Context: an optimization exercise on an open-source flow, tuned for small area, a short achievable clock period and few clock cycles per item. The choices shown serve that exercise and are no tape-out recipe. At most, simulation tests tie the RTL to the original design; equivalence was not proved. Not every run is shown, and edits may drop behaviour that the tests do not exercise. The RTL of run 3 was laid out without a check of its function. Power figures rest on the tool's default switching activity, not on a simulated workload.

[design/flow/config.mk]
export PLATFORM = sky130hd
export DESIGN_NAME = masked_gaussian_system_multi_sigma
export DESIGN_NICKNAME = masked_gaussian_system_multi_sigma
export VERILOG_FILES = /design/flow/design.v
export SDC_FILE = /design/flow/constraint.sdc
export NUM_CORES = 8
export LEC_CHECK = 0
export CAP_MARGIN = 20
export CORE_MARGIN = 2
export CORE_UTILIZATION = 40
export SLEW_MARGIN = 20
[design/flow/constraint.sdc]
create_clock -name core_clock -period 9.0 [get_ports {clk}]
set_input_delay 1.8000 -clock core_clock [delete_from_list [all_inputs] [get_ports {clk}]]
set_output_delay 1.8000 -clock core_clock [all_outputs]
set_load 0.01 [all_outputs]
[design/flow/design.v]
`timescale 1ns / 1ps
module trng (
    input  wire       clk,
    input  wire        rst,
    input  wire        enable,       
    output reg  [7:0]  random_byte,  
    output reg         valid         
);
    reg [31:0] lfsr1;   
    reg [31:0] lfsr2;   
    wire feedback1 = lfsr1[31] ^ lfsr1[21] ^ lfsr1[1]  ^ lfsr1[0];
    wire feedback2 = lfsr2[31] ^ lfsr2[29] ^ lfsr2[25] ^ lfsr2[24];
    always @(posedge clk or posedge rst) begin
        if (rst) begin
            lfsr1 <= 32'hACE1BABE;
            lfsr2 <= 32'hDEADBEEF;
            random_byte <= 8'd0;
            valid <= 1'b0;
        end else begin
            if (enable) begin
                lfsr1 <= {lfsr1[30:0], feedback1};
                lfsr2 <= {lfsr2[30:0], feedback2};
                random_byte <= lfsr1[7:0] ^ lfsr2[23:16];  
                valid <= 1'b1;
            end else begin
                valid <= 1'b0;
            end
        end
    end
endmodule  
module seed_accumulator #(
    parameter SEED_WIDTH = 256,         
    parameter BYTES_PER_CYCLE = 1       
) (
    input wire clk,
    input wire rst,
    input wire start,                   
    input wire trng_valid,              
    input wire [7:0] trng_byte,         
    output reg [SEED_WIDTH-1:0] seed,   
    output reg seed_ready,              
    output reg collecting               
);
    localparam BYTES_NEEDED = SEED_WIDTH / 8;   
    localparam COUNTER_WIDTH = $clog2(BYTES_NEEDED) + 1;
    reg [COUNTER_WIDTH-1:0] byte_counter;
    reg [SEED_WIDTH-1:0] seed_buffer;
    always @(posedge clk or posedge rst) begin
        if (rst) begin
            seed <= {SEED_WIDTH{1'b0}};
            seed_ready <= 1'b0;
            collecting <= 1'b0;
            byte_counter <= 0;
            seed_buffer <= {SEED_WIDTH{1'b0}};
        end else begin
            if (start && !collecting && !seed_ready) begin
                collecting <= 1'b1;
                seed_ready <= 1'b0;
                byte_counter <= 0;
                seed_buffer <= {SEED_WIDTH{1'b0}};
            end else if (collecting) begin
                if (trng_valid) begin
                    seed_buffer <= {seed_buffer[SEED_WIDTH-9:0], trng_byte};
                    byte_counter <= byte_counter + 1;
                    if (byte_counter >= BYTES_NEEDED - 1) begin
                        seed <= {seed_buffer[SEED_WIDTH-9:0], trng_byte};
                        seed_ready <= 1'b1;
                        collecting <= 1'b0;
                        byte_counter <= 0;
                    end
                end
            end else if (seed_ready) begin
                if (!start) begin
                    seed_ready <= 1'b0;
                end
            end
        end
    end
endmodule  
`timescale 1ns / 1ps
module trng_system #(
    parameter SEED_WIDTH = 256  
) (
    input wire clk,
    input wire rst,
    input wire start_seed_collection,  
    output wire [SEED_WIDTH-1:0] seed,  
    output wire seed_ready,       
    output wire collecting      
);
    wire [7:0] trng_byte;  
    wire trng_valid;  
    wire trng_enable;  
    assign trng_enable = collecting;
    trng trng_inst (
        .clk(clk),
        .rst(rst),
        .enable(trng_enable),
        .random_byte(trng_byte),
        .valid(trng_valid)
    );
    seed_accumulator #(
        .SEED_WIDTH(SEED_WIDTH),
        .BYTES_PER_CYCLE(1) 
    ) accumulator_inst (
        .clk(clk),
        .rst(rst),
        .start(start_seed_collection),
        .trng_valid(trng_valid),
        .trng_byte(trng_byte),
        .seed(seed),
        .seed_ready(seed_ready),
        .collecting(collecting)
    ); 
endmodule
module keccak_core #(
    parameter ROUNDS = 24
) (
    input wire clk,
    input wire rst,
    input wire start,  
    input wire [1599:0] state_in,
    output reg [1599:0] state_out,
    output reg done
);
    reg [1599:0] state;
    reg [4:0] round_count;
    reg processing;
    function [63:0] RC;
        input [4:0] idx;
        case (idx)
            5'd0: RC = 64'h0000000000000001;
            5'd1: RC = 64'h0000000000008082;
            5'd2: RC = 64'h800000000000808A;
            5'd3: RC = 64'h8000000080008000;
            5'd4: RC = 64'h000000000000808B;
            5'd5: RC = 64'h0000000080000001;
            5'd6: RC = 64'h8000000080008081;
            5'd7: RC = 64'h8000000000008009;
            5'd8: RC = 64'h000000000000008A;
            5'd9: RC = 64'h0000000000000088;
            5'd10: RC = 64'h0000000080008009;
            5'd11: RC = 64'h000000008000000A;
            5'd12: RC = 64'h000000008000808B;
            5'd13: RC = 64'h800000000000008B;
            5'd14: RC = 64'h8000000000008089;
            5'd15: RC = 64'h8000000000008003;
            5'd16: RC = 64'h8000000000008002;
            5'd17: RC = 64'h8000000000000080;
            5'd18: RC = 64'h000000000000800A;
            5'd19: RC = 64'h800000008000000A;
            5'd20: RC = 64'h8000000080008081;
            5'd21: RC = 64'h8000000000008080;
            5'd22: RC = 64'h0000000080000001;
            5'd23: RC = 64'h8000000080008008;
            default: RC = 64'h0;
        endcase
    endfunction
    always @(posedge clk or posedge rst) begin
        if (rst) begin
            state <= 1600'd0;
            state_out <= 1600'd0;
            done <= 1'b0;
            round_count <= 5'd0;
            processing <= 1'b0;
        end else begin
            if (start && !processing) begin
                state <= state_in;
                round_count <= 5'd0;
                processing <= 1'b1;
                done <= 1'b0;
            end else if (processing) begin
                if (round_count < ROUNDS) begin
                    state <= state ^ 
                             {state[1535:0], state[1599:1536]} ^ 
                             {state[1471:0], state[1599:1472]} ^
                             {state[1279:0], state[1599:1280]} ^
                             RC(round_count);
                    round_count <= round_count + 1;
                end else begin
                    state_out <= state;
                    done <= 1'b1;
                    processing <= 1'b0;
                end
            end else begin
                done <= 1'b0;
            end
        end
    end
endmodule
module shake256_drbg #(
    parameter SEED_WIDTH = 256,
    parameter OUTPUT_WIDTH = 32,
    parameter RATE = 1088
) (
    input wire clk,
    input wire rst,
    input wire reseed,
    input wire [SEED_WIDTH-1:0] seed,
    input wire gen,
    output reg [OUTPUT_WIDTH-1:0] random_out,
    output reg valid
);
    localparam IDLE = 3'd0; 
    localparam ABSORB = 3'd1; 
    localparam PERMUTE = 3'd2; 
    localparam SQUEEZE = 3'd3; 
    localparam OUTPUT = 3'd4; 
    localparam WAIT_PERMUTE = 3'd5; 
    reg [2:0] state;
    reg [1599:0] keccak_state; 
    reg keccak_start;  
    wire [1599:0] keccak_state_out;
    wire keccak_done;  
    reg [1087:0] output_buffer;
    reg [10:0] bits_available;
    reg [31:0] output_counter;
    reg seeded;
    keccak_core #(
        .ROUNDS(24)
    ) keccak_inst (
        .clk(clk),
        .rst(rst),
        .start(keccak_start),
        .state_in(keccak_state),
        .state_out(keccak_state_out),
        .done(keccak_done)
    );
    always @(posedge clk or posedge rst) begin
        if (rst) begin
            state <= IDLE;
            keccak_state <= 1600'd0;
            keccak_start <= 1'b0;
            output_buffer <= 1088'd0;
            bits_available <= 11'd0;
            random_out <= 32'd0;
            valid <= 1'b0;
            output_counter <= 32'd0;
            seeded <= 1'b0;
        end else begin
            case (state)
                IDLE: begin
                    valid <= 1'b0;
                    keccak_start <= 1'b0;
                    if (reseed) begin
                        keccak_state <= 1600'd0;
                        keccak_state[SEED_WIDTH-1:0] <= seed;
                        keccak_state[SEED_WIDTH+7:SEED_WIDTH] <= 8'h1F;  
                        keccak_state[RATE-1:RATE-8] <= 8'h80; 
                        bits_available <= 11'd0;
                        output_counter <= 32'd0;
                        seeded <= 1'b1;
                        state <= ABSORB; 
                    end else if (gen && seeded) begin
                        if (bits_available >= OUTPUT_WIDTH)  
			 begin
                            random_out <= output_buffer[OUTPUT_WIDTH-1:0];
                            output_buffer <= output_buffer >> OUTPUT_WIDTH;
                            bits_available <= bits_available - OUTPUT_WIDTH;
                            output_counter <= output_counter + 1;
                            valid <= 1'b1;
                            state <= OUTPUT;
                        end else begin
                            state <= WAIT_PERMUTE;
                        end
                    end
                end
                ABSORB: begin
                    keccak_start <= 1'b1;
                    state <= PERMUTE;
                end
                WAIT_PERMUTE: begin
                    keccak_start <= 1'b1;
                    state <= PERMUTE;
                end
                PERMUTE: begin
                    keccak_start <= 1'b0;
                    if (keccak_done) begin
                        keccak_state <= keccak_state_out;
                        state <= SQUEEZE;
                    end
                end
                SQUEEZE: begin
                    random_out <= keccak_state_out[OUTPUT_WIDTH-1:0];
                    output_buffer <= keccak_state_out[RATE-1:OUTPUT_WIDTH];
                    bits_available <= RATE - OUTPUT_WIDTH;
                    output_counter <= output_counter + 1;
                    valid <= 1'b1;
                    state <= OUTPUT;
                end
                OUTPUT: begin
                    valid <= 1'b0;
                    state <= IDLE;
                end
                default: state <= IDLE;
            endcase
        end
    end
endmodule  
`timescale 1ns / 1ps
module drbg_system #(
    parameter SEED_WIDTH = 256,
    parameter MASK_WIDTH = 32
) (
    input wire clk,
    input wire rst,
    input wire start_reseed,
    input wire gen_mask,
    output wire [MASK_WIDTH-1:0] mask_out,
    output wire mask_valid,
    output wire reseeding
);
    wire [SEED_WIDTH-1:0] seed;
    wire seed_ready;
    wire collecting;
    wire [MASK_WIDTH-1:0] drbg_out;
    wire drbg_valid;
    reg absorbing;
    trng_system #(
        .SEED_WIDTH(SEED_WIDTH)
    ) trng_sys_inst (
        .clk(clk),
        .rst(rst),
        .start_seed_collection(start_reseed),
        .seed(seed),
        .seed_ready(seed_ready),
        .collecting(collecting)
    );
    shake256_drbg #(
        .SEED_WIDTH(SEED_WIDTH),
        .OUTPUT_WIDTH(MASK_WIDTH)
    ) drbg_inst (
        .clk(clk),
        .rst(rst),
        .reseed(seed_ready),
        .seed(seed),
        .gen(gen_mask),
        .random_out(drbg_out),
        .valid(drbg_valid)
    );
    always @(posedge clk or posedge rst) begin
        if (rst) begin
            absorbing <= 1'b0;
        end else if (seed_ready) begin
            absorbing <= 1'b1;
        end else if (drbg_valid) begin
            absorbing <= 1'b0;
        end
    end
    assign mask_out   = drbg_out;
    assign mask_valid = drbg_valid & ~absorbing;
    assign reseeding  = collecting | seed_ready | absorbing;
endmodule
`timescale 1ns / 1ps
module masked_gaussian_sampler_cdt_multi_sigma #(
    parameter PRECISION = 64,
    parameter TABLE_SIZE = 21,
    parameter X_MIN = -10,
    parameter X_MAX = 10,
    parameter SAMPLE_WIDTH = 16,
    parameter CENTER_WIDTH = 32,
    parameter CENTER_FRAC_BITS = 16,
    parameter MASK_WIDTH = 32,
    parameter NUM_SIGMA_TABLES = 4,
    parameter SIGMA_SEL_WIDTH = 2
) (
    input wire clk,
    input wire rst,
    input wire start,
    input wire [PRECISION-1:0] random_u,  
    input wire signed [CENTER_WIDTH-1:0] center,  
    input wire [SIGMA_SEL_WIDTH-1:0] sigma_sel,  
    input wire [MASK_WIDTH-1:0] mask_in, 
    input wire mask_valid, 
    output reg req_mask,
    output reg signed [SAMPLE_WIDTH-1:0] sample_share0,
    output reg signed [SAMPLE_WIDTH-1:0] sample_share1,
    output reg valid
);
    function [PRECISION-1:0] CDT_tables;
        input [SIGMA_SEL_WIDTH-1:0] tsel;
        input [7:0] tidx;
        case ({tsel, tidx})
            {2'd0, 8'd0}: CDT_tables = 64'h00000000000EE2BD;
            {2'd0, 8'd1}: CDT_tables = 64'h0000000010008171;
            {2'd0, 8'd2}: CDT_tables = 64'h0000000970EE458A;
            {2'd0, 8'd3}: CDT_tables = 64'h00000311062D9F70;
            {2'd0, 8'd4}: CDT_tables = 64'h00008CF77AB42DFF;
            {2'd0, 8'd5}: CDT_tables = 64'h000E14BA89683A83;
            {2'd0, 8'd6}: CDT_tables = 64'h00CA265B5AF726A0;
            {2'd0, 8'd7}: CDT_tables = 64'h0674F109D1541480;
            {2'd0, 8'd8}: CDT_tables = 64'h1EC915D5A762BC00;
            {2'd0, 8'd9}: CDT_tables = 64'h590A2916917F0000;
            {2'd0, 8'd10}: CDT_tables = 64'hA6F5D6E96E810000;
            {2'd0, 8'd11}: CDT_tables = 64'hE136EA2A589D4000;
            {2'd0, 8'd12}: CDT_tables = 64'hF98B0EF62EABE800;
            {2'd0, 8'd13}: CDT_tables = 64'hFF35D9A4A508D800;
            {2'd0, 8'd14}: CDT_tables = 64'hFFF1EB457697C800;
            {2'd0, 8'd15}: CDT_tables = 64'hFFFF7308854BD000;
            {2'd0, 8'd16}: CDT_tables = 64'hFFFFFCEEF9D26000;
            {2'd0, 8'd17}: CDT_tables = 64'hFFFFFFF68F11B800;
            {2'd0, 8'd18}: CDT_tables = 64'hFFFFFFFFEFFF8000;
            {2'd0, 8'd19}: CDT_tables = 64'hFFFFFFFFFFF12000;
            {2'd0, 8'd20}: CDT_tables = 64'hFFFFFFFFFFFFF800;
            {2'd1, 8'd0}: CDT_tables = 64'h000000000659B572;
            {2'd1, 8'd1}: CDT_tables = 64'h00000002B8F741D2;
            {2'd1, 8'd2}: CDT_tables = 64'h000000B590E72FEC;
            {2'd1, 8'd3}: CDT_tables = 64'h00001CD344A4FC69;
            {2'd1, 8'd4}: CDT_tables = 64'h0002CCD2B5B09B07;
            {2'd1, 8'd5}: CDT_tables = 64'h002AD9BD378C9A00;
            {2'd1, 8'd6}: CDT_tables = 64'h0196F4E57E49CE10;
            {2'd1, 8'd7}: CDT_tables = 64'h097D99CBA24F3A80;
            {2'd1, 8'd8}: CDT_tables = 64'h245959D1BF359400;
            {2'd1, 8'd9}: CDT_tables = 64'h5C493B6163AE2800;
            {2'd1, 8'd10}: CDT_tables = 64'hA3B6C49E9C51D800;
            {2'd1, 8'd11}: CDT_tables = 64'hDBA6A62E40CA7000;
            {2'd1, 8'd12}: CDT_tables = 64'hF68266345DB0C800;
            {2'd1, 8'd13}: CDT_tables = 64'hFE690B1A81B63000;
            {2'd1, 8'd14}: CDT_tables = 64'hFFD52642C8736800;
            {2'd1, 8'd15}: CDT_tables = 64'hFFFD332D4A4F6800;
            {2'd1, 8'd16}: CDT_tables = 64'hFFFFE32CBB5B0000;
            {2'd1, 8'd17}: CDT_tables = 64'hFFFFFF4A6F18D000;
            {2'd1, 8'd18}: CDT_tables = 64'hFFFFFFFD4708C000;
            {2'd1, 8'd19}: CDT_tables = 64'hFFFFFFFFF9A64800;
            {2'd1, 8'd20}: CDT_tables = 64'hFFFFFFFFFFF70800;
            {2'd2, 8'd0}: CDT_tables = 64'h00000001E6115527;
            {2'd2, 8'd1}: CDT_tables = 64'h000000595C58E8E5;
            {2'd2, 8'd2}: CDT_tables = 64'h00000AF66F2B0869;
            {2'd2, 8'd3}: CDT_tables = 64'h0000E65F278E0081;
            {2'd2, 8'd4}: CDT_tables = 64'h000CB368A46711A3;
            {2'd2, 8'd5}: CDT_tables = 64'h007906810C990728;
            {2'd2, 8'd6}: CDT_tables = 64'h03108502FC5AF4E0;
            {2'd2, 8'd7}: CDT_tables = 64'h0DAA7E3702BC8800;
            {2'd2, 8'd8}: CDT_tables = 64'h2AA56BF30A40DC00;
            {2'd2, 8'd9}: CDT_tables = 64'h5F9E1E001AFF9C00;
            {2'd2, 8'd10}: CDT_tables = 64'hA061E1FFE5006000;
            {2'd2, 8'd11}: CDT_tables = 64'hD55A940CF5BF2000;
            {2'd2, 8'd12}: CDT_tables = 64'hF25581C8FD437800;
            {2'd2, 8'd13}: CDT_tables = 64'hFCEF7AFD03A50800;
            {2'd2, 8'd14}: CDT_tables = 64'hFF86F97EF366F800;
            {2'd2, 8'd15}: CDT_tables = 64'hFFF34C975B98F000;
            {2'd2, 8'd16}: CDT_tables = 64'hFFFF19A0D8720000;
            {2'd2, 8'd17}: CDT_tables = 64'hFFFFF50990D4F800;
            {2'd2, 8'd18}: CDT_tables = 64'hFFFFFFA6A3A71800;
            {2'd2, 8'd19}: CDT_tables = 64'hFFFFFFFE19EEA800;
            {2'd2, 8'd20}: CDT_tables = 64'hFFFFFFFFF91F5800;
            {2'd3, 8'd0}: CDT_tables = 64'h0000025D76E74AF6;
            {2'd3, 8'd1}: CDT_tables = 64'h0000245F4DF3A3D8;
            {2'd3, 8'd2}: CDT_tables = 64'h0001A6431F8A6A6A;
            {2'd3, 8'd3}: CDT_tables = 64'h000E7DA056E72672;
            {2'd3, 8'd4}: CDT_tables = 64'h0060A48E8B33C8B4;
            {2'd3, 8'd5}: CDT_tables = 64'h01EB7293A6936DE0;
            {2'd3, 8'd6}: CDT_tables = 64'h077D1AC06D808F00;
            {2'd3, 8'd7}: CDT_tables = 64'h169A44CF1CF07C00;
            {2'd3, 8'd8}: CDT_tables = 64'h356FCC76C2E80C00;
            {2'd3, 8'd9}: CDT_tables = 64'h64BADAA817517C00;
            {2'd3, 8'd10}: CDT_tables = 64'h9B452557E8AE8800;
            {2'd3, 8'd11}: CDT_tables = 64'hCA9033893D17F000;
            {2'd3, 8'd12}: CDT_tables = 64'hE965BB30E30F8000;
            {2'd3, 8'd13}: CDT_tables = 64'hF882E53F927F7000;
            {2'd3, 8'd14}: CDT_tables = 64'hFE148D6C596C9000;
            {2'd3, 8'd15}: CDT_tables = 64'hFF9F5B7174CC3800;
            {2'd3, 8'd16}: CDT_tables = 64'hFFF1825FA918D800;
            {2'd3, 8'd17}: CDT_tables = 64'hFFFE59BCE0759800;
            {2'd3, 8'd18}: CDT_tables = 64'hFFFFDBA0B20C6000;
            {2'd3, 8'd19}: CDT_tables = 64'hFFFFFDA28918B800;
            {2'd3, 8'd20}: CDT_tables = 64'hFFFFFFE2558C1800;
            default: CDT_tables = {PRECISION{1'b1}};
        endcase
    endfunction
    localparam IDLE = 3'd0;
    localparam REQUEST_MASK = 3'd1;
    localparam WAIT_MASK = 3'd2;
    localparam SEARCH = 3'd3;
    localparam ADD_CENTER = 3'd4;
    localparam MASK_OUTPUT = 3'd5;
    localparam DONE = 3'd6;
    reg [2:0] state;
    reg [7:0] left, right, mid;
    wire [7:0] mid_w = (left + right) >> 1;
    reg [3:0] search_iter;
    reg signed [SAMPLE_WIDTH-1:0] sample_unmasked;
    reg signed [SAMPLE_WIDTH-1:0] sample_with_center;
    reg [SIGMA_SEL_WIDTH-1:0] current_sigma_sel;
    reg [MASK_WIDTH-1:0] current_mask;
    localparam SEARCH_DEPTH = 7;   
    always @(posedge clk or posedge rst) begin
        if (rst) begin
            state <= IDLE;
            sample_share0 <= 0;
            sample_share1 <= 0;
            valid <= 0;
            left <= 0;
            right <= 0;
            mid <= 0;
            search_iter <= 0;
            sample_unmasked <= 0;
            sample_with_center <= 0;
            current_mask <= 0;
            current_sigma_sel <= 0;
            req_mask <= 0;
        end else begin
            case (state)
                IDLE: begin
                    valid <= 0;
                    req_mask <= 0;
                    if (start) begin
                        current_sigma_sel <= sigma_sel;
                        req_mask <= 1;
                        state <= REQUEST_MASK;  
                    end
                end
                REQUEST_MASK: begin
                    req_mask <= 0;
                    state <= WAIT_MASK;
                end 
                WAIT_MASK: begin
                    if (mask_valid) begin
                        current_mask <= mask_in;
                        left <= 0;
                        right <= TABLE_SIZE - 1;
                        search_iter <= 0;
                        state <= SEARCH;
                    end
                end
                SEARCH: begin
                    if (left < right) begin
                        mid <= (left + right) >> 1;
if (random_u <= CDT_tables(current_sigma_sel, mid_w)) begin
                            right <= mid_w;
                        end else begin
                            left <= mid_w + 1;
                        end
                        search_iter <= search_iter + 1;
                        if (search_iter >= SEARCH_DEPTH) begin
                            state <= ADD_CENTER;
                        end
                    end else begin
                        sample_unmasked <= X_MIN + left;
                        state <= ADD_CENTER;
                    end
                end
                ADD_CENTER: begin
                    if (center >= 0) begin
                        sample_with_center <= sample_unmasked + 
                            ((center + (1 << (CENTER_FRAC_BITS-1))) >> CENTER_FRAC_BITS);
                    end else begin
                        sample_with_center <= sample_unmasked + 
                            ((center - (1 << (CENTER_FRAC_BITS-1))) >> CENTER_FRAC_BITS);
                    end
                    state <= MASK_OUTPUT;
                end
                MASK_OUTPUT: begin
                    sample_share0 <= sample_with_center ^ current_mask[SAMPLE_WIDTH-1:0];
                    sample_share1 <= current_mask[SAMPLE_WIDTH-1:0];
                    state <= DONE;  
                end
                DONE: begin
                    valid <= 1;
                    state <= IDLE;
                end
                default: state <= IDLE;
            endcase
        end
    end
endmodule
`timescale 1ns / 1ps
module masked_gaussian_system_multi_sigma #(
    parameter PRECISION = 64,
    parameter TABLE_SIZE = 21,
    parameter X_MIN = -10,
    parameter X_MAX = 10,
    parameter SAMPLE_WIDTH = 16,
    parameter CENTER_WIDTH = 32,
    parameter CENTER_FRAC_BITS = 16,
    parameter SEED_WIDTH = 256,
    parameter MASK_WIDTH = 32,
    parameter NUM_SIGMA_TABLES = 4,
    parameter SIGMA_SEL_WIDTH = 2
) (
    input wire clk,
    input wire rst,
    input wire start_reseed,
    input wire start_sample,
    input wire [PRECISION-1:0] random_u,
    input wire signed [CENTER_WIDTH-1:0] center,
    input wire [SIGMA_SEL_WIDTH-1:0] sigma_sel,   
    output wire signed [SAMPLE_WIDTH-1:0] sample_share0,
    output wire signed [SAMPLE_WIDTH-1:0] sample_share1,
    output wire sample_valid,
    output wire reseeding,
    output wire [SAMPLE_WIDTH-1:0] sample_reconstructed   
);
    wire [MASK_WIDTH-1:0] mask_out;
    wire mask_valid;
    wire req_mask;
    drbg_system #(
        .SEED_WIDTH(SEED_WIDTH),
        .MASK_WIDTH(MASK_WIDTH)
    ) drbg_inst (
        .clk(clk),
        .rst(rst),
        .start_reseed(start_reseed),
        .gen_mask(req_mask),
        .mask_out(mask_out),
        .mask_valid(mask_valid),
        .reseeding(reseeding)
    );
    masked_gaussian_sampler_cdt_multi_sigma #(
        .PRECISION(PRECISION),
        .TABLE_SIZE(TABLE_SIZE),
        .X_MIN(X_MIN),
        .X_MAX(X_MAX),
        .SAMPLE_WIDTH(SAMPLE_WIDTH),
        .CENTER_WIDTH(CENTER_WIDTH),
        .CENTER_FRAC_BITS(CENTER_FRAC_BITS),
        .MASK_WIDTH(MASK_WIDTH),
        .NUM_SIGMA_TABLES(NUM_SIGMA_TABLES),
        .SIGMA_SEL_WIDTH(SIGMA_SEL_WIDTH)
    ) sampler_inst (
        .clk(clk),
        .rst(rst),
        .start(start_sample),
        .random_u(random_u),
        .center(center),
        .sigma_sel(sigma_sel),
        .mask_in(mask_out),
        .mask_valid(mask_valid),
        .req_mask(req_mask),
        .sample_share0(sample_share0),
        .sample_share1(sample_share1),
        .valid(sample_valid)
    );
    assign sample_reconstructed = sample_share0 ^ sample_share1;
endmodule
[design/flow/run.sh]
#!/bin/bash
# synth_recipe.tcl (not shown) runs the flow's synth.tcl, then flattens the netlist and writes it again
# the make line also repeats each setting of config.mk as NAME=value (left out here)
make -C /OpenROAD-flow-scripts/flow DESIGN_CONFIG=/design/flow/config.mk WORK_HOME=/design/flow/orfs CLKGATE_MAP_FILE= SYNTH_SCRIPT=/design/flow/synth_recipe.tcl finish
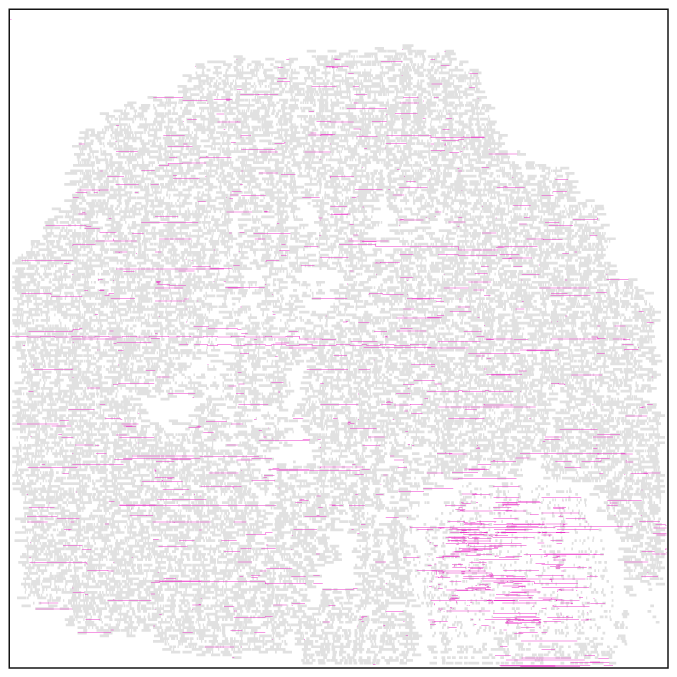
Figure 1: run 1, the metal 3 layer.
Scale: 1 px per um.
The wires run mostly horizontal. The layer holds 3.3% of the routed length. The layer carries 14600 um of wire. 438 nets have wire on it.
met3 track demand over resource in global routing: 0.0202
vias post-DR: 119000
total wirelength of the detailed-routed design: 440000 um

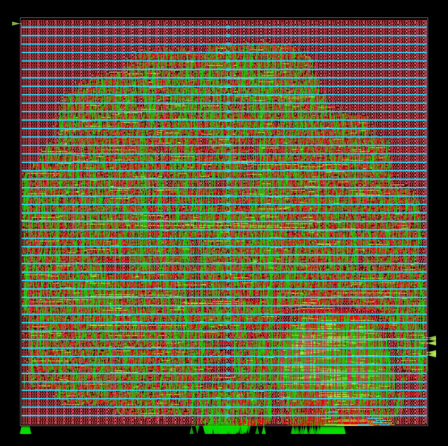
Figure 2: run 1, full-chip view from the flow's report step.
Final Util: 0.443
die height: 657 um
Die Span X: 657 um
total die area: 432000 um2
post-layout instance count excluding filler cells: 23100

==> impl_metrics.json, run 1 <==
{
  "outcome": "no timing/DRC/antenna violations",
  "holdWs_ps": 445,
  "core_region_area_um2": 424000,
  "drt_first_iter_violations": 8752,
  "part_of_the_total_power_dissipated_in_the_clock_network": 0.177,
  "clock_buffers": 573,
  "fin_skew_ps": 75.6,
  "worst_path_most_repeated_cell": "sky130_fd_sc_hd__buf_4",
  "postRouteAntennaNets": 0,
  "critPathArrivalTime_ps": 8790,
  "max_clock_freq_mhz": 126,
  "mostFrequentLayoutCell": "sky130_fd_sc_hd__dfrtp_1",
  "worst_ir_drop_vdd_mv": 0.399,
  "post_detailed_route_wirelength_per_cell_um": 19.1,
  "post-route-min-period_ps": 7940,
  "worst_path_largest_cell_delay_ps": 830,
  "hold_viol": 0,
  "clock_cell_area_share": 0.0678,
  "netSwitchingFraction": 0.421,
  "cts_resized": 0,
  "cts_tree": "done",
  "synth_async_sr_flop_share": 1.00,
  "cp-endpoint": "sampler_inst.right[2]$_DFFE_PP0P_",
  "internal_power_mw": 52.1,
  "hold_class": "flop to flop",
  "pwr.group.combinational_mw": 44.0,
  "reg2reg_setup_slack_ps": 1060,
  "timing.reg2reg.worst_path_depth": 28,
  "worstPathMaxFanout": 14,
  "final_net_count": 17300,
  "clock_latency_ps": 960,
  "clock_tree.root_cell": "sky130_fd_sc_hd__clkbuf_16",
  "yosys.area_share.xor_xnor": 0.128,
  "timing.rr.end": "sampler_inst.right[2]$_DFFE_PP0P_",
  "multiInputCombCellCount": 12700,
  "power.largest_group": "combinational logic",
  "multi_input_area_um2": 75700,
  "timing.critical_path.from_type": "flop",
  "layout_common_cells": "sky130_fd_sc_hd__dfrtp_1, sky130_fd_sc_hd__nand2_1, sky130_fd_sc_hd__nor2_1, sky130_fd_sc_hd__xnor2_1, sky130_fd_sc_hd__a21oi_1",
  "grt_pass1_vias": 119000,
  "synth_to_final_area_change_pct": 10.1,
  "endpoint_kind": "flop",
  "num-fill-cells": 40700,
  "clk-power_mw": 16.0,
  "clock_tree.htree_level_count": 5,
  "setup_total_neg_slack_ps": 0,
  "timing.critical_path.required_ps": 9860,
  "placementRows": 239,
  "synthesis.area_per_instance_um2": 9.39,
  "synth_compound_gate_area_share": 0.0772,
  "final_critical_path_setup_slack_ps": 1060,
  "signal_buffer_area_fraction": 0.0225,
  "drt_first_pass_iters": 6,
  "synth_cell_types": 94,
  "critical_path.startpoint": "sampler_inst.left[0]$_DFFE_PP0P_",
  "clock-sinks": 3509,
  "layout.area.top_class": "flip-flops and latches",
  "tritoncts.num_buffers": 386,
  "synthCells": 18200,
  "maxSlewViolCount": 0,
  "share_comb_of_total_power": 0.488,
  "post-route-drc-count": 0,
  "totalPowerFinal_mw": 90.0,
  "maxCapViolCount": 0,
  "syn_area_um2": 171000,
  "placement.io_buffers": 136,
  "cts-root-to-sink-buffers": 4,
  "synth-simple-area-share": 0.159,
  "grt_pass1_wl_um": 707000,
  "postCtsSetupRepairBufs": 0,
  "placement.setup.worst_slack_ps": 1310,
  "yosysWarningCount": 6,
  "final_design_area_no_fill_um2": 188000,
  "buffers_excl_clock": 422,
  "initial_antenna_violation_count": 15,
  "synth_ff_type": "sky130_fd_sc_hd__dfrtp_1",
  "synth_top_family_by_area": "simple AND/OR/NAND/NOR gates",
  "count_of_sequential_standard_cells": 3509,
  "portion_of_netlist_area_occupied_by_mux_cells": 0.0692,
  "maxSlewHeadroom": 0.161,
  "well_tap_count": 5663,
  "timing_worst_setup_path_type": "flop to flop",
  "synth_sequential_area_ratio": 0.515,
  "multi_input_combinational_area_share": 0.403,
  "diodes": 10,
  "clkSlewWorstSetupHoldPaths_ps": 70,
  "placed_cells_incl_taps": 22400,
  "floorplan.initialDensity": 0.402,
  "gpl.final_weighted_congestion": 0.933,
  "critical_path.reg2reg.startpoint": "sampler_inst.left[0]$_DFFE_PP0P_",
  "nonClockInverterCount": 46,
  "overall_overflow_remaining_after_global_route": 0,
  "final_period_utilization": 0.882,
  "finalSetupViolCount": 0,
  "pin_count": 152,
  "critical_path.slowest_cell": "sky130_fd_sc_hd__o21ai_1",
  "hpwlAfterDp_um": 270000,
  "post_dp_cell_area_um2": 175000,
  "detail_route.vias_per_cell": 5.17,
  "layout-drive-gt1-share": 0.116,
  "power.net_switching_mw": 37.9,
  "powerDensity_nw_per_um2": 479,
  "worst_slew_pin_slew_ps": 1260,
  "rsz0062_at_grt": "no",
  "synth_enable_flop_cells": 0,
  "static-leakage-power_nw": 86.0,
  "maximum_number_of_pins_on_one_net_before_global_route_repair": 238,
  "synth_nets": 18400,
  "yosys.area_share.adder": 0.00922,
  "synth-seq-cells": 3509,
  "grt_util_all_layers": 0.202,
  "pwr-share-seq": 0.334,
  "post_cts_hold_buffer_count": 0
}
Testbench counts for the RTL of run 1, summed over its fixed seeds: cycles 25,725, samples 2,048.
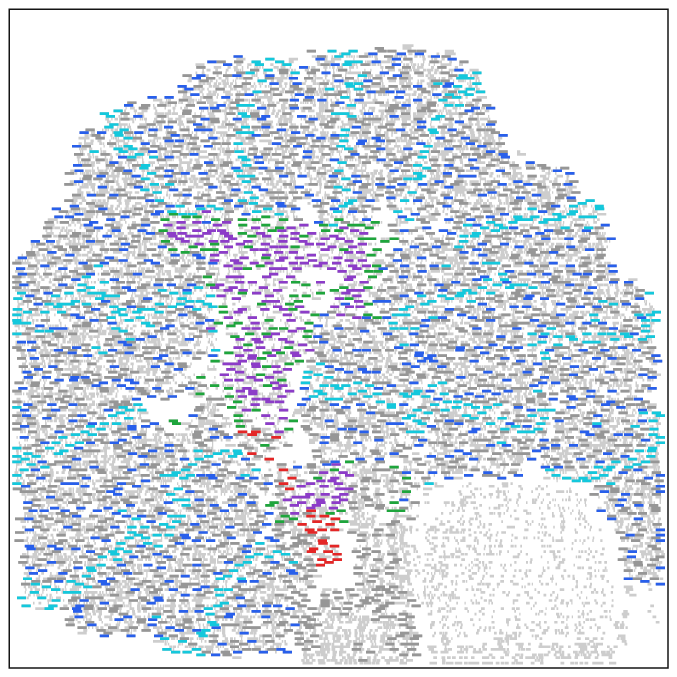
Figure 3: run 1, sequential cells coloured by netlist name.
Scale: 1 px per um. Other sequential cells in the stronger grey, the rest of the logic in the fainter grey.
Key: `drbg_inst.drbg_inst.output_buffer` = cyan [flops 528, where all over the die]; `drbg_inst.drbg_inst.keccak_state` = blue [flops 800, where all over the die]; `drbg_inst.trng_sys_inst.trng_inst.lfsr1` = red [flops 32, where bottom middle]; `drbg_inst.trng_sys_inst.accumulator_inst.seed` = green [flops 128]; `drbg_inst.trng_sys_inst.accumulator_inst.seed_buffer` = purple [flops 232]
Another 1789 sequential cells are not coloured.
fraction of area in registers: 0.468
sequential logic power: 30.1 mW
area used by sequential logic in the layout: 87900 um2

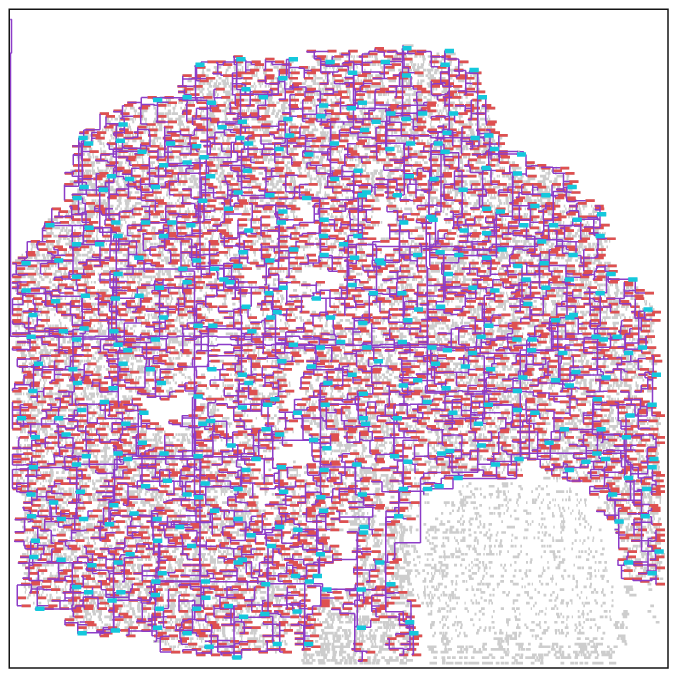
Figure 4: run 1, routed clock nets over the placement.
Scale: 1 px per um.
Key: clock drivers = cyan [count 386]; flip-flops = red [count 3509]; clock wires = purple [length 47.6 mm]
There are 387 routed clock nets.

[run 1: worst max-delay path: cells and delay by family, from the launching register on]
| family | cells | cell delay, ps |
|---|---|---|
| multiplexers | 1 | 190 |
| flip-flops | 1 | 410 |
| AO/OA/AOI/OAI | 11 | 3320 |
| buffers and inverters | 6 | 1250 |
| AND/OR/NAND/NOR | 8 | 2000 |
| adder cells (fa/ha/maj) | 2 | 630 |
[run 1: worst min-delay path by stage]
stage / from / to / slack [ps] / cells after the start
2_1_floorplan: flop / drbg_inst.trng_sys_inst.trng_inst.valid$_DFF_PP0_ / 350 / 0
3_3_place_gp: drbg_inst.drbg_inst.keccak_state[646]$_DFFE_PP0P_ / drbg_inst.drbg_inst.keccak_state[646]$_DFFE_PP0P_ / 450 / 2
3_5_place_dp: drbg_inst.drbg_inst.keccak_state[265]$_DFFE_PP0P_ / drbg_inst.drbg_inst.keccak_state[265]$_DFFE_PP0P_ / 460 / 2
4_1_cts: drbg_inst.drbg_inst.keccak_inst.state_out[1280]$_DFFE_PP0P_ / drbg_inst.drbg_inst.keccak_state[1280]$_DFFE_PP0P_ / 430 / 2
5_1_grt: drbg_inst.drbg_inst.keccak_state[1448]$_DFFE_PP0P_ / drbg_inst.drbg_inst.keccak_state[1448]$_DFFE_PP0P_ / 480 / 2
6_report: drbg_inst.drbg_inst.keccak_inst.state_out[1280]$_DFFE_PP0P_ / drbg_inst.drbg_inst.keccak_state[1280]$_DFFE_PP0P_ / 440 / 2
[run 1: synthesized netlist by cell type, types with 16 or more instances]
library cell / count / area share
sky130_fd_sc_hd__o211ai_1: 16 / 0.00070
sky130_fd_sc_hd__a21oi_1: 1173 / 0.034
sky130_fd_sc_hd__buf_1: 86 / 0.0019
sky130_fd_sc_hd__nand3_1: 720 / 0.021
sky130_fd_sc_hd__dfrtp_1: 3466 / 0.51
sky130_fd_sc_hd__inv_1: 45 / 0.00099
sky130_fd_sc_hd__mux2_2: 1027 / 0.068
sky130_fd_sc_hd__mux2i_1: 24 / 0.0014
sky130_fd_sc_hd__a22o_1: 18 / 0.00092
sky130_fd_sc_hd__nand4_1: 47 / 0.0017
sky130_fd_sc_hd__o22ai_1: 21 / 0.00077
sky130_fd_sc_hd__dfstp_2: 43 / 0.0066
sky130_fd_sc_hd__ha_1: 121 / 0.0089
sky130_fd_sc_hd__buf_2: 18 / 0.00053
sky130_fd_sc_hd__o21ai_0: 175 / 0.0051
sky130_fd_sc_hd__a21o_1: 53 / 0.0023
sky130_fd_sc_hd__a31oi_1: 683 / 0.025
sky130_fd_sc_hd__or3_1: 19 / 0.00070
sky130_fd_sc_hd__xor2_1: 824 / 0.042
sky130_fd_sc_hd__nand2_1: 3306 / 0.073
sky130_fd_sc_hd__nor2_1: 2435 / 0.054
sky130_fd_sc_hd__clkbuf_1: 1762 / 0.039
sky130_fd_sc_hd__nor4_1: 49 / 0.0018
sky130_fd_sc_hd__xnor2_1: 1666 / 0.086
sky130_fd_sc_hd__nor3_1: 96 / 0.0028
[run 1: sequential cells by signal, summed over array words and instances, names as in the netlist, 3 cells and up]
name                                                   count
drbg_inst.drbg_inst.bits_available                         6
drbg_inst.drbg_inst.keccak_inst.round_count                5
drbg_inst.drbg_inst.keccak_inst.state                    800
drbg_inst.drbg_inst.keccak_inst.state_out                800
drbg_inst.drbg_inst.keccak_state                         800
drbg_inst.drbg_inst.output_buffer                        528
drbg_inst.drbg_inst.random_out                            16
drbg_inst.drbg_inst.state                                  3
drbg_inst.trng_sys_inst.accumulator_inst.byte_counter      6
drbg_inst.trng_sys_inst.accumulator_inst.seed            128
drbg_inst.trng_sys_inst.accumulator_inst.seed_buffer     232
drbg_inst.trng_sys_inst.trng_inst.lfsr1                   32
drbg_inst.trng_sys_inst.trng_inst.lfsr2                   32
drbg_inst.trng_sys_inst.trng_inst.random_byte              8
sampler_inst.current_mask                                 16
sampler_inst.left                                          8
sampler_inst.right                                         7
sampler_inst.sample_share0                                16
sampler_inst.sample_share1                                16
sampler_inst.sample_unmasked                              14
sampler_inst.sample_with_center                           16
sampler_inst.search_iter                                   4
sampler_inst.state                                         3
[run 1: routing by layer]
metal / vias to the layer above / global-route usage / share of wire
li1: 56900 / - / -
met1: 60100 / 0.295 / 0.49
met2: 1731 / 0.320 / 0.45
met3: 646 / 0.0202 / 0.033
met4: 12 / 0.0511 / 0.026
met5: - / 0 / 0.00018
Figure 5. Signal wires on met4 (run 1).
Scale: 1 px per um.
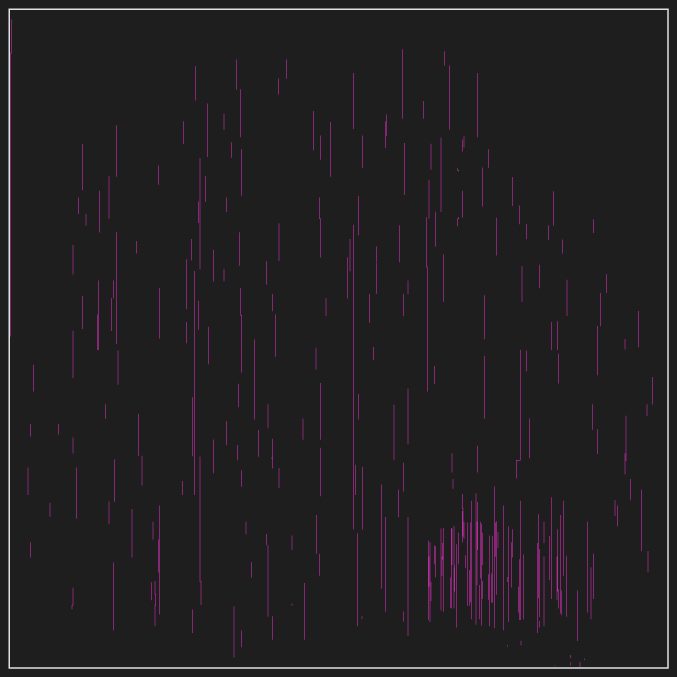

==> run 2: a larger rewrite; changed files in full <==
==> design/flow/design.v <==
module trng (
    input  wire        clk,
    input  wire        rst,
    input  wire        step,
    output wire [36:0] z
);
    reg  [31:0] wa;
    reg  [31:0] wb;
    wire [42:0] ea;
    wire [42:0] eb;
    assign ea[31:0] = wa;
    assign eb[31:0] = wb;
    assign ea[32] = ea[0] ^ ea[10] ^ ea[30] ^ ea[31];
    assign ea[33] = ea[1] ^ ea[11] ^ ea[31] ^ ea[32];
    assign ea[34] = ea[2] ^ ea[12] ^ ea[32] ^ ea[33];
    assign ea[35] = ea[3] ^ ea[13] ^ ea[33] ^ ea[34];
    assign ea[36] = ea[4] ^ ea[14] ^ ea[34] ^ ea[35];
    assign ea[37] = ea[5] ^ ea[15] ^ ea[35] ^ ea[36];
    assign ea[38] = ea[6] ^ ea[16] ^ ea[36] ^ ea[37];
    assign ea[39] = ea[7] ^ ea[17] ^ ea[37] ^ ea[38];
    assign ea[40] = ea[8] ^ ea[18] ^ ea[38] ^ ea[39];
    assign ea[41] = ea[9] ^ ea[19] ^ ea[39] ^ ea[40];
    assign ea[42] = ea[10] ^ ea[20] ^ ea[40] ^ ea[41];
    assign eb[32] = eb[0] ^ eb[2] ^ eb[6] ^ eb[7];
    assign eb[33] = eb[1] ^ eb[3] ^ eb[7] ^ eb[8];
    assign eb[34] = eb[2] ^ eb[4] ^ eb[8] ^ eb[9];
    assign eb[35] = eb[3] ^ eb[5] ^ eb[9] ^ eb[10];
    assign eb[36] = eb[4] ^ eb[6] ^ eb[10] ^ eb[11];
    assign eb[37] = eb[5] ^ eb[7] ^ eb[11] ^ eb[12];
    assign eb[38] = eb[6] ^ eb[8] ^ eb[12] ^ eb[13];
    assign eb[39] = eb[7] ^ eb[9] ^ eb[13] ^ eb[14];
    assign eb[40] = eb[8] ^ eb[10] ^ eb[14] ^ eb[15];
    assign eb[41] = eb[9] ^ eb[11] ^ eb[15] ^ eb[16];
    assign eb[42] = eb[10] ^ eb[12] ^ eb[16] ^ eb[17];
    always @(posedge clk or posedge rst) begin
        if (rst) begin
            wa <= 32'hF5761CD6;
            wb <= 32'hBD9243BC;
        end else if (step) begin
            wa <= ea[42:11];
            wb <= eb[42:11];
        end
    end
    wire [62:26] a;
    wire [46:10] b;
    assign a[62:31] = wa;
    assign b[41:10] = wb;
    assign a[30] = a[62] ^ a[40] ^ a[60] ^ a[61];
    assign a[29] = a[61] ^ a[39] ^ a[59] ^ a[60];
    assign a[28] = a[60] ^ a[38] ^ a[58] ^ a[59];
    assign a[27] = a[59] ^ a[37] ^ a[57] ^ a[58];
    assign a[26] = a[58] ^ a[36] ^ a[56] ^ a[57];
    assign b[42] = b[10] ^ b[12] ^ b[16] ^ b[17];
    assign b[43] = b[11] ^ b[13] ^ b[17] ^ b[18];
    assign b[44] = b[12] ^ b[14] ^ b[18] ^ b[19];
    assign b[45] = b[13] ^ b[15] ^ b[19] ^ b[20];
    assign b[46] = b[14] ^ b[16] ^ b[20] ^ b[21];
    genvar d;
    generate for (d = 0; d < 37; d = d + 1) begin : zg
        assign z[d] = a[62-d] ^ b[46-d];
    end endgenerate
endmodule
module drbg (
    input  wire        clk,
    input  wire        load,         
    input  wire        adv,          
    input  wire [36:0] z,
    output wire [15:0] mask          
);
    reg [24:0] ah;
    reg [4:0]  lane;
    reg        h;                    
    wire [24:0] f0;
    assign f0[0] = ah[9] ^ ah[2];
    assign f0[1] = ah[10] ^ ah[3];
    assign f0[2] = ah[11] ^ ah[4];
    assign f0[3] = ah[12] ^ ah[5];
    assign f0[4] = ah[13] ^ ah[6];
    assign f0[5] = ah[14] ^ ah[7];
    assign f0[6] = ah[15] ^ ah[8];
    assign f0[7] = ah[16] ^ ah[9];
    assign f0[8] = ah[17] ^ ah[10];
    assign f0[9] = ah[18] ^ ah[11];
    assign f0[10] = ah[19] ^ ah[12];
    assign f0[11] = ah[20] ^ ah[13];
    assign f0[12] = ah[21] ^ ah[14];
    assign f0[13] = ah[22] ^ ah[15];
    assign f0[14] = ah[23] ^ ah[16];
    assign f0[15] = ah[24] ^ ah[17];
    assign f0[16] = ah[0] ^ ah[18];
    assign f0[17] = ah[1] ^ ah[19];
    assign f0[18] = ah[2] ^ ah[20];
    assign f0[19] = ah[3] ^ ah[21];
    assign f0[20] = ah[4] ^ ah[22];
    assign f0[21] = ah[5] ^ ah[23];
    assign f0[22] = ah[6] ^ ah[24];
    assign f0[23] = ah[7] ^ ah[0];
    assign f0[24] = ah[8] ^ ah[1];
    wire [24:0] f1;
    assign f1[0] = f0[0] ^ f0[9];
    assign f1[1] = f0[1] ^ f0[10];
    assign f1[2] = f0[2] ^ f0[11];
    assign f1[3] = f0[3] ^ f0[12];
    assign f1[4] = f0[4] ^ f0[13];
    assign f1[5] = f0[5] ^ f0[14];
    assign f1[6] = f0[6] ^ f0[15];
    assign f1[7] = f0[7] ^ f0[16];
    assign f1[8] = f0[8] ^ f0[17];
    assign f1[9] = f0[9] ^ f0[18];
    assign f1[10] = f0[10] ^ f0[19];
    assign f1[11] = f0[11] ^ f0[20];
    assign f1[12] = f0[12] ^ f0[21];
    assign f1[13] = f0[13] ^ f0[22];
    assign f1[14] = f0[14] ^ f0[23];
    assign f1[15] = f0[15] ^ f0[24];
    assign f1[16] = f0[16] ^ f0[0];
    assign f1[17] = f0[17] ^ f0[1];
    assign f1[18] = f0[18] ^ f0[2];
    assign f1[19] = f0[19] ^ f0[3];
    assign f1[20] = f0[20] ^ f0[4];
    assign f1[21] = f0[21] ^ f0[5];
    assign f1[22] = f0[22] ^ f0[6];
    assign f1[23] = f0[23] ^ f0[7];
    assign f1[24] = f0[24] ^ f0[8];
    wire [24:0] f2;
    assign f2[0] = f1[0] ^ f1[17] ^ f1[1];
    assign f2[1] = f1[1] ^ f1[18] ^ f1[2];
    assign f2[2] = f1[2] ^ f1[19] ^ f1[3];
    assign f2[3] = f1[3] ^ f1[20] ^ f1[4];
    assign f2[4] = f1[4] ^ f1[21] ^ f1[5];
    assign f2[5] = f1[5] ^ f1[22] ^ f1[6];
    assign f2[6] = f1[6] ^ f1[23] ^ f1[7];
    assign f2[7] = f1[7] ^ f1[24] ^ f1[8];
    assign f2[8] = f1[8] ^ f1[0] ^ f1[9];
    assign f2[9] = f1[9] ^ f1[1] ^ f1[10];
    assign f2[10] = f1[10] ^ f1[2] ^ f1[11];
    assign f2[11] = f1[11] ^ f1[3] ^ f1[12];
    assign f2[12] = f1[12] ^ f1[4] ^ f1[13];
    assign f2[13] = f1[13] ^ f1[5] ^ f1[14];
    assign f2[14] = f1[14] ^ f1[6] ^ f1[15];
    assign f2[15] = f1[15] ^ f1[7] ^ f1[16];
    assign f2[16] = f1[16] ^ f1[8] ^ f1[17];
    assign f2[17] = f1[17] ^ f1[9] ^ f1[18];
    assign f2[18] = f1[18] ^ f1[10] ^ f1[19];
    assign f2[19] = f1[19] ^ f1[11] ^ f1[20];
    assign f2[20] = f1[20] ^ f1[12] ^ f1[21];
    assign f2[21] = f1[21] ^ f1[13] ^ f1[22];
    assign f2[22] = f1[22] ^ f1[14] ^ f1[23];
    assign f2[23] = f1[23] ^ f1[15] ^ f1[24];
    assign f2[24] = f1[24] ^ f1[16] ^ f1[0];
    wire [24:0] f3;
    assign f3[0] = f2[0] ^ f2[9] ^ f2[2];
    assign f3[1] = f2[1] ^ f2[10] ^ f2[3];
    assign f3[2] = f2[2] ^ f2[11] ^ f2[4];
    assign f3[3] = f2[3] ^ f2[12] ^ f2[5];
    assign f3[4] = f2[4] ^ f2[13] ^ f2[6];
    assign f3[5] = f2[5] ^ f2[14] ^ f2[7];
    assign f3[6] = f2[6] ^ f2[15] ^ f2[8];
    assign f3[7] = f2[7] ^ f2[16] ^ f2[9];
    assign f3[8] = f2[8] ^ f2[17] ^ f2[10];
    assign f3[9] = f2[9] ^ f2[18] ^ f2[11];
    assign f3[10] = f2[10] ^ f2[19] ^ f2[12];
    assign f3[11] = f2[11] ^ f2[20] ^ f2[13];
    assign f3[12] = f2[12] ^ f2[21] ^ f2[14];
    assign f3[13] = f2[13] ^ f2[22] ^ f2[15];
    assign f3[14] = f2[14] ^ f2[23] ^ f2[16];
    assign f3[15] = f2[15] ^ f2[24] ^ f2[17];
    assign f3[16] = f2[16] ^ f2[0] ^ f2[18];
    assign f3[17] = f2[17] ^ f2[1] ^ f2[19];
    assign f3[18] = f2[18] ^ f2[2] ^ f2[20];
    assign f3[19] = f2[19] ^ f2[3] ^ f2[21];
    assign f3[20] = f2[20] ^ f2[4] ^ f2[22];
    assign f3[21] = f2[21] ^ f2[5] ^ f2[23];
    assign f3[22] = f2[22] ^ f2[6] ^ f2[24];
    assign f3[23] = f2[23] ^ f2[7] ^ f2[0];
    assign f3[24] = f2[24] ^ f2[8] ^ f2[1];
    always @(posedge clk) begin
        if (load) begin
            ah <= 25'h1F02161;
            lane <= 5'd0;
            h <= 1'b1;
        end else if (adv) begin
            if (!h) begin
                h <= 1'b1;
            end else if (lane != 5'd16) begin
                ah <= {ah[0], ah[24:1]};
                lane <= lane + 5'd1;
                h <= 1'b0;
            end else begin
                ah <= f3;
                lane <= 5'd0;
                h <= 1'b0;
            end
        end
    end
    wire [36:0] zs = h ? {4'd0, z[36:4]} : z;
    localparam [31:0] SG0 = 32'h00007480;
    localparam [31:0] SG1 = 32'h0000E3A7;
    localparam [31:0] SG3 = 32'h00004189;
    localparam [31:0] SG7 = 32'h000132D6;
    localparam [31:0] SG15 = 32'h000063AA;
    assign mask[0] = (zs[0] & ah[0]) ^ (zs[8] & ah[24]) ^ (zs[16] & ah[23]) ^ (zs[24] & ah[22]) ^ (~h & (ah[21] ^ ah[18] ^ ah[15] ^ ah[13] ^ ah[12] ^ ah[11] ^ ah[8] ^ ah[7] ^ ah[6] ^ ah[4] ^ ah[3] ^ SG0[lane]));
    assign mask[1] = (zs[1] & ah[0]) ^ (zs[9] & ah[24]) ^ (zs[17] & ah[23]) ^ (zs[25] & ah[22]) ^ (~h & (ah[0] ^ ah[24] ^ ah[23] ^ ah[21] ^ ah[20] ^ ah[18] ^ ah[17] ^ ah[16] ^ ah[12] ^ ah[11] ^ ah[10] ^ ah[8] ^ ah[7] ^ ah[4] ^ ah[3] ^ SG1[lane]));
    assign mask[2] = (zs[2] & ah[0]) ^ (zs[10] & ah[24]) ^ (zs[18] & ah[23]) ^ (zs[26] & ah[22]) ^ (~h & (ah[21]));
    assign mask[3] = (zs[3] & ah[0]) ^ (zs[11] & ah[24]) ^ (zs[19] & ah[23]) ^ (zs[27] & ah[22]) ^ (~h & (ah[0] ^ ah[22] ^ ah[21] ^ ah[18] ^ ah[17] ^ ah[11] ^ ah[8] ^ ah[7] ^ ah[4] ^ ah[3] ^ SG3[lane]));
    assign mask[4] = (zs[4] & ah[0]) ^ (zs[12] & ah[24]) ^ (zs[20] & ah[23]) ^ (zs[28] & ah[22]) ^ (~h & (ah[21]));
    assign mask[5] = (zs[5] & ah[0]) ^ (zs[13] & ah[24]) ^ (zs[21] & ah[23]) ^ (zs[29] & ah[22]);
    assign mask[6] = (zs[6] & ah[0]) ^ (zs[14] & ah[24]) ^ (zs[22] & ah[23]) ^ (zs[30] & ah[22]);
    assign mask[7] = (zs[7] & ah[0]) ^ (zs[15] & ah[24]) ^ (zs[23] & ah[23]) ^ (zs[31] & ah[22]) ^ (~h & (ah[24] ^ ah[23] ^ ah[21] ^ ah[19] ^ ah[18] ^ ah[16] ^ ah[13] ^ ah[12] ^ ah[9] ^ ah[8] ^ ah[6] ^ ah[3] ^ SG7[lane]));
    assign mask[8] = (zs[1] & ah[0]) ^ (zs[9] & ah[24]) ^ (zs[17] & ah[23]) ^ (zs[25] & ah[22]);
    assign mask[9] = (zs[2] & ah[0]) ^ (zs[10] & ah[24]) ^ (zs[18] & ah[23]) ^ (zs[26] & ah[22]);
    assign mask[10] = (zs[3] & ah[0]) ^ (zs[11] & ah[24]) ^ (zs[19] & ah[23]) ^ (zs[27] & ah[22]);
    assign mask[11] = (zs[4] & ah[0]) ^ (zs[12] & ah[24]) ^ (zs[20] & ah[23]) ^ (zs[28] & ah[22]);
    assign mask[12] = (zs[5] & ah[0]) ^ (zs[13] & ah[24]) ^ (zs[21] & ah[23]) ^ (zs[29] & ah[22]);
    assign mask[13] = (zs[6] & ah[0]) ^ (zs[14] & ah[24]) ^ (zs[22] & ah[23]) ^ (zs[30] & ah[22]);
    assign mask[14] = (zs[7] & ah[0]) ^ (zs[15] & ah[24]) ^ (zs[23] & ah[23]) ^ (zs[31] & ah[22]);
    assign mask[15] = (zs[8] & ah[0]) ^ (zs[16] & ah[24]) ^ (zs[24] & ah[23]) ^ (zs[32] & ah[22]) ^ (~h & (ah[24] ^ ah[22] ^ ah[20] ^ ah[18] ^ ah[17] ^ ah[16] ^ ah[12] ^ ah[11] ^ ah[8] ^ ah[6] ^ ah[5] ^ ah[3] ^ ah[2] ^ SG15[lane]));
endmodule
module cdt_fast (
    input  wire [11:0] uh,
    input  wire [1:0]  sel,
    output wire [4:0]  idx,
    output wire        amb
);
    wire [19:0] g0;
    wire [19:0] e0;
    assign g0[0] = uh > 12'd0;
    assign e0[0] = uh == 12'd0;
    assign g0[1] = uh > 12'd0;
    assign e0[1] = uh == 12'd0;
    assign g0[2] = uh > 12'd0;
    assign e0[2] = uh == 12'd0;
    assign g0[3] = uh > 12'd0;
    assign e0[3] = uh == 12'd0;
    assign g0[4] = uh > 12'd0;
    assign e0[4] = uh == 12'd0;
    assign g0[5] = uh > 12'd0;
    assign e0[5] = uh == 12'd0;
    assign g0[6] = uh > 12'd12;
    assign e0[6] = uh == 12'd12;
    assign g0[7] = uh > 12'd103;
    assign e0[7] = uh == 12'd103;
    assign g0[8] = uh > 12'd492;
    assign e0[8] = uh == 12'd492;
    assign g0[9] = uh > 12'd1424;
    assign e0[9] = uh == 12'd1424;
    assign g0[10] = uh > 12'd2671;
    assign e0[10] = uh == 12'd2671;
    assign g0[11] = uh > 12'd3603;
    assign e0[11] = uh == 12'd3603;
    assign g0[12] = uh > 12'd3992;
    assign e0[12] = uh == 12'd3992;
    assign g0[13] = uh > 12'd4083;
    assign e0[13] = uh == 12'd4083;
    assign g0[14] = uh > 12'd4095;
    assign e0[14] = uh == 12'd4095;
    assign g0[15] = uh > 12'd4095;
    assign e0[15] = uh == 12'd4095;
    assign g0[16] = uh > 12'd4095;
    assign e0[16] = uh == 12'd4095;
    assign g0[17] = uh > 12'd4095;
    assign e0[17] = uh == 12'd4095;
    assign g0[18] = uh > 12'd4095;
    assign e0[18] = uh == 12'd4095;
    assign g0[19] = uh > 12'd4095;
    assign e0[19] = uh == 12'd4095;
    wire [19:0] g1;
    wire [19:0] e1;
    assign g1[0] = uh > 12'd0;
    assign e1[0] = uh == 12'd0;
    assign g1[1] = uh > 12'd0;
    assign e1[1] = uh == 12'd0;
    assign g1[2] = uh > 12'd0;
    assign e1[2] = uh == 12'd0;
    assign g1[3] = uh > 12'd0;
    assign e1[3] = uh == 12'd0;
    assign g1[4] = uh > 12'd0;
    assign e1[4] = uh == 12'd0;
    assign g1[5] = uh > 12'd2;
    assign e1[5] = uh == 12'd2;
    assign g1[6] = uh > 12'd25;
    assign e1[6] = uh == 12'd25;
    assign g1[7] = uh > 12'd151;
    assign e1[7] = uh == 12'd151;
    assign g1[8] = uh > 12'd581;
    assign e1[8] = uh == 12'd581;
    assign g1[9] = uh > 12'd1476;
    assign e1[9] = uh == 12'd1476;
    assign g1[10] = uh > 12'd2619;
    assign e1[10] = uh == 12'd2619;
    assign g1[11] = uh > 12'd3514;
    assign e1[11] = uh == 12'd3514;
    assign g1[12] = uh > 12'd3944;
    assign e1[12] = uh == 12'd3944;
    assign g1[13] = uh > 12'd4070;
    assign e1[13] = uh == 12'd4070;
    assign g1[14] = uh > 12'd4093;
    assign e1[14] = uh == 12'd4093;
    assign g1[15] = uh > 12'd4095;
    assign e1[15] = uh == 12'd4095;
    assign g1[16] = uh > 12'd4095;
    assign e1[16] = uh == 12'd4095;
    assign g1[17] = uh > 12'd4095;
    assign e1[17] = uh == 12'd4095;
    assign g1[18] = uh > 12'd4095;
    assign e1[18] = uh == 12'd4095;
    assign g1[19] = uh > 12'd4095;
    assign e1[19] = uh == 12'd4095;
    wire [19:0] g2;
    wire [19:0] e2;
    assign g2[0] = uh > 12'd0;
    assign e2[0] = uh == 12'd0;
    assign g2[1] = uh > 12'd0;
    assign e2[1] = uh == 12'd0;
    assign g2[2] = uh > 12'd0;
    assign e2[2] = uh == 12'd0;
    assign g2[3] = uh > 12'd0;
    assign e2[3] = uh == 12'd0;
    assign g2[4] = uh > 12'd0;
    assign e2[4] = uh == 12'd0;
    assign g2[5] = uh > 12'd7;
    assign e2[5] = uh == 12'd7;
    assign g2[6] = uh > 12'd49;
    assign e2[6] = uh == 12'd49;
    assign g2[7] = uh > 12'd218;
    assign e2[7] = uh == 12'd218;
    assign g2[8] = uh > 12'd682;
    assign e2[8] = uh == 12'd682;
    assign g2[9] = uh > 12'd1529;
    assign e2[9] = uh == 12'd1529;
    assign g2[10] = uh > 12'd2566;
    assign e2[10] = uh == 12'd2566;
    assign g2[11] = uh > 12'd3413;
    assign e2[11] = uh == 12'd3413;
    assign g2[12] = uh > 12'd3877;
    assign e2[12] = uh == 12'd3877;
    assign g2[13] = uh > 12'd4046;
    assign e2[13] = uh == 12'd4046;
    assign g2[14] = uh > 12'd4088;
    assign e2[14] = uh == 12'd4088;
    assign g2[15] = uh > 12'd4095;
    assign e2[15] = uh == 12'd4095;
    assign g2[16] = uh > 12'd4095;
    assign e2[16] = uh == 12'd4095;
    assign g2[17] = uh > 12'd4095;
    assign e2[17] = uh == 12'd4095;
    assign g2[18] = uh > 12'd4095;
    assign e2[18] = uh == 12'd4095;
    assign g2[19] = uh > 12'd4095;
    assign e2[19] = uh == 12'd4095;
    wire [19:0] g3;
    wire [19:0] e3;
    assign g3[0] = uh > 12'd0;
    assign e3[0] = uh == 12'd0;
    assign g3[1] = uh > 12'd0;
    assign e3[1] = uh == 12'd0;
    assign g3[2] = uh > 12'd0;
    assign e3[2] = uh == 12'd0;
    assign g3[3] = uh > 12'd0;
    assign e3[3] = uh == 12'd0;
    assign g3[4] = uh > 12'd6;
    assign e3[4] = uh == 12'd6;
    assign g3[5] = uh > 12'd30;
    assign e3[5] = uh == 12'd30;
    assign g3[6] = uh > 12'd119;
    assign e3[6] = uh == 12'd119;
    assign g3[7] = uh > 12'd361;
    assign e3[7] = uh == 12'd361;
    assign g3[8] = uh > 12'd854;
    assign e3[8] = uh == 12'd854;
    assign g3[9] = uh > 12'd1611;
    assign e3[9] = uh == 12'd1611;
    assign g3[10] = uh > 12'd2484;
    assign e3[10] = uh == 12'd2484;
    assign g3[11] = uh > 12'd3241;
    assign e3[11] = uh == 12'd3241;
    assign g3[12] = uh > 12'd3734;
    assign e3[12] = uh == 12'd3734;
    assign g3[13] = uh > 12'd3976;
    assign e3[13] = uh == 12'd3976;
    assign g3[14] = uh > 12'd4065;
    assign e3[14] = uh == 12'd4065;
    assign g3[15] = uh > 12'd4089;
    assign e3[15] = uh == 12'd4089;
    assign g3[16] = uh > 12'd4095;
    assign e3[16] = uh == 12'd4095;
    assign g3[17] = uh > 12'd4095;
    assign e3[17] = uh == 12'd4095;
    assign g3[18] = uh > 12'd4095;
    assign e3[18] = uh == 12'd4095;
    assign g3[19] = uh > 12'd4095;
    assign e3[19] = uh == 12'd4095;
    wire [19:0] th = sel[1] ? (sel[0] ? g3 : g2) : (sel[0] ? g1 : g0);
    assign amb = sel[1] ? (sel[0] ? |e3 : |e2) : (sel[0] ? |e1 : |e0);
    assign idx[4] = th[15];
    assign idx[3] = th[7] & ~th[15];
    assign idx[2] = (th[3] & ~th[7]) | (th[11] & ~th[15]) | th[19];
    assign idx[1] = (th[1] & ~th[3]) | (th[5] & ~th[7]) | (th[9] & ~th[11]) | (th[13] & ~th[15]) | (th[17] & ~th[19]);
    assign idx[0] = (th[0] & ~th[1]) | (th[2] & ~th[3]) | (th[4] & ~th[5]) | (th[6] & ~th[7]) | (th[8] & ~th[9]) |
                    (th[10] & ~th[11]) | (th[12] & ~th[13]) | (th[14] & ~th[15]) | (th[16] & ~th[17]) | (th[18] & ~th[19]);
endmodule
module cdt_rom (
    input  wire [1:0]  sel,
    input  wire [4:0]  idx,
    output wire [51:0] k,
    output wire        last
);
    wire [127:0] dec = 128'd1 << {sel, idx};
    assign k[0] = |(dec & 128'h000000000000001F0000001800000033);
    assign k[1] = |(dec & 128'h0000000D000000110000001300000034);
    assign k[2] = |(dec & 128'h00000011000000030000001400000011);
    assign k[3] = |(dec & 128'h00000006000000240000000C00000015);
    assign k[4] = |(dec & 128'h0000001B00000000000000430000001B);
    assign k[5] = |(dec & 128'h0000003D000000770000000D0000005B);
    assign k[6] = |(dec & 128'h0000002F000000460000000F0000001A);
    assign k[7] = |(dec & 128'h000000330000005A00000086000000F5);
    assign k[8] = |(dec & 128'h0000006200000031000000170000001E);
    assign k[9] = |(dec & 128'h0000004F00000020000000F400000069);
    assign k[10] = |(dec & 128'h000003E8000003610000014D000001DC);
    assign k[11] = |(dec & 128'h000B87F5000E73860008D6FC00027138);
    assign k[12] = |(dec & 128'h000BEA800006D35100022DB90002A1A8);
    assign k[13] = |(dec & 128'h000CAAAE000ADC420000EA8D000B1171);
    assign k[14] = |(dec & 128'h00052AB50002D543000EDC4A0001F805);
    assign k[15] = |(dec & 128'h000B5C52000AC3C2000615790006F10B);
    assign k[16] = |(dec & 128'h00023A3B00043A350001C5C7000EDE48);
    assign k[17] = |(dec & 128'h00003C3F000D5A5C0009EA860005D345);
    assign k[18] = |(dec & 128'h0006FC09000E6A980008A3AE00044ADD);
    assign k[19] = |(dec & 128'h000DF50400088AEE00078AE10004BA2D);
    assign k[20] = |(dec & 128'h000B2AB200038AE300037513000F4AD0);
    assign k[21] = |(dec & 128'h0002659B000D6A940008731E000C137C);
    assign k[22] = |(dec & 128'h0002E38B000B53520001CCC7000D83E4);
    assign k[23] = |(dec & 128'h000085EF000EAAA800083A3E000D5C54);
    assign k[24] = |(dec & 128'h00095A56000CFC0C000F3330000FA3A0);
    assign k[25] = |(dec & 128'h0004333D0004E38D000783E1000E5558);
    assign k[26] = |(dec & 128'h00008AEF00001C7F00061579000EF508);
    assign k[27] = |(dec & 128'h00094CD600099366000BD542000F1C70);
    assign k[28] = |(dec & 128'h0004EA8D000BDA420009157600094AD6);
    assign k[29] = |(dec & 128'h00079C6100045C5D000B03F2000D7514);
    assign k[30] = |(dec & 128'h0002D54B0001DC47000EDA48000D4CD4);
    assign k[31] = |(dec & 128'h000F353000075C5100096596000FA3A0);
    assign k[32] = |(dec & 128'h0001ACA70002A5AB000C83EC000C45DC);
    assign k[33] = |(dec & 128'h000925B6000CC5CC000A6C9A000F1A70);
    assign k[34] = |(dec & 128'h00036593000CEC8C000D9C64000F7310);
    assign k[35] = |(dec & 128'h00036A93000A7C1A000FACA0000D8CE4);
    assign k[36] = |(dec & 128'h0003B5230008E58E000C353C000E1378);
    assign k[37] = |(dec & 128'h000EF308000D6594000D9A64000F3C30);
    assign k[38] = |(dec & 128'h0001C5C70008751E000E43D8000F5550);
    assign k[39] = |(dec & 128'h000E0AF8000DB524000C05FC000F3530);
    assign k[40] = |(dec & 128'h000EFC08000F5550000FA3A0000EE388);
    assign k[41] = |(dec & 128'h00059A65000C23BC000FFA00000EDC48);
    assign k[42] = |(dec & 128'h0008659E000E8AE8000E5C58000F1570);
    assign k[43] = |(dec & 128'h000ED348000DE384000E23B8000F7A10);
    assign k[44] = |(dec & 128'h000E9A68000F6A90000E83E8000FA5A0);
    assign k[45] = |(dec & 128'h00083C3E000E6598000FDA40000FCAC0);
    assign k[46] = |(dec & 128'h000EA3A8000EE588000F1570000FEC80);
    assign k[47] = |(dec & 128'h000D7314000E5C58000F0CF0000F6C90);
    assign k[48] = |(dec & 128'h000D9564000FB520000FE380000FF500);
    assign k[49] = |(dec & 128'h000EA3A8000FEA80000F1C70000F9A60);
    assign k[50] = |(dec & 128'h000ED548000F7310000FCCC0000FACA0);
    assign k[51] = |(dec & 128'h000E83E8000F2AB0000FA3A0000F9360);
    assign last = |(dec & 128'h0008FFF800087FF000087FF000083FE0);
endmodule
`timescale 1ns / 1ps
module masked_gaussian_system_multi_sigma #(
    parameter PRECISION = 64,
    parameter TABLE_SIZE = 21,
    parameter X_MIN = -10,
    parameter X_MAX = 10,
    parameter SAMPLE_WIDTH = 16,
    parameter CENTER_WIDTH = 32,
    parameter CENTER_FRAC_BITS = 16,
    parameter SEED_WIDTH = 256,
    parameter MASK_WIDTH = 32,
    parameter NUM_SIGMA_TABLES = 4,
    parameter SIGMA_SEL_WIDTH = 2
) (
    input wire clk,
    input wire rst,
    input wire start_reseed,
    input wire start_sample,
    input wire [PRECISION-1:0] random_u,
    input wire signed [CENTER_WIDTH-1:0] center,
    input wire [SIGMA_SEL_WIDTH-1:0] sigma_sel,
    output wire signed [SAMPLE_WIDTH-1:0] sample_share0,
    output wire signed [SAMPLE_WIDTH-1:0] sample_share1,
    output wire sample_valid,
    output wire reseeding,
    output wire [SAMPLE_WIDTH-1:0] sample_reconstructed
);
    reg        rs1;         
    reg        rs2;         
    reg        vld;
    reg        busy;        
    reg [4:0]  idx_r;
    reg [15:0] cb_r;
    reg [15:0] m_r;
    wire [36:0] z;
    wire [15:0] mask;
    wire [4:0]  idx_f;
    wire        amb;
    wire [52-1:0] k_lo;
    wire        k_last;
    trng trng_inst (
        .clk(clk),
        .rst(rst),
        .step(start_reseed | rs1 | rs2),
        .z(z)
    );
    drbg drbg_inst (
        .clk(clk),
        .load(start_reseed),
        .adv(start_sample),
        .z(z),
        .mask(mask)
    );
    cdt_fast fast_inst (
        .uh(random_u[63:52]),
        .sel(sigma_sel),
        .idx(idx_f),
        .amb(amb)
    );
    cdt_rom rom_inst (
        .sel(sigma_sel),
        .idx(idx_r),
        .k(k_lo),
        .last(k_last)
    );
    wire gt   = random_u[52-1:0] > k_lo;
    wire done = ~gt | k_last;
    wire [15:0] cbase = center[31:16] +
        (center[15] ? (center[31] ? 16'hFFF6 : 16'hFFF7) : (center[31] ? 16'hFFF5 : 16'hFFF6));
    always @(posedge clk or posedge rst) begin
        if (rst) begin
            rs1  <= 1'b0;
            rs2  <= 1'b0;
            vld  <= 1'b0;
            busy <= 1'b0;
        end else begin
            rs1  <= start_reseed;
            rs2  <= rs1;
            vld  <= (start_sample & ~amb) | (busy & done);
            busy <= (start_sample & amb) | (busy & ~done);
        end
    end
    always @(posedge clk) begin
        if (busy) begin
            if (gt) idx_r <= idx_r + 5'd1;
        end else begin
            idx_r <= idx_f;
        end
        if (!busy) m_r <= mask;
        cb_r <= cbase;
    end
    wire [15:0] samp = cb_r + {11'd0, idx_r};
    assign sample_share0 = samp ^ m_r;
    assign sample_share1 = m_r;
    assign sample_reconstructed = sample_share0 ^ sample_share1;
    assign sample_valid = vld;
    assign reseeding = rs1 | rs2;
endmodule
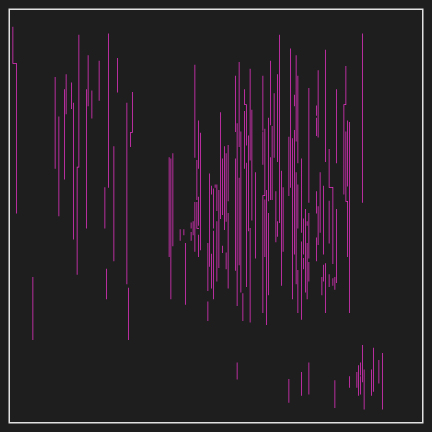
Figure 6: run 2, signal wires on met4.
Scale: 2 px per um.
The layer holds 6.0% of the routed length. The longest straight run is 95.2 um.
vias post-DR: 18000
total wirelength of the detailed-routed design: 81700 um

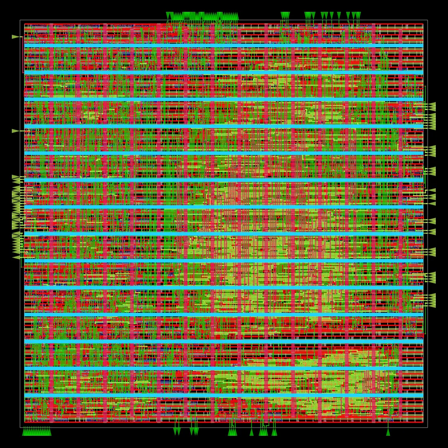
Figure 7: run 2, full-chip view from the flow's report step.
Finished Cell Area: 18700 um2
total die area: 42400 um2
die height: 206 um

==> run 2 against run 1 <==
Against the previous run: still clean; die area fell by 90%; via count decreased by 85%; setup slack improved by 1200 ps; final area decreased by 90%; register-to-register slack better by 1500 ps; non-clock buffer count is 233 lower; synthesized cell count is 88% lower; cell count decreased by 88%; largest cell class is now multi-input combinational cells.
==> impl_metrics.json, run 2 <==
{
  "detail_route.vias_per_cell": 6.63,
  "gpl.final_weighted_congestion": 1.05,
  "synth_sequential_area_ratio": 0.200,
  "tritoncts.num_buffers": 17,
  "synth-seq-cells": 134,
  "final_net_count": 2350,
  "chipWidth_um": 206,
  "yosys-top-cells-count": "sky130_fd_sc_hd__xnor2_1, sky130_fd_sc_hd__nor2_1, sky130_fd_sc_hd__nand2_1",
  "synth_cell_types": 97,
  "post_detailed_route_wirelength_per_cell_um": 30.0,
  "grt_pass1_wl_um": 117000,
  "synthesis.area_per_instance_um2": 7.67,
  "worst_slew_pin_slew_ps": 1150,
  "post_dp_cell_area_um2": 18100,
  "crit_path_cell_trace": "buf_2, nand2b_1, nor3_1, a31oi_1, and4b_1, o2111ai_1, nor3_1, ha_1, and4_1, nand4_1, or3_1, nor3_1, a211o_1, a21o_1, a22o_1",
  "synth_to_final_area_change_pct": 14.5,
  "clock_tree.root_cell": "sky130_fd_sc_hd__clkbuf_16",
  "synthCells": 2130,
  "setup_total_neg_slack_ps": 0,
  "seq_area_um2": 3260,
  "worstPathMaxFanout": 32,
  "cts_tree": "done",
  "synth_nets": 2307,
  "post-route-drc-count": 0,
  "outcome": "no timing/DRC/antenna violations",
  "placement.io_buffers": 136,
  "grt_pass1_vias": 17000,
  "maxSlewViolCount": 0,
  "timing.critical_path.from_type": "input pin",
  "worst_path_largest_cell_delay_ps": 850,
  "finalSetupViolCount": 0,
  "grt_util_all_layers": 0.380,
  "multi_input_area_um2": 12300,
  "layout-drive-gt1-share": 0.0988,
  "post-route-min-period_ps": 6730,
  "holdWs_ps": 371,
  "clkSlewWorstSetupHoldPaths_ps": 60,
  "clock_tree.htree_level_count": 4,
  "timing.reg2reg.worst_path_depth": 19,
  "floorplan.initialDensity": 0.403,
  "clock-sinks": 134,
  "max_clock_freq_mhz": 149,
  "clock_latency_ps": 440,
  "timing_worst_setup_path_type": "input pin to flop",
  "drt_first_pass_iters": 8,
  "hpwlAfterDp_um": 62500,
  "yosysMostFrequentCell": "sky130_fd_sc_hd__xnor2_1",
  "static-leakage-power_nw": 7.29,
  "post_cts_hold_buffer_count": 0,
  "postCtsSetupRepairBufs": 0,
  "critical_path.slowest_cell": "sky130_fd_sc_hd__a31oi_1",
  "endpoint_kind": "flop",
  "hold_viol": 0,
  "synth_async_sr_flop_share": 0.507,
  "syn_area_um2": 16300,
  "post_synth_main_area_contributors": "sky130_fd_sc_hd__xnor2_1, sky130_fd_sc_hd__dfstp_2, sky130_fd_sc_hd__dfxtp_1, sky130_fd_sc_hd__ha_1, sky130_fd_sc_hd__xor2_1",
  "yosysWarningCount": 3,
  "synth_enable_flop_cells": 19,
  "pin_count": 152,
  "worst_path_most_repeated_cell": "sky130_fd_sc_hd__nor3_1",
  "maxSlewHeadroom": 0.231,
  "fin_skew_ps": 11.6,
  "synth_ff_type": "sky130_fd_sc_hd__dfxtp_1",
  "layout_common_cells": "sky130_fd_sc_hd__xnor2_1, sky130_fd_sc_hd__nor2_1, sky130_fd_sc_hd__nand2_1, sky130_fd_sc_hd__a21oi_1, sky130_fd_sc_hd__clkdlybuf4s50_1",
  "final_period_utilization": 0.747,
  "cts_resized": 0,
  "postLayoutCoreUtil": 0.461,
  "num-fill-cells": 4094,
  "drt_first_iter_violations": 2563,
  "cell_type_contributing_the_most_total_cell_area_after_synthesis": "sky130_fd_sc_hd__xnor2_1",
  "worst_ir_drop_vdd_mv": 0.728,
  "hold_class": "flop to flop",
  "cts-root-to-sink-buffers": 2,
  "rsz0062_at_grt": "no",
  "initial_antenna_violation_count": 1,
  "postRouteAntennaNets": 0,
  "hold-path-cell-count": 0,
  "synth_top_area_share": 0.141,
  "maxCapViolCount": 0,
  "powerDensity_nw_per_um2": 390,
  "core_region_area_um2": 40600,
  "placementRows": 74,
  "critPathArrivalTime_ps": 7090,
  "maximum_number_of_pins_on_one_net_before_global_route_repair": 77,
  "overall_overflow_remaining_after_global_route": 0,
  "mostFrequentLayoutCell": "sky130_fd_sc_hd__xnor2_1",
  "timing.critical_path.required_ps": 9360,
  "largest_registers": "trng_inst.wa: 32 flops, trng_inst.wb: 32 flops, drbg_inst.ah: 25 flops"
}
Testbench counts for the RTL of run 2, summed over its fixed seeds: cycles 2,102, samples 2,048.
==> run 2: cell count changes after synthesis, sizes merged, moves of 660 or more <==
cell / previous run / this run
dfrtp: 3466 / 32
nand2: 3307 / 190
nor2: 2437 / 196
clkbuf: 1763 / 105
xnor2: 1666 / 263
a21oi: 1175 / 147
mux2: 1027 / 53
xor2: 824 / 100
a31oi: 683 / 23
==> run 2: power by group <==
group | internal [mW] | leakage [nW] | total [mW] | switching (mW)
logic | 2.21 | 5.64 | 5.21 | 3.00
registers | 1.02 | 1.34 | 1.36 | 0.341
clock network | 0.434 | 0.302 | 0.713 | 0.279
==> run 2: per-layer routing <==
| metal | track usage | routed length, um | vias to the layer above |
|---|---|---|---|
| met3 | 0.0981 | 9090 | 318 |
| met4 | 0.196 | 4920 | 0 |
| met1 | 0.477 | 31500 | 8637 |
| li1 | - | - | 7785 |
| met5 | 0 | 0 | - |
| met2 | 0.602 | 36100 | 1285 |
==> run 2: kinds of logic (layout without fill, tap and decap cells) <==
logic type,count (synthesis),after routing,share of synthesized area
simple gates,808,808,0.252
other cells,0,2,0
fa+ha+maj,75,75,0.0584
flops,134,134,0.200
buf+inv,191,247,0.0503
xor+xnor,365,365,0.199
mux,61,61,0.0415
compound gates,496,496,0.199
==> run 2: area by class of cell <==
cell class                      count  share of cell area
Multi-Input combinational cell   1805               0.658
Sequential cell                   134               0.174
Timing Repair Buffer              189              0.0936
Tap cell                          532              0.0356
Clock buffer                       22              0.0272
Clock inverter                     10             0.00549
Inverter                           26             0.00522
Antenna cell                        2            0.000268
==> run 2: stage by stage <==
step	std cells	setup slack [ps]	power, mW
6_report	2720	2270	7.28
5_1_grt	2718	2230	7.70
4_1_cts	2718	2630	7.19
3_5_place_dp	2686	2190	6.43
3_3_place_gp	2686	1980	6.38
2_1_floorplan	2130	3510	4.74
==> run 2: critical path: cells and delay by family <==
family / cells / cell delay [ps]
simple gates: 8 / 2910
fa+ha+maj: 1 / 180
compound gates: 5 / 1550
buf+inv: 1 / 580
==> run 2: final timing paths <==
check | start | endpoint | slack (ps)
setup reg to reg | idx_r[0]$_DFFE_PP_ | idx_r[4]$_DFFE_PP_ | 2590
min in group asynchronous | rst | trng_inst.wb[19]$_DFFE_PP0P_ | 2000
hold / removal | rs1$_DFF_PP0_ | rs2$_DFF_PP0_ | 370
setup / recovery | sigma_sel[0] | vld$_DFF_PP0_ | 2270
max in group asynchronous | rst | rs2$_DFF_PP0_ | 6430
hold reg to reg | rs1$_DFF_PP0_ | rs2$_DFF_PP0_ | 370
Figure 8. The metal 3 layer (run 2).
Scale: 2 px per um.
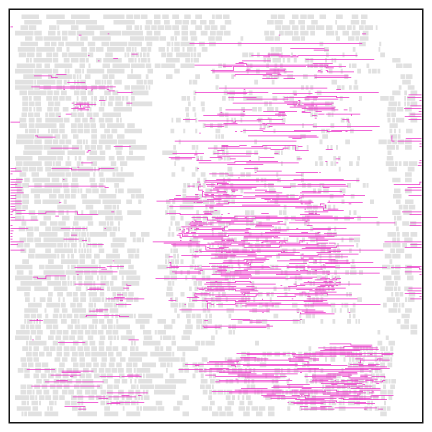

==> run 3: too many edits to list; what changed since run 2 <==
design/flow/design.v: 560 -> 768 lines; modules unchanged: 1
  trng: edited, 62 -> 62 lines
  cdt_fast: edited, 183 -> 184 lines
  cdt_rom: edited, 61 -> 123 lines
  masked_gaussian_system_multi_sigma: edited, 97 -> 141 lines
  ks_add: new, 26 lines
  cmp_gt: new, 28 lines
  incdec: new, 17 lines
  cbase_calc: new, 15 lines
  out_stage: new, 15 lines
==> module cmp_gt as of run 3 <==
module cmp_gt #(parameter N = 52) (
    input  wire [N-1:0] a,
    input  wire [N-1:0] b,
    output wire         gt,
    output wire         eq
);
    localparam L = $clog2(N);
    localparam M = 1 << L;
    wire [M-1:0] g [0:L];
    wire [M-1:0] e [0:L];
    assign g[0] = {{(M-N){1'b0}}, a & ~b};
    assign e[0] = {{(M-N){1'b1}}, ~(a ^ b)};
    genvar i, j;
    generate
        for (i = 0; i < L; i = i + 1) begin : lvl
            for (j = 0; j < (M >> (i + 1)); j = j + 1) begin : node
                assign g[i+1][j] = g[i][2*j+1] | (e[i][2*j+1] & g[i][2*j]);
                assign e[i+1][j] = e[i][2*j+1] & e[i][2*j];
            end
            if ((M >> (i + 1)) < M) begin : pad
                assign g[i+1][M-1:(M >> (i + 1))] = {(M - (M >> (i + 1))){1'b0}};
                assign e[i+1][M-1:(M >> (i + 1))] = {(M - (M >> (i + 1))){1'b0}};
            end
        end
    endgenerate
    assign gt = g[L][0];
    assign eq = e[L][0];
endmodule
==> module cbase_calc as of run 3 <==
module cbase_calc (
    input  wire [31:0] c,
    output wire [4:0]  lo,       
    output wire [10:0] hi,       
    output wire [10:0] hi1       
);
    wire [4:0]  t5 = (c[15] == c[31]) ? {1'b0, c[19:16]} + 5'd6 :
                     c[15] ? {1'b0, c[19:16]} + 5'd7 : {1'b0, c[19:16]} + 5'd5;
    wire        c4 = t5[4];
    assign lo = {c[20] ~^ c4, t5[3:0]};
    wire        bin = ~c4 & ~c[20];             
    wire        cin = c4 | c[20];               
    incdec #(.N(11)) dec0 (.a(c[31:21]), .c(bin), .dec(1'b1), .s(hi));
    incdec #(.N(11)) inc0 (.a(c[31:21]), .c(cin), .dec(1'b0), .s(hi1));
endmodule
==> module incdec as of run 3 <==
module incdec #(parameter N = 11) (
    input  wire [N-1:0] a,
    input  wire         c,
    input  wire         dec,
    output wire [N-1:0] s
);
    wire [N-1:0] q = dec ? ~a : a;      
    wire [N:0]   r;                      
    assign r[0] = c;
    genvar i;
    generate
        for (i = 0; i < N; i = i + 1) begin : pre
            assign r[i+1] = c & (&q[i:0]);
        end
    endgenerate
    assign s = a ^ r[N-1:0];
endmodule
==> module masked_gaussian_system_multi_sigma as of run 3 <==
module masked_gaussian_system_multi_sigma #(
    parameter PRECISION = 64,
    parameter TABLE_SIZE = 21,
    parameter X_MIN = -10,
    parameter X_MAX = 10,
    parameter SAMPLE_WIDTH = 16,
    parameter CENTER_WIDTH = 32,
    parameter CENTER_FRAC_BITS = 16,
    parameter SEED_WIDTH = 256,
    parameter MASK_WIDTH = 32,
    parameter NUM_SIGMA_TABLES = 4,
    parameter SIGMA_SEL_WIDTH = 2
) (
    input wire clk,
    input wire rst,
    input wire start_reseed,
    input wire start_sample,
    input wire [PRECISION-1:0] random_u,
    input wire signed [CENTER_WIDTH-1:0] center,
    input wire [SIGMA_SEL_WIDTH-1:0] sigma_sel,
    output wire signed [SAMPLE_WIDTH-1:0] sample_share0,
    output wire signed [SAMPLE_WIDTH-1:0] sample_share1,
    output wire sample_valid,
    output wire reseeding,
    output wire [SAMPLE_WIDTH-1:0] sample_reconstructed
);
    reg        rs1;         
    reg        rs2;         
    reg        vld;
    reg        busy;        
    reg        ph;          
    reg        last_r;
    reg [4:0]  idx_r;
    reg [10:0] cbh_r;       
    reg [10:0] cbh1_r;      
    reg [4:0]  cbl_r;       
    reg        c5_r;        
    reg [15:0] m_r;
    reg [1:0]  sel_r;       
    wire [36:0] z;
    wire [15:0] mask;
    wire [4:0]  idx_f;
    wire [19:0] th_f;
    wire        amb;
    wire [52-1:0] k_lo;
    wire        k_last;
    trng trng_inst (
        .clk(clk),
        .rst(rst),
        .step(start_reseed | rs1 | rs2),
        .z(z)
    );
    drbg drbg_inst (
        .clk(clk),
        .load(start_reseed),
        .adv(start_sample),
        .z(z),
        .mask(mask)
    );
    cdt_fast fast_inst (
        .uh(random_u[63:52]),
        .sel(sigma_sel),
        .idx(idx_f),
        .th(th_f),
        .amb(amb)
    );
    cdt_rom rom_inst (
        .sel(sel_r),
        .idx(idx_r),
        .k(k_lo),
        .last(k_last)
    );
    localparam RH = 52 / 2;
    wire gt_hi, eq_hi, gt_lo, eq_lo;
    cmp_gt #(.N(52 - RH)) cmp_hi (.a(random_u[52-1:RH]), .b(k_lo[52-1:RH]), .gt(gt_hi), .eq(eq_hi));
    cmp_gt #(.N(RH)) cmp_lo (.a(random_u[RH-1:0]), .b(k_lo[RH-1:0]), .gt(gt_lo), .eq(eq_lo));
    reg gth_r, eqh_r, gtl_r;
    wire gt_r = gth_r | (eqh_r & gtl_r);
    wire done = ~gt_r | last_r;
    wire [4:0]  cbase_lo;
    wire [10:0] cbh_f;
    wire [10:0] cbh1_f;
    cbase_calc cbase_inst (.c(center), .lo(cbase_lo), .hi(cbh_f), .hi1(cbh1_f));
    always @(posedge clk or posedge rst) begin
        if (rst) begin
            rs1  <= 1'b0;
            rs2  <= 1'b0;
            vld  <= 1'b0;
            busy <= 1'b0;
            ph   <= 1'b0;
        end else begin
            rs1  <= start_reseed;
            rs2  <= rs1;
            vld  <= (start_sample & ~amb) | (busy & ph & done);
            busy <= (start_sample & amb) | (busy & ~(ph & done));
            ph   <= busy & ~ph;
        end
    end
    wire [31:12] cbl_dec;
    genvar v;
    generate
        for (v = 12; v < 32; v = v + 1) begin : cdec
            assign cbl_dec[v] = (cbase_lo == v) & th_f[31 - v];
        end
    endgenerate
    wire       c5_f = |cbl_dec;
    wire [5:0] idx_inc = {1'b0, idx_r} + {5'd0, ph & gt_r};
    wire [5:0] lo_inc;
    ks_add #(.N(6)) add_inc (.a({1'b0, cbl_r}), .b(idx_inc), .s(lo_inc));
    always @(posedge clk) begin
        if (busy) begin
            idx_r <= idx_inc[4:0];
            c5_r  <= lo_inc[5];
        end else begin
            idx_r <= idx_f;
            c5_r  <= c5_f;
        end
        if (!busy) m_r <= mask;
        cbl_r <= cbase_lo;
        cbh_r <= cbh_f;
        cbh1_r <= cbh1_f;
        gth_r <= gt_hi;
        eqh_r <= eq_hi;
        gtl_r <= gt_lo;
        last_r <= k_last;
        sel_r <= sigma_sel;
    end
    out_stage out_inst (
        .cbl(cbl_r),
        .idx(idx_r),
        .c5(c5_r),
        .cbh(cbh_r),
        .cbh1(cbh1_r),
        .m(m_r),
        .share0(sample_share0),
        .recon(sample_reconstructed)
    );
    assign sample_share1 = m_r;
    assign sample_valid = vld;
    assign reseeding = rs1 | rs2;
endmodule
==> module ks_add as of run 3 <==
module ks_add #(parameter N = 16) (
    input  wire [N-1:0] a,
    input  wire [N-1:0] b,
    output wire [N-1:0] s
);
    localparam L = $clog2(N);
    wire [N-1:0] g [0:L];
    wire [N-1:0] p [0:L];
    assign g[0] = a & b;
    assign p[0] = a | b;
    genvar i, j;
    generate
        for (i = 0; i < L; i = i + 1) begin : lvl
            for (j = 0; j < N; j = j + 1) begin : bt
                if (j >= (1 << i)) begin : comb
                    assign g[i+1][j] = g[i][j] | (p[i][j] & g[i][j-(1<<i)]);
                    assign p[i+1][j] = p[i][j] & p[i][j-(1<<i)];
                end else begin : pass
                    assign g[i+1][j] = g[i][j];
                    assign p[i+1][j] = p[i][j];
                end
            end
        end
    endgenerate
    assign s = a ^ b ^ {g[L][N-2:0], 1'b0};
endmodule
==> module trng as of run 3 <==
module trng (
    input  wire        clk,
    input  wire        rst,
    input  wire        step,
    output wire [36:0] z
);
    reg  [31:0] wa;
    reg  [31:0] wb;
    wire [42:0] ea;
    wire [42:0] eb;
    assign ea[31:0] = wa;
    assign eb[31:0] = wb;
    assign ea[32] = ea[0] ^ ea[10] ^ ea[30] ^ ea[31];
    assign ea[33] = ea[0] ^ ea[1] ^ ea[10] ^ ea[11] ^ ea[30];
    assign ea[34] = ea[1] ^ ea[2] ^ ea[11] ^ ea[12] ^ ea[31];
    assign ea[35] = ea[2] ^ ea[3] ^ ea[12] ^ ea[13] ^ ea[32];
    assign ea[36] = ea[3] ^ ea[4] ^ ea[13] ^ ea[14] ^ ea[33];
    assign ea[37] = ea[4] ^ ea[5] ^ ea[14] ^ ea[15] ^ ea[34];
    assign ea[38] = ea[5] ^ ea[6] ^ ea[15] ^ ea[16] ^ ea[35];
    assign ea[39] = ea[6] ^ ea[7] ^ ea[16] ^ ea[17] ^ ea[36];
    assign ea[40] = ea[7] ^ ea[8] ^ ea[17] ^ ea[18] ^ ea[37];
    assign ea[41] = ea[8] ^ ea[9] ^ ea[18] ^ ea[19] ^ ea[38];
    assign ea[42] = ea[9] ^ ea[10] ^ ea[19] ^ ea[20] ^ ea[39];
    assign eb[32] = eb[0] ^ eb[2] ^ eb[6] ^ eb[7];
    assign eb[33] = eb[1] ^ eb[3] ^ eb[7] ^ eb[8];
    assign eb[34] = eb[2] ^ eb[4] ^ eb[8] ^ eb[9];
    assign eb[35] = eb[3] ^ eb[5] ^ eb[9] ^ eb[10];
    assign eb[36] = eb[4] ^ eb[6] ^ eb[10] ^ eb[11];
    assign eb[37] = eb[5] ^ eb[7] ^ eb[11] ^ eb[12];
    assign eb[38] = eb[6] ^ eb[8] ^ eb[12] ^ eb[13];
    assign eb[39] = eb[7] ^ eb[9] ^ eb[13] ^ eb[14];
    assign eb[40] = eb[8] ^ eb[10] ^ eb[14] ^ eb[15];
    assign eb[41] = eb[9] ^ eb[11] ^ eb[15] ^ eb[16];
    assign eb[42] = eb[10] ^ eb[12] ^ eb[16] ^ eb[17];
    always @(posedge clk or posedge rst) begin
        if (rst) begin
            wa <= 32'hF5761CD6;
            wb <= 32'hBD9243BC;
        end else if (step) begin
            wa <= ea[42:11];
            wb <= eb[42:11];
        end
    end
    wire [62:26] a;
    wire [46:10] b;
    assign a[62:31] = wa;
    assign b[41:10] = wb;
    assign a[30] = a[62] ^ a[40] ^ a[60] ^ a[61];
    assign a[29] = a[61] ^ a[39] ^ a[59] ^ a[60];
    assign a[28] = a[60] ^ a[38] ^ a[58] ^ a[59];
    assign a[27] = a[59] ^ a[37] ^ a[57] ^ a[58];
    assign a[26] = a[58] ^ a[36] ^ a[56] ^ a[57];
    assign b[42] = b[10] ^ b[12] ^ b[16] ^ b[17];
    assign b[43] = b[11] ^ b[13] ^ b[17] ^ b[18];
    assign b[44] = b[12] ^ b[14] ^ b[18] ^ b[19];
    assign b[45] = b[13] ^ b[15] ^ b[19] ^ b[20];
    assign b[46] = b[14] ^ b[16] ^ b[20] ^ b[21];
    genvar d;
    generate for (d = 0; d < 37; d = d + 1) begin : zg
        assign z[d] = a[62-d] ^ b[46-d];
    end endgenerate
endmodule
==> module out_stage as of run 3 <==
module out_stage (
    input  wire [4:0]  cbl,
    input  wire [4:0]  idx,
    input  wire        c5,       
    input  wire [10:0] cbh,
    input  wire [10:0] cbh1,
    input  wire [15:0] m,
    output wire [15:0] share0,
    output wire [15:0] recon
);
    wire [4:0]  lo;
    ks_add #(.N(5)) add2 (.a(cbl), .b(idx), .s(lo));
    assign recon  = {c5 ? cbh1 : cbh, lo};
    assign share0 = recon ^ m;
endmodule
==> design/flow/flow/run.sh (new file) <==
#!/bin/bash
# Layout flow: the standard ORFS flow (standard.sh) with three changes:
#  - synthesis is the standard flow's own script (synth_recipe.tcl) with ABC's mapping
#    script replaced by flow/abc_map.script (registers are mapped before ABC
#    and are the same as in the standard synthesis);
#  - the port buffers are sky130_fd_sc_hd__buf_2 cells;
#  - timing repair aims for the setup slack margin given below.
set -euo pipefail
HERE="$(cd "$(dirname "${BASH_SOURCE[0]}")" && pwd)"
WORK="$(dirname "$HERE")"
cd "$WORK"
export MY_ABC_SCRIPT="$HERE/abc_map.script"
cat > "$WORK/flow_synth.tcl" <<'TCL'
proc abc {args} {
  set i [lsearch $args -script]
  if {$i >= 0} { set args [lreplace $args $i [expr {$i + 1}] -script $::env(MY_ABC_SCRIPT)] }
  yosys abc {*}$args
}
TCL
echo "source $WORK/synth_recipe.tcl" >> "$WORK/flow_synth.tcl"
bash standard.sh "SYNTH_SCRIPT=$WORK/flow_synth.tcl" \
  "BUFFER_PORTS_ARGS=-buffer_cell sky130_fd_sc_hd__buf_2" \
  "SETUP_SLACK_MARGIN=${FLOW_SETUP_MARGIN:-5}" \
  finish > "$WORK/flow_make.log" 2>&1
==> design/flow/flow/abc_map.script (new file) <==
strash
&get -n
&fraig -x
&put
dc2
strash
&get -n
&dch -f
&nf -D 1500
&put
buffer -c
upsize -D 1500 -c
dnsize -D 1500 -c
stime -p
==> design/flow/standard.sh (new file) <==
#!/bin/bash
# synth_recipe.tcl (not shown) runs the flow's synth.tcl, then flattens the netlist and writes it again
# the make line also repeats each setting of config.mk as NAME=value (left out here)
make -C /OpenROAD-flow-scripts/flow DESIGN_CONFIG=/design/flow/config.mk WORK_HOME=/design/flow/orfs CLKGATE_MAP_FILE= SYNTH_SCRIPT=/design/flow/synth_recipe.tcl "${@:-finish}"
--- a/design/flow/config.mk
+++ b/design/flow/config.mk
@@ -9,3 +9,4 @@
 export CORE_MARGIN = 2
 export CORE_UTILIZATION = 40
+export SETUP_SLACK_MARGIN = 5
 export SLEW_MARGIN = 20
removed: design/flow/run.sh
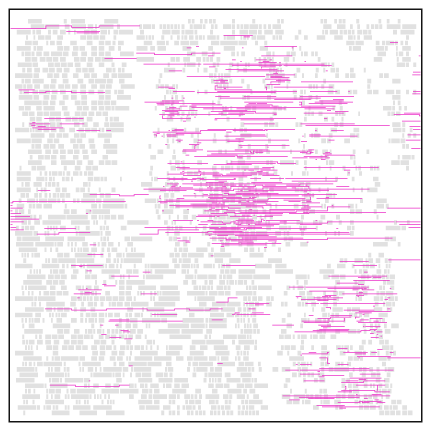
Figure 9: run 3, the metal 3 layer.
Scale: 2 px per um.
vias post-DR: 17500
total wirelength of the detailed-routed design: 72300 um
met3 track demand over resource in global routing: 0.0925

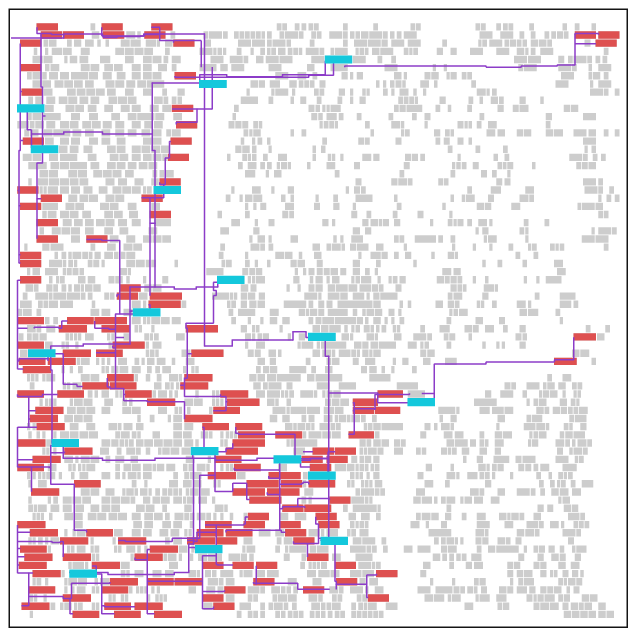
Figure 10: run 3, routed clock nets over the placement.
Scale: 3 px per um.
part of the total power dissipated in the clock network: 0.099
clock latency at the later pin of the worst-skew pair: 490 ps

==> run 3 against run 2 <==
Against the previous run: largest cell class unchanged; global-route usage shrank 3.9 points; largest power group unchanged; combinational power is 2% higher; total power rose by 3.6%; routed wire length decreased by 11%; clock skew rose by 12 ps; highest routed layer unchanged; non-clock buffer count grew 26; sequential power rose by 7%.
==> impl_metrics.json, run 3 <==
{
  "outcome": "no timing/DRC/antenna violations",
  "worstPathMaxFanout": 32,
  "synth_cell_types": 96,
  "cell_type_contributing_the_most_total_cell_area_after_synthesis": "sky130_fd_sc_hd__xnor2_1",
  "endpoint_kind": "flop",
  "pin_count": 152,
  "clkSlewWorstSetupHoldPaths_ps": 80,
  "synth_sequential_area_ratio": 0.221,
  "worstHoldStart": "rs1$_DFF_PP0_",
  "static-leakage-power_nw": 7.59,
  "grt_pass1_wl_um": 107000,
  "grt_util_all_layers": 0.341,
  "postRouteAntennaNets": 0,
  "synth_enable_flop_cells": 14,
  "synth_async_sr_flop_share": 0.451,
  "synthesis.area_per_instance_um2": 7.47,
  "rsz0062_at_grt": "yes",
  "placementRows": 73,
  "placement.io_buffers": 136,
  "post_synth_main_area_contributors": "sky130_fd_sc_hd__xnor2_1, sky130_fd_sc_hd__dfxtp_1, sky130_fd_sc_hd__nand2_1, sky130_fd_sc_hd__xor2_1, sky130_fd_sc_hd__dfstp_2",
  "clock-sinks": 153,
  "gpl.final_weighted_congestion": 1.06,
  "synth-seq-cells": 153,
  "detail_route.vias_per_cell": 6.28,
  "maxCapViolCount": 0,
  "final_net_count": 2426,
  "timing_worst_setup_path_type": "flop to flop",
  "yosysWarningCount": 6,
  "hpwlAfterDp_um": 53600,
  "floorplan.initialDensity": 0.407,
  "overall_overflow_remaining_after_global_route": 0,
  "max_clock_freq_mhz": 246,
  "layout_common_cells": "sky130_fd_sc_hd__nand2_1, sky130_fd_sc_hd__xnor2_1, sky130_fd_sc_hd__nor2_1, sky130_fd_sc_hd__xor2_1, sky130_fd_sc_hd__buf_2",
  "critical_path.startpoint": "idx_r[4]$_DFF_P_",
  "floorplan.die_area_um2": 42200,
  "mostFrequentLayoutCell": "sky130_fd_sc_hd__nand2_1",
  "drt_first_iter_violations": 2185,
  "timing.critical_path.required_ps": 9390,
  "post_detailed_route_wirelength_per_cell_um": 25.9,
  "timing.critical_path.from_type": "flop",
  "timing.reg2reg.worst_path_depth": 18,
  "post_dp_cell_area_um2": 17200,
  "hold_viol": 0,
  "hold-path-cell-count": 0,
  "synth_ff_type": "sky130_fd_sc_hd__dfxtp_1",
  "tritoncts.num_buffers": 17,
  "syn_area_um2": 16200,
  "cts-root-to-sink-buffers": 2,
  "critical_path.reg2reg.startpoint": "idx_r[4]$_DFF_P_",
  "layout-drive-gt1-share": 0.191,
  "setup_total_neg_slack_ps": 0,
  "synthCells": 2174,
  "maxSlewViolCount": 0,
  "cts_tree": "done",
  "chipWidth_um": 206,
  "worst_slew_pin_slew_ps": 1060,
  "yosysMostFrequentCell": "sky130_fd_sc_hd__nand2_1",
  "reg2reg_setup_slack_ps": 4940,
  "die_h_um": 206,
  "final_period_utilization": 0.451,
  "yosys-top-cells-count": "sky130_fd_sc_hd__nand2_1, sky130_fd_sc_hd__xnor2_1, sky130_fd_sc_hd__nor2_1",
  "clock_tree.root_cell": "sky130_fd_sc_hd__clkbuf_16",
  "finalSetupViolCount": 0,
  "maximum_number_of_pins_on_one_net_before_global_route_repair": 73,
  "final_design_area_no_fill_um2": 18700,
  "clock_tree.htree_level_count": 4,
  "maxSlewHeadroom": 0.293,
  "grt_pass1_vias": 16800,
  "post-route-drc-count": 0,
  "critPathArrivalTime_ps": 4450,
  "core_region_area_um2": 39900,
  "post-route-min-period_ps": 4060,
  "fin_skew_ps": 23.3,
  "synth_to_final_area_change_pct": 15.3,
  "synth_top_area_share": 0.134,
  "worst_ir_drop_vdd_mv": 0.266,
  "hold_class": "flop to flop",
  "synth_nets": 2350,
  "powerDensity_nw_per_um2": 403,
  "initial_antenna_violation_count": 1,
  "largest_registers": "trng_inst.wa: 32 flops, trng_inst.wb: 32 flops, drbg_inst.ah: 25 flops",
  "drt_first_pass_iters": 6
}
run 3: critical path, stage by stage, from the launching register on:
cell and delay (ps):
sky130_fd_sc_hd__dfxtp_1 360, sky130_fd_sc_hd__buf_12 230, sky130_fd_sc_hd__nor3b_4 100, sky130_fd_sc_hd__nand2_4 220
sky130_fd_sc_hd__nor2_4 110, sky130_fd_sc_hd__buf_4 170, sky130_fd_sc_hd__nor3_2 410, sky130_fd_sc_hd__nand2_1 240
sky130_fd_sc_hd__o21ai_0 360, sky130_fd_sc_hd__a32o_1 320, sky130_fd_sc_hd__ha_1 280, sky130_fd_sc_hd__nand2_1 110
sky130_fd_sc_hd__nor2_1 60, sky130_fd_sc_hd__a211oi_1 180, sky130_fd_sc_hd__o21ai_0 110, sky130_fd_sc_hd__a21o_1 180
sky130_fd_sc_hd__a21oi_1 150, sky130_fd_sc_hd__o21ai_0 160, sky130_fd_sc_hd__a21o_1 200
run 3: metal layers:
| layer | track usage | share of wire | up-vias |
|---|---|---|---|
| met2 | 0.544 | 0.45 | 954 |
| met4 | 0.150 | 0.048 | 0 |
| met3 | 0.0925 | 0.091 | 248 |
| met5 | 0 | 0 | - |
| met1 | 0.431 | 0.41 | 8432 |
| li1 | - | - | 7896 |
run 3: where the power goes:
group | internal, mW | switching (mW) | leakage (nW) | total [mW]
clock | 0.383 | 0.365 | 0.299 | 0.747
combinational | 2.10 | 3.24 | 5.80 | 5.34
sequential | 1.09 | 0.371 | 1.49 | 1.46
run 3: layout make-up:
| class | count | area [um2] |
|---|---|---|
| Clock inverter | 14 | 173 |
| Sequential cell | 153 | 3610 |
| Antenna cell | 2 | 5.00 |
| Fill cell | 4000 | 21200 |
| Timing Repair Buffer | 215 | 1420 |
| Multi-Input combinational cell | 1826 | 12300 |
| Tap cell | 525 | 657 |
| Clock buffer | 18 | 439 |
| Inverter | 37 | 153 |
run 3: path summary, 6_finish.rpt:
check	end
max in group asynchronous	ph$_DFF_PP0_
max	gth_r$_DFF_P_
min in group asynchronous	trng_inst.wa[9]$_DFFE_PP0P_
min	rs2$_DFF_PP0_
max reg2reg	gth_r$_DFF_P_
min reg2reg	rs2$_DFF_PP0_
run 3: timing repair:
item,in CTS,in global routing
gates cloned,1,1
gates resized for setup,84,49
pin swaps,10,12
buffers inserted,24,22
hold buffers,0,0
endpoints found under the setup margin,16,16
run 3: kinds of logic (layout without fill, tap and decap cells):
family	Yosys count	count (layout)	share of synthesized area
compound gates	470	470	0.187
xor+xnor	385	385	0.210
buf+inv	195	284	0.0524
flops	153	153	0.221
other cells	0	2	0
mux	13	13	0.00901
fa+ha+maj	75	75	0.0585
simple gates	883	883	0.262
run 3: through the flow:
stage,power [mW],hold WS (ps),cells,utilization,setup WS (ps)
6_report,7.54,395,2790,0.469,4940
5_1_grt,7.98,411,2788,0.469,4830
4_1_cts,7.35,399,2763,0.458,4860
3_5_place_dp,6.32,383,2706,0.430,3720
3_3_place_gp,6.34,372,2706,0.430,3620
2_1_floorplan,4.72,361,2174,-,4920
Figure 11. Full-chip view from the flow's report step (run 3).
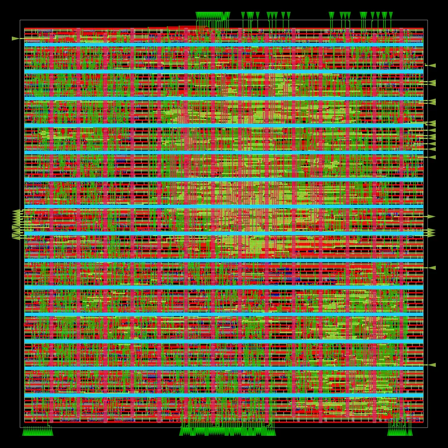

## Run 4: large edit since run 3, in outline
design/flow/design.v: 768 -> 830 lines; modules unchanged: 9
  drbg: edited, 156 -> 218 lines
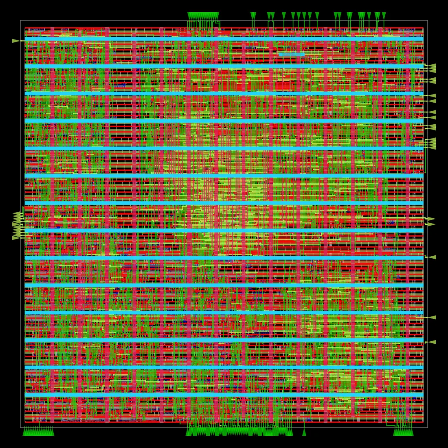
Figure 12: run 4, full-chip view from the flow's report step.
Boundary Pins: 152
die height: 202 um

==> run 4 against run 3 <==
Against the previous run: die area decreased by 3.1%; total power decreased by 2.9%; clock power fell by 5.8%; via count fell by 0.96%; final area down 3.2%; sequential share of layout area up 0.61 points; fmax shrank 3.1%; clock skew rose by 1.9 ps; routed wire length up 0.41%; count of clock-buffer cells in the layout is the same; hold slack improved by 20 ps; utilization shrank 0.10 points; critical path type is now flop to output pin; critical endpoint is now sample_share0[4].
==> impl_metrics.json, run 4 <==
{
  "outcome": "no timing/DRC/antenna violations",
  "setup_total_neg_slack_ps": 0,
  "detailroute.wirelength.met2_um": 32400,
  "final_net_count": 2369,
  "rsz0062_at_grt": "yes",
  "critPathArrivalTime_ps": 2390,
  "finalSetupViolCount": 0,
  "grt_pass1_vias": 17000,
  "placementRows": 72,
  "floorplan.initialDensity": 0.406,
  "post-route-drc-count": 0,
  "hold_viol": 0,
  "synth_top_area_share": 0.134,
  "overall_overflow_remaining_after_global_route": 0,
  "grt_pass1_wl_um": 109000,
  "drt_first_pass_iters": 8,
  "post_synth_main_area_contributors": "sky130_fd_sc_hd__xnor2_1, sky130_fd_sc_hd__dfxtp_1, sky130_fd_sc_hd__nand2_1, sky130_fd_sc_hd__xor2_1, sky130_fd_sc_hd__dfstp_2",
  "max_clock_freq_mhz": 238,
  "synth_enable_flop_cells": 14,
  "final_period_utilization": 0.466,
  "postRouteAntennaNets": 0,
  "cts_tree": "done",
  "final_cells": 2724,
  "detail_route.vias_per_cell": 6.37,
  "hpwlAfterDp_um": 53900,
  "synth_to_final_area_change_pct": 15.3,
  "clock_tree.root_cell": "sky130_fd_sc_hd__clkbuf_16",
  "tritoncts.num_buffers": 17,
  "post-route-min-period_ps": 4190,
  "largest_registers": "trng_inst.wa: 32 flops, trng_inst.wb: 32 flops, drbg_inst.ah: 25 flops",
  "final_design_area_no_fill_um2": 18100,
  "powerDensity_nw_per_um2": 404,
  "post_detailed_route_wirelength_per_cell_um": 26.6,
  "num-fill-cells": 3906,
  "gpl.final_weighted_congestion": 1.03,
  "fin_skew_ps": 25.2,
  "met3WireLength_um": 6880,
  "wl_met1_um": 29600,
  "timing.critical_path.required_ps": 7200,
  "diodes": 0,
  "synth_async_sr_flop_share": 0.451,
  "placed_cells_incl_taps": 2666,
  "core_region_area_um2": 38700,
  "drt_first_iter_violations": 2096,
  "synth_cell_types": 87,
  "worst_ir_drop_vdd_mv": 0.284,
  "cell_type_contributing_the_most_total_cell_area_after_synthesis": "sky130_fd_sc_hd__xnor2_1",
  "syn_area_um2": 15700,
  "clock_latency_ps": 460,
  "mostFrequentLayoutCell": "sky130_fd_sc_hd__nand2_1",
  "synthesis.area_per_instance_um2": 7.32,
  "hold_class": "flop to flop",
  "maximum_number_of_pins_on_one_net_before_global_route_repair": 76,
  "endpoint_kind": "output pin",
  "post_dp_cell_area_um2": 16700,
  "yosys-top-cells-count": "sky130_fd_sc_hd__nand2_1, sky130_fd_sc_hd__xnor2_1, sky130_fd_sc_hd__nor2_1",
  "floorplan.die_area_um2": 40900,
  "clkSlewWorstSetupHoldPaths_ps": 70,
  "synth_sequential_area_ratio": 0.228,
  "yosysMostFrequentCell": "sky130_fd_sc_hd__nand2_1",
  "post_cts_hold_buffer_count": 0,
  "worst_slew_pin_slew_ps": 1160,
  "timing.critical_path.from_type": "flop",
  "cts-root-to-sink-buffers": 2,
  "initial_antenna_violation_count": 2,
  "chipWidth_um": 202,
  "static-leakage-power_nw": 7.30,
  "layout_common_cells": "sky130_fd_sc_hd__nand2_1, sky130_fd_sc_hd__xnor2_1, sky130_fd_sc_hd__nor2_1, sky130_fd_sc_hd__a21oi_1, sky130_fd_sc_hd__buf_2",
  "grt_util_all_layers": 0.351,
  "maxSlewViolCount": 0,
  "synth-seq-cells": 153,
  "synthCells": 2148,
  "layout-drive-gt1-share": 0.183,
  "maxSlewHeadroom": 0.221,
  "clock-sinks": 153,
  "yosysWarningCount": 6,
  "synth_ff_type": "sky130_fd_sc_hd__dfxtp_1",
  "placement.io_buffers": 136,
  "dr.max_layer_used": "met5",
  "worstPathMaxFanout": 7,
  "synth_nets": 2324,
  "clock_tree.htree_level_count": 4,
  "timing_worst_setup_path_type": "flop to output pin",
  "maxCapViolCount": 0
}
Testbench counts for the RTL of run 4, summed over its fixed seeds: cycles 2,108, samples 2,048.
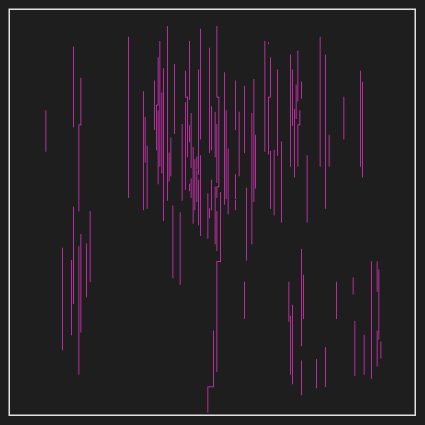
Figure 13: run 4, signal wires on met4.
Scale: 2 px per um.
total wirelength of the detailed-routed design: 72600 um
vias post-DR: 17400

[run 4: cell count changes after synthesis, moves of 8 or more]
| cell | change |
|---|---|
| sky130_fd_sc_hd__a21oi_1 | +11 |
| sky130_fd_sc_hd__buf_4 | -8 |
| sky130_fd_sc_hd__clkbuf_1 | +41 |
| sky130_fd_sc_hd__nor4_1 | -9 |
| sky130_fd_sc_hd__nor2b_1 | -12 |
| sky130_fd_sc_hd__xor2_1 | -18 |
| sky130_fd_sc_hd__buf_2 | -27 |
| sky130_fd_sc_hd__xnor2_1 | -9 |
| sky130_fd_sc_hd__nand2_1 | +15 |
| sky130_fd_sc_hd__nand3_1 | +13 |
[run 4: logic make-up (layout without fill, tap and decap cells)]
kind of cell / count (synthesis) / in the layout / synth area share
simple gates: 887 / 887 / 0.264
compound gates: 466 / 466 / 0.190
xor+xnor: 352 / 352 / 0.196
buf+inv: 200 / 258 / 0.0502
flops: 153 / 153 / 0.228
fa+ha+maj: 75 / 75 / 0.0605
mux: 15 / 15 / 0.0112
[run 4: metrics by stage]
stage               hold slack (ps)  setup WS (ps)  total power [mW]   util
floorplan                       361           4860              4.56      -
global placement                366           3720              6.17  0.430
detailed placement              381           3850              6.18  0.430
CTS                             414           4760              7.13  0.459
global route                    414           4690              7.76  0.468
finish                          415           4810              7.32  0.468
[run 4: where the power goes]
part / leakage (nW) / total (mW) / switching (mW) / internal [mW]
registers: 1.49 / 1.46 / 0.367 / 1.09
clock network: 0.271 / 0.704 / 0.339 / 0.364
logic: 5.54 / 5.16 / 3.18 / 1.98
total: 7.30 / 7.32 / 3.89 / 3.44
[run 4: area by class of cell]
cell class | count | area [um2] | share of cell area
Timing Repair Buffer | 193 | 1290 | 0.0710
Multi-Input combinational cell | 1795 | 11900 | 0.656
Clock buffer | 18 | 429 | 0.0237
Clock inverter | 14 | 133 | 0.00731
Inverter | 33 | 140 | 0.00773
Tap cell | 518 | 648 | 0.0357
Sequential cell | 153 | 3610 | 0.199
[run 4: what timing repair did]
item / 4_1_cts / 5_1_grt
resized for setup: 88 / 76
buffers inserted: 16 / 7
cloned: 2 / 0
setup endpoints to repair: 17 / 16
pin swaps: 13 / 14
[run 4: worst paths after layout]
check / startpoint / depth (start not counted) / end / slack [ps]
worst max-delay path: idx_r[0]$_DFF_P_ / 9 / sample_share0[4] / 4810
worst min-delay path: rs1$_DFF_PP0_ / 0 / rs2$_DFF_PP0_ / 410
worst max register to register: idx_r[1]$_DFF_P_ / 16 / gtl_r$_DFF_P_ / 4880
worst min register to register: rs1$_DFF_PP0_ / 0 / rs2$_DFF_PP0_ / 410
max in group asynchronous: rst / 3 / ph$_DFF_PP0_ / 6840
min in group asynchronous: rst / 3 / trng_inst.wa[9]$_DFFE_PP0P_ / 1610
[run 4: per-layer routing]
layer | global-route usage | up-vias
li1 | - | 7726
met1 | 0.455 | 8373
met2 | 0.555 | 1025
met3 | 0.0816 | 235
met4 | 0.159 | 2
met5 | 0 | -
[run 4: critical path: stages, from the launching register on]
cell and delay (ps):
sky130_fd_sc_hd__dfxtp_4 360, sky130_fd_sc_hd__buf_12 140, sky130_fd_sc_hd__ha_4 160, sky130_fd_sc_hd__fa_2 370
sky130_fd_sc_hd__a21oi_2 140, sky130_fd_sc_hd__nor2_1 50, sky130_fd_sc_hd__nor2_2 180, sky130_fd_sc_hd__xnor2_4 200
sky130_fd_sc_hd__xor2_1 180, sky130_fd_sc_hd__buf_2 150

==> notes/layouts.md <==
Pictures saved along the way, in no particular order.

Sequential cells coloured by netlist name.
Scale: 2 px per um. Other sequential cells in the stronger grey, the rest of the logic in the fainter grey.
panel A
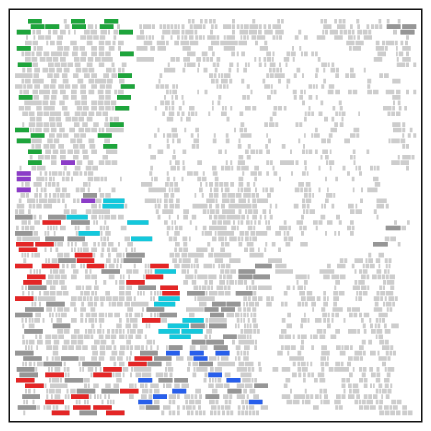
panel B
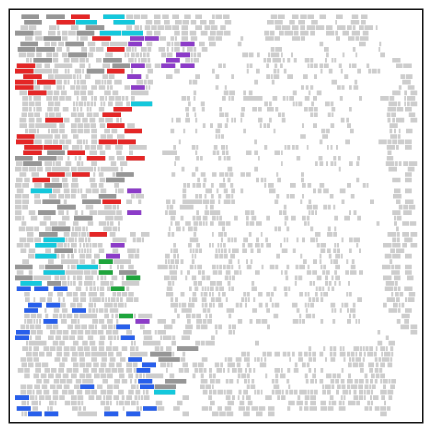
run 2: panel B
run 3: panel A

Key to panel A:
Key: `trng_inst.wa` = red [flops 32]; `drbg_inst.ah` = green [flops 25, where top left]; `cbh_r` = blue [flops 11, where bottom middle]; `m_r` = cyan [flops 14]; `drbg_inst.lane` = purple [flops 5, where left middle]

-- afterwards: timing with drivers on the ports --
No port has a modelled driver above. Below, the same layouts with a new extraction and two added sets of constraints.
Step 1, drivers: a clkbuf_16 drives clk and a buf_2 each remaining input, both assumed.
Step 2, shift: input delay + t, output delay - t, t = (earliest + latest rising clock arrival at the registers) / 2. This alone moves slack from input paths to output paths.
Three values: ideal ports, drivers, drivers and shift; two values: the first two.
run | t (ns) | setup slack, ns | hold slack, ns | latest minus earliest clock arrival (ns)
run 1 | 1.038 | 1.064 / 1.064 / 1.064 | 0.445 / 0.445 / 0.445 | 0.087 / 0.087
run 2 | 0.478 | 2.274 / 2.286 / 1.808 | 0.371 / 0.371 / 0.371 | 0.011 / 0.012
run 3 | 0.536 | 4.937 / 4.899 / 4.534 | 0.395 / 0.395 / 0.395 | 0.029 / 0.029
run 4 | 0.510 | 4.805 / 4.747 / 4.542 | 0.415 / 0.415 / 0.415 | 0.027 / 0.027
After both steps every run listed still meets setup and hold. The setup slack of run 2, which loses most, moves by +0.012 ns with the drivers and by -0.466 ns with both steps.
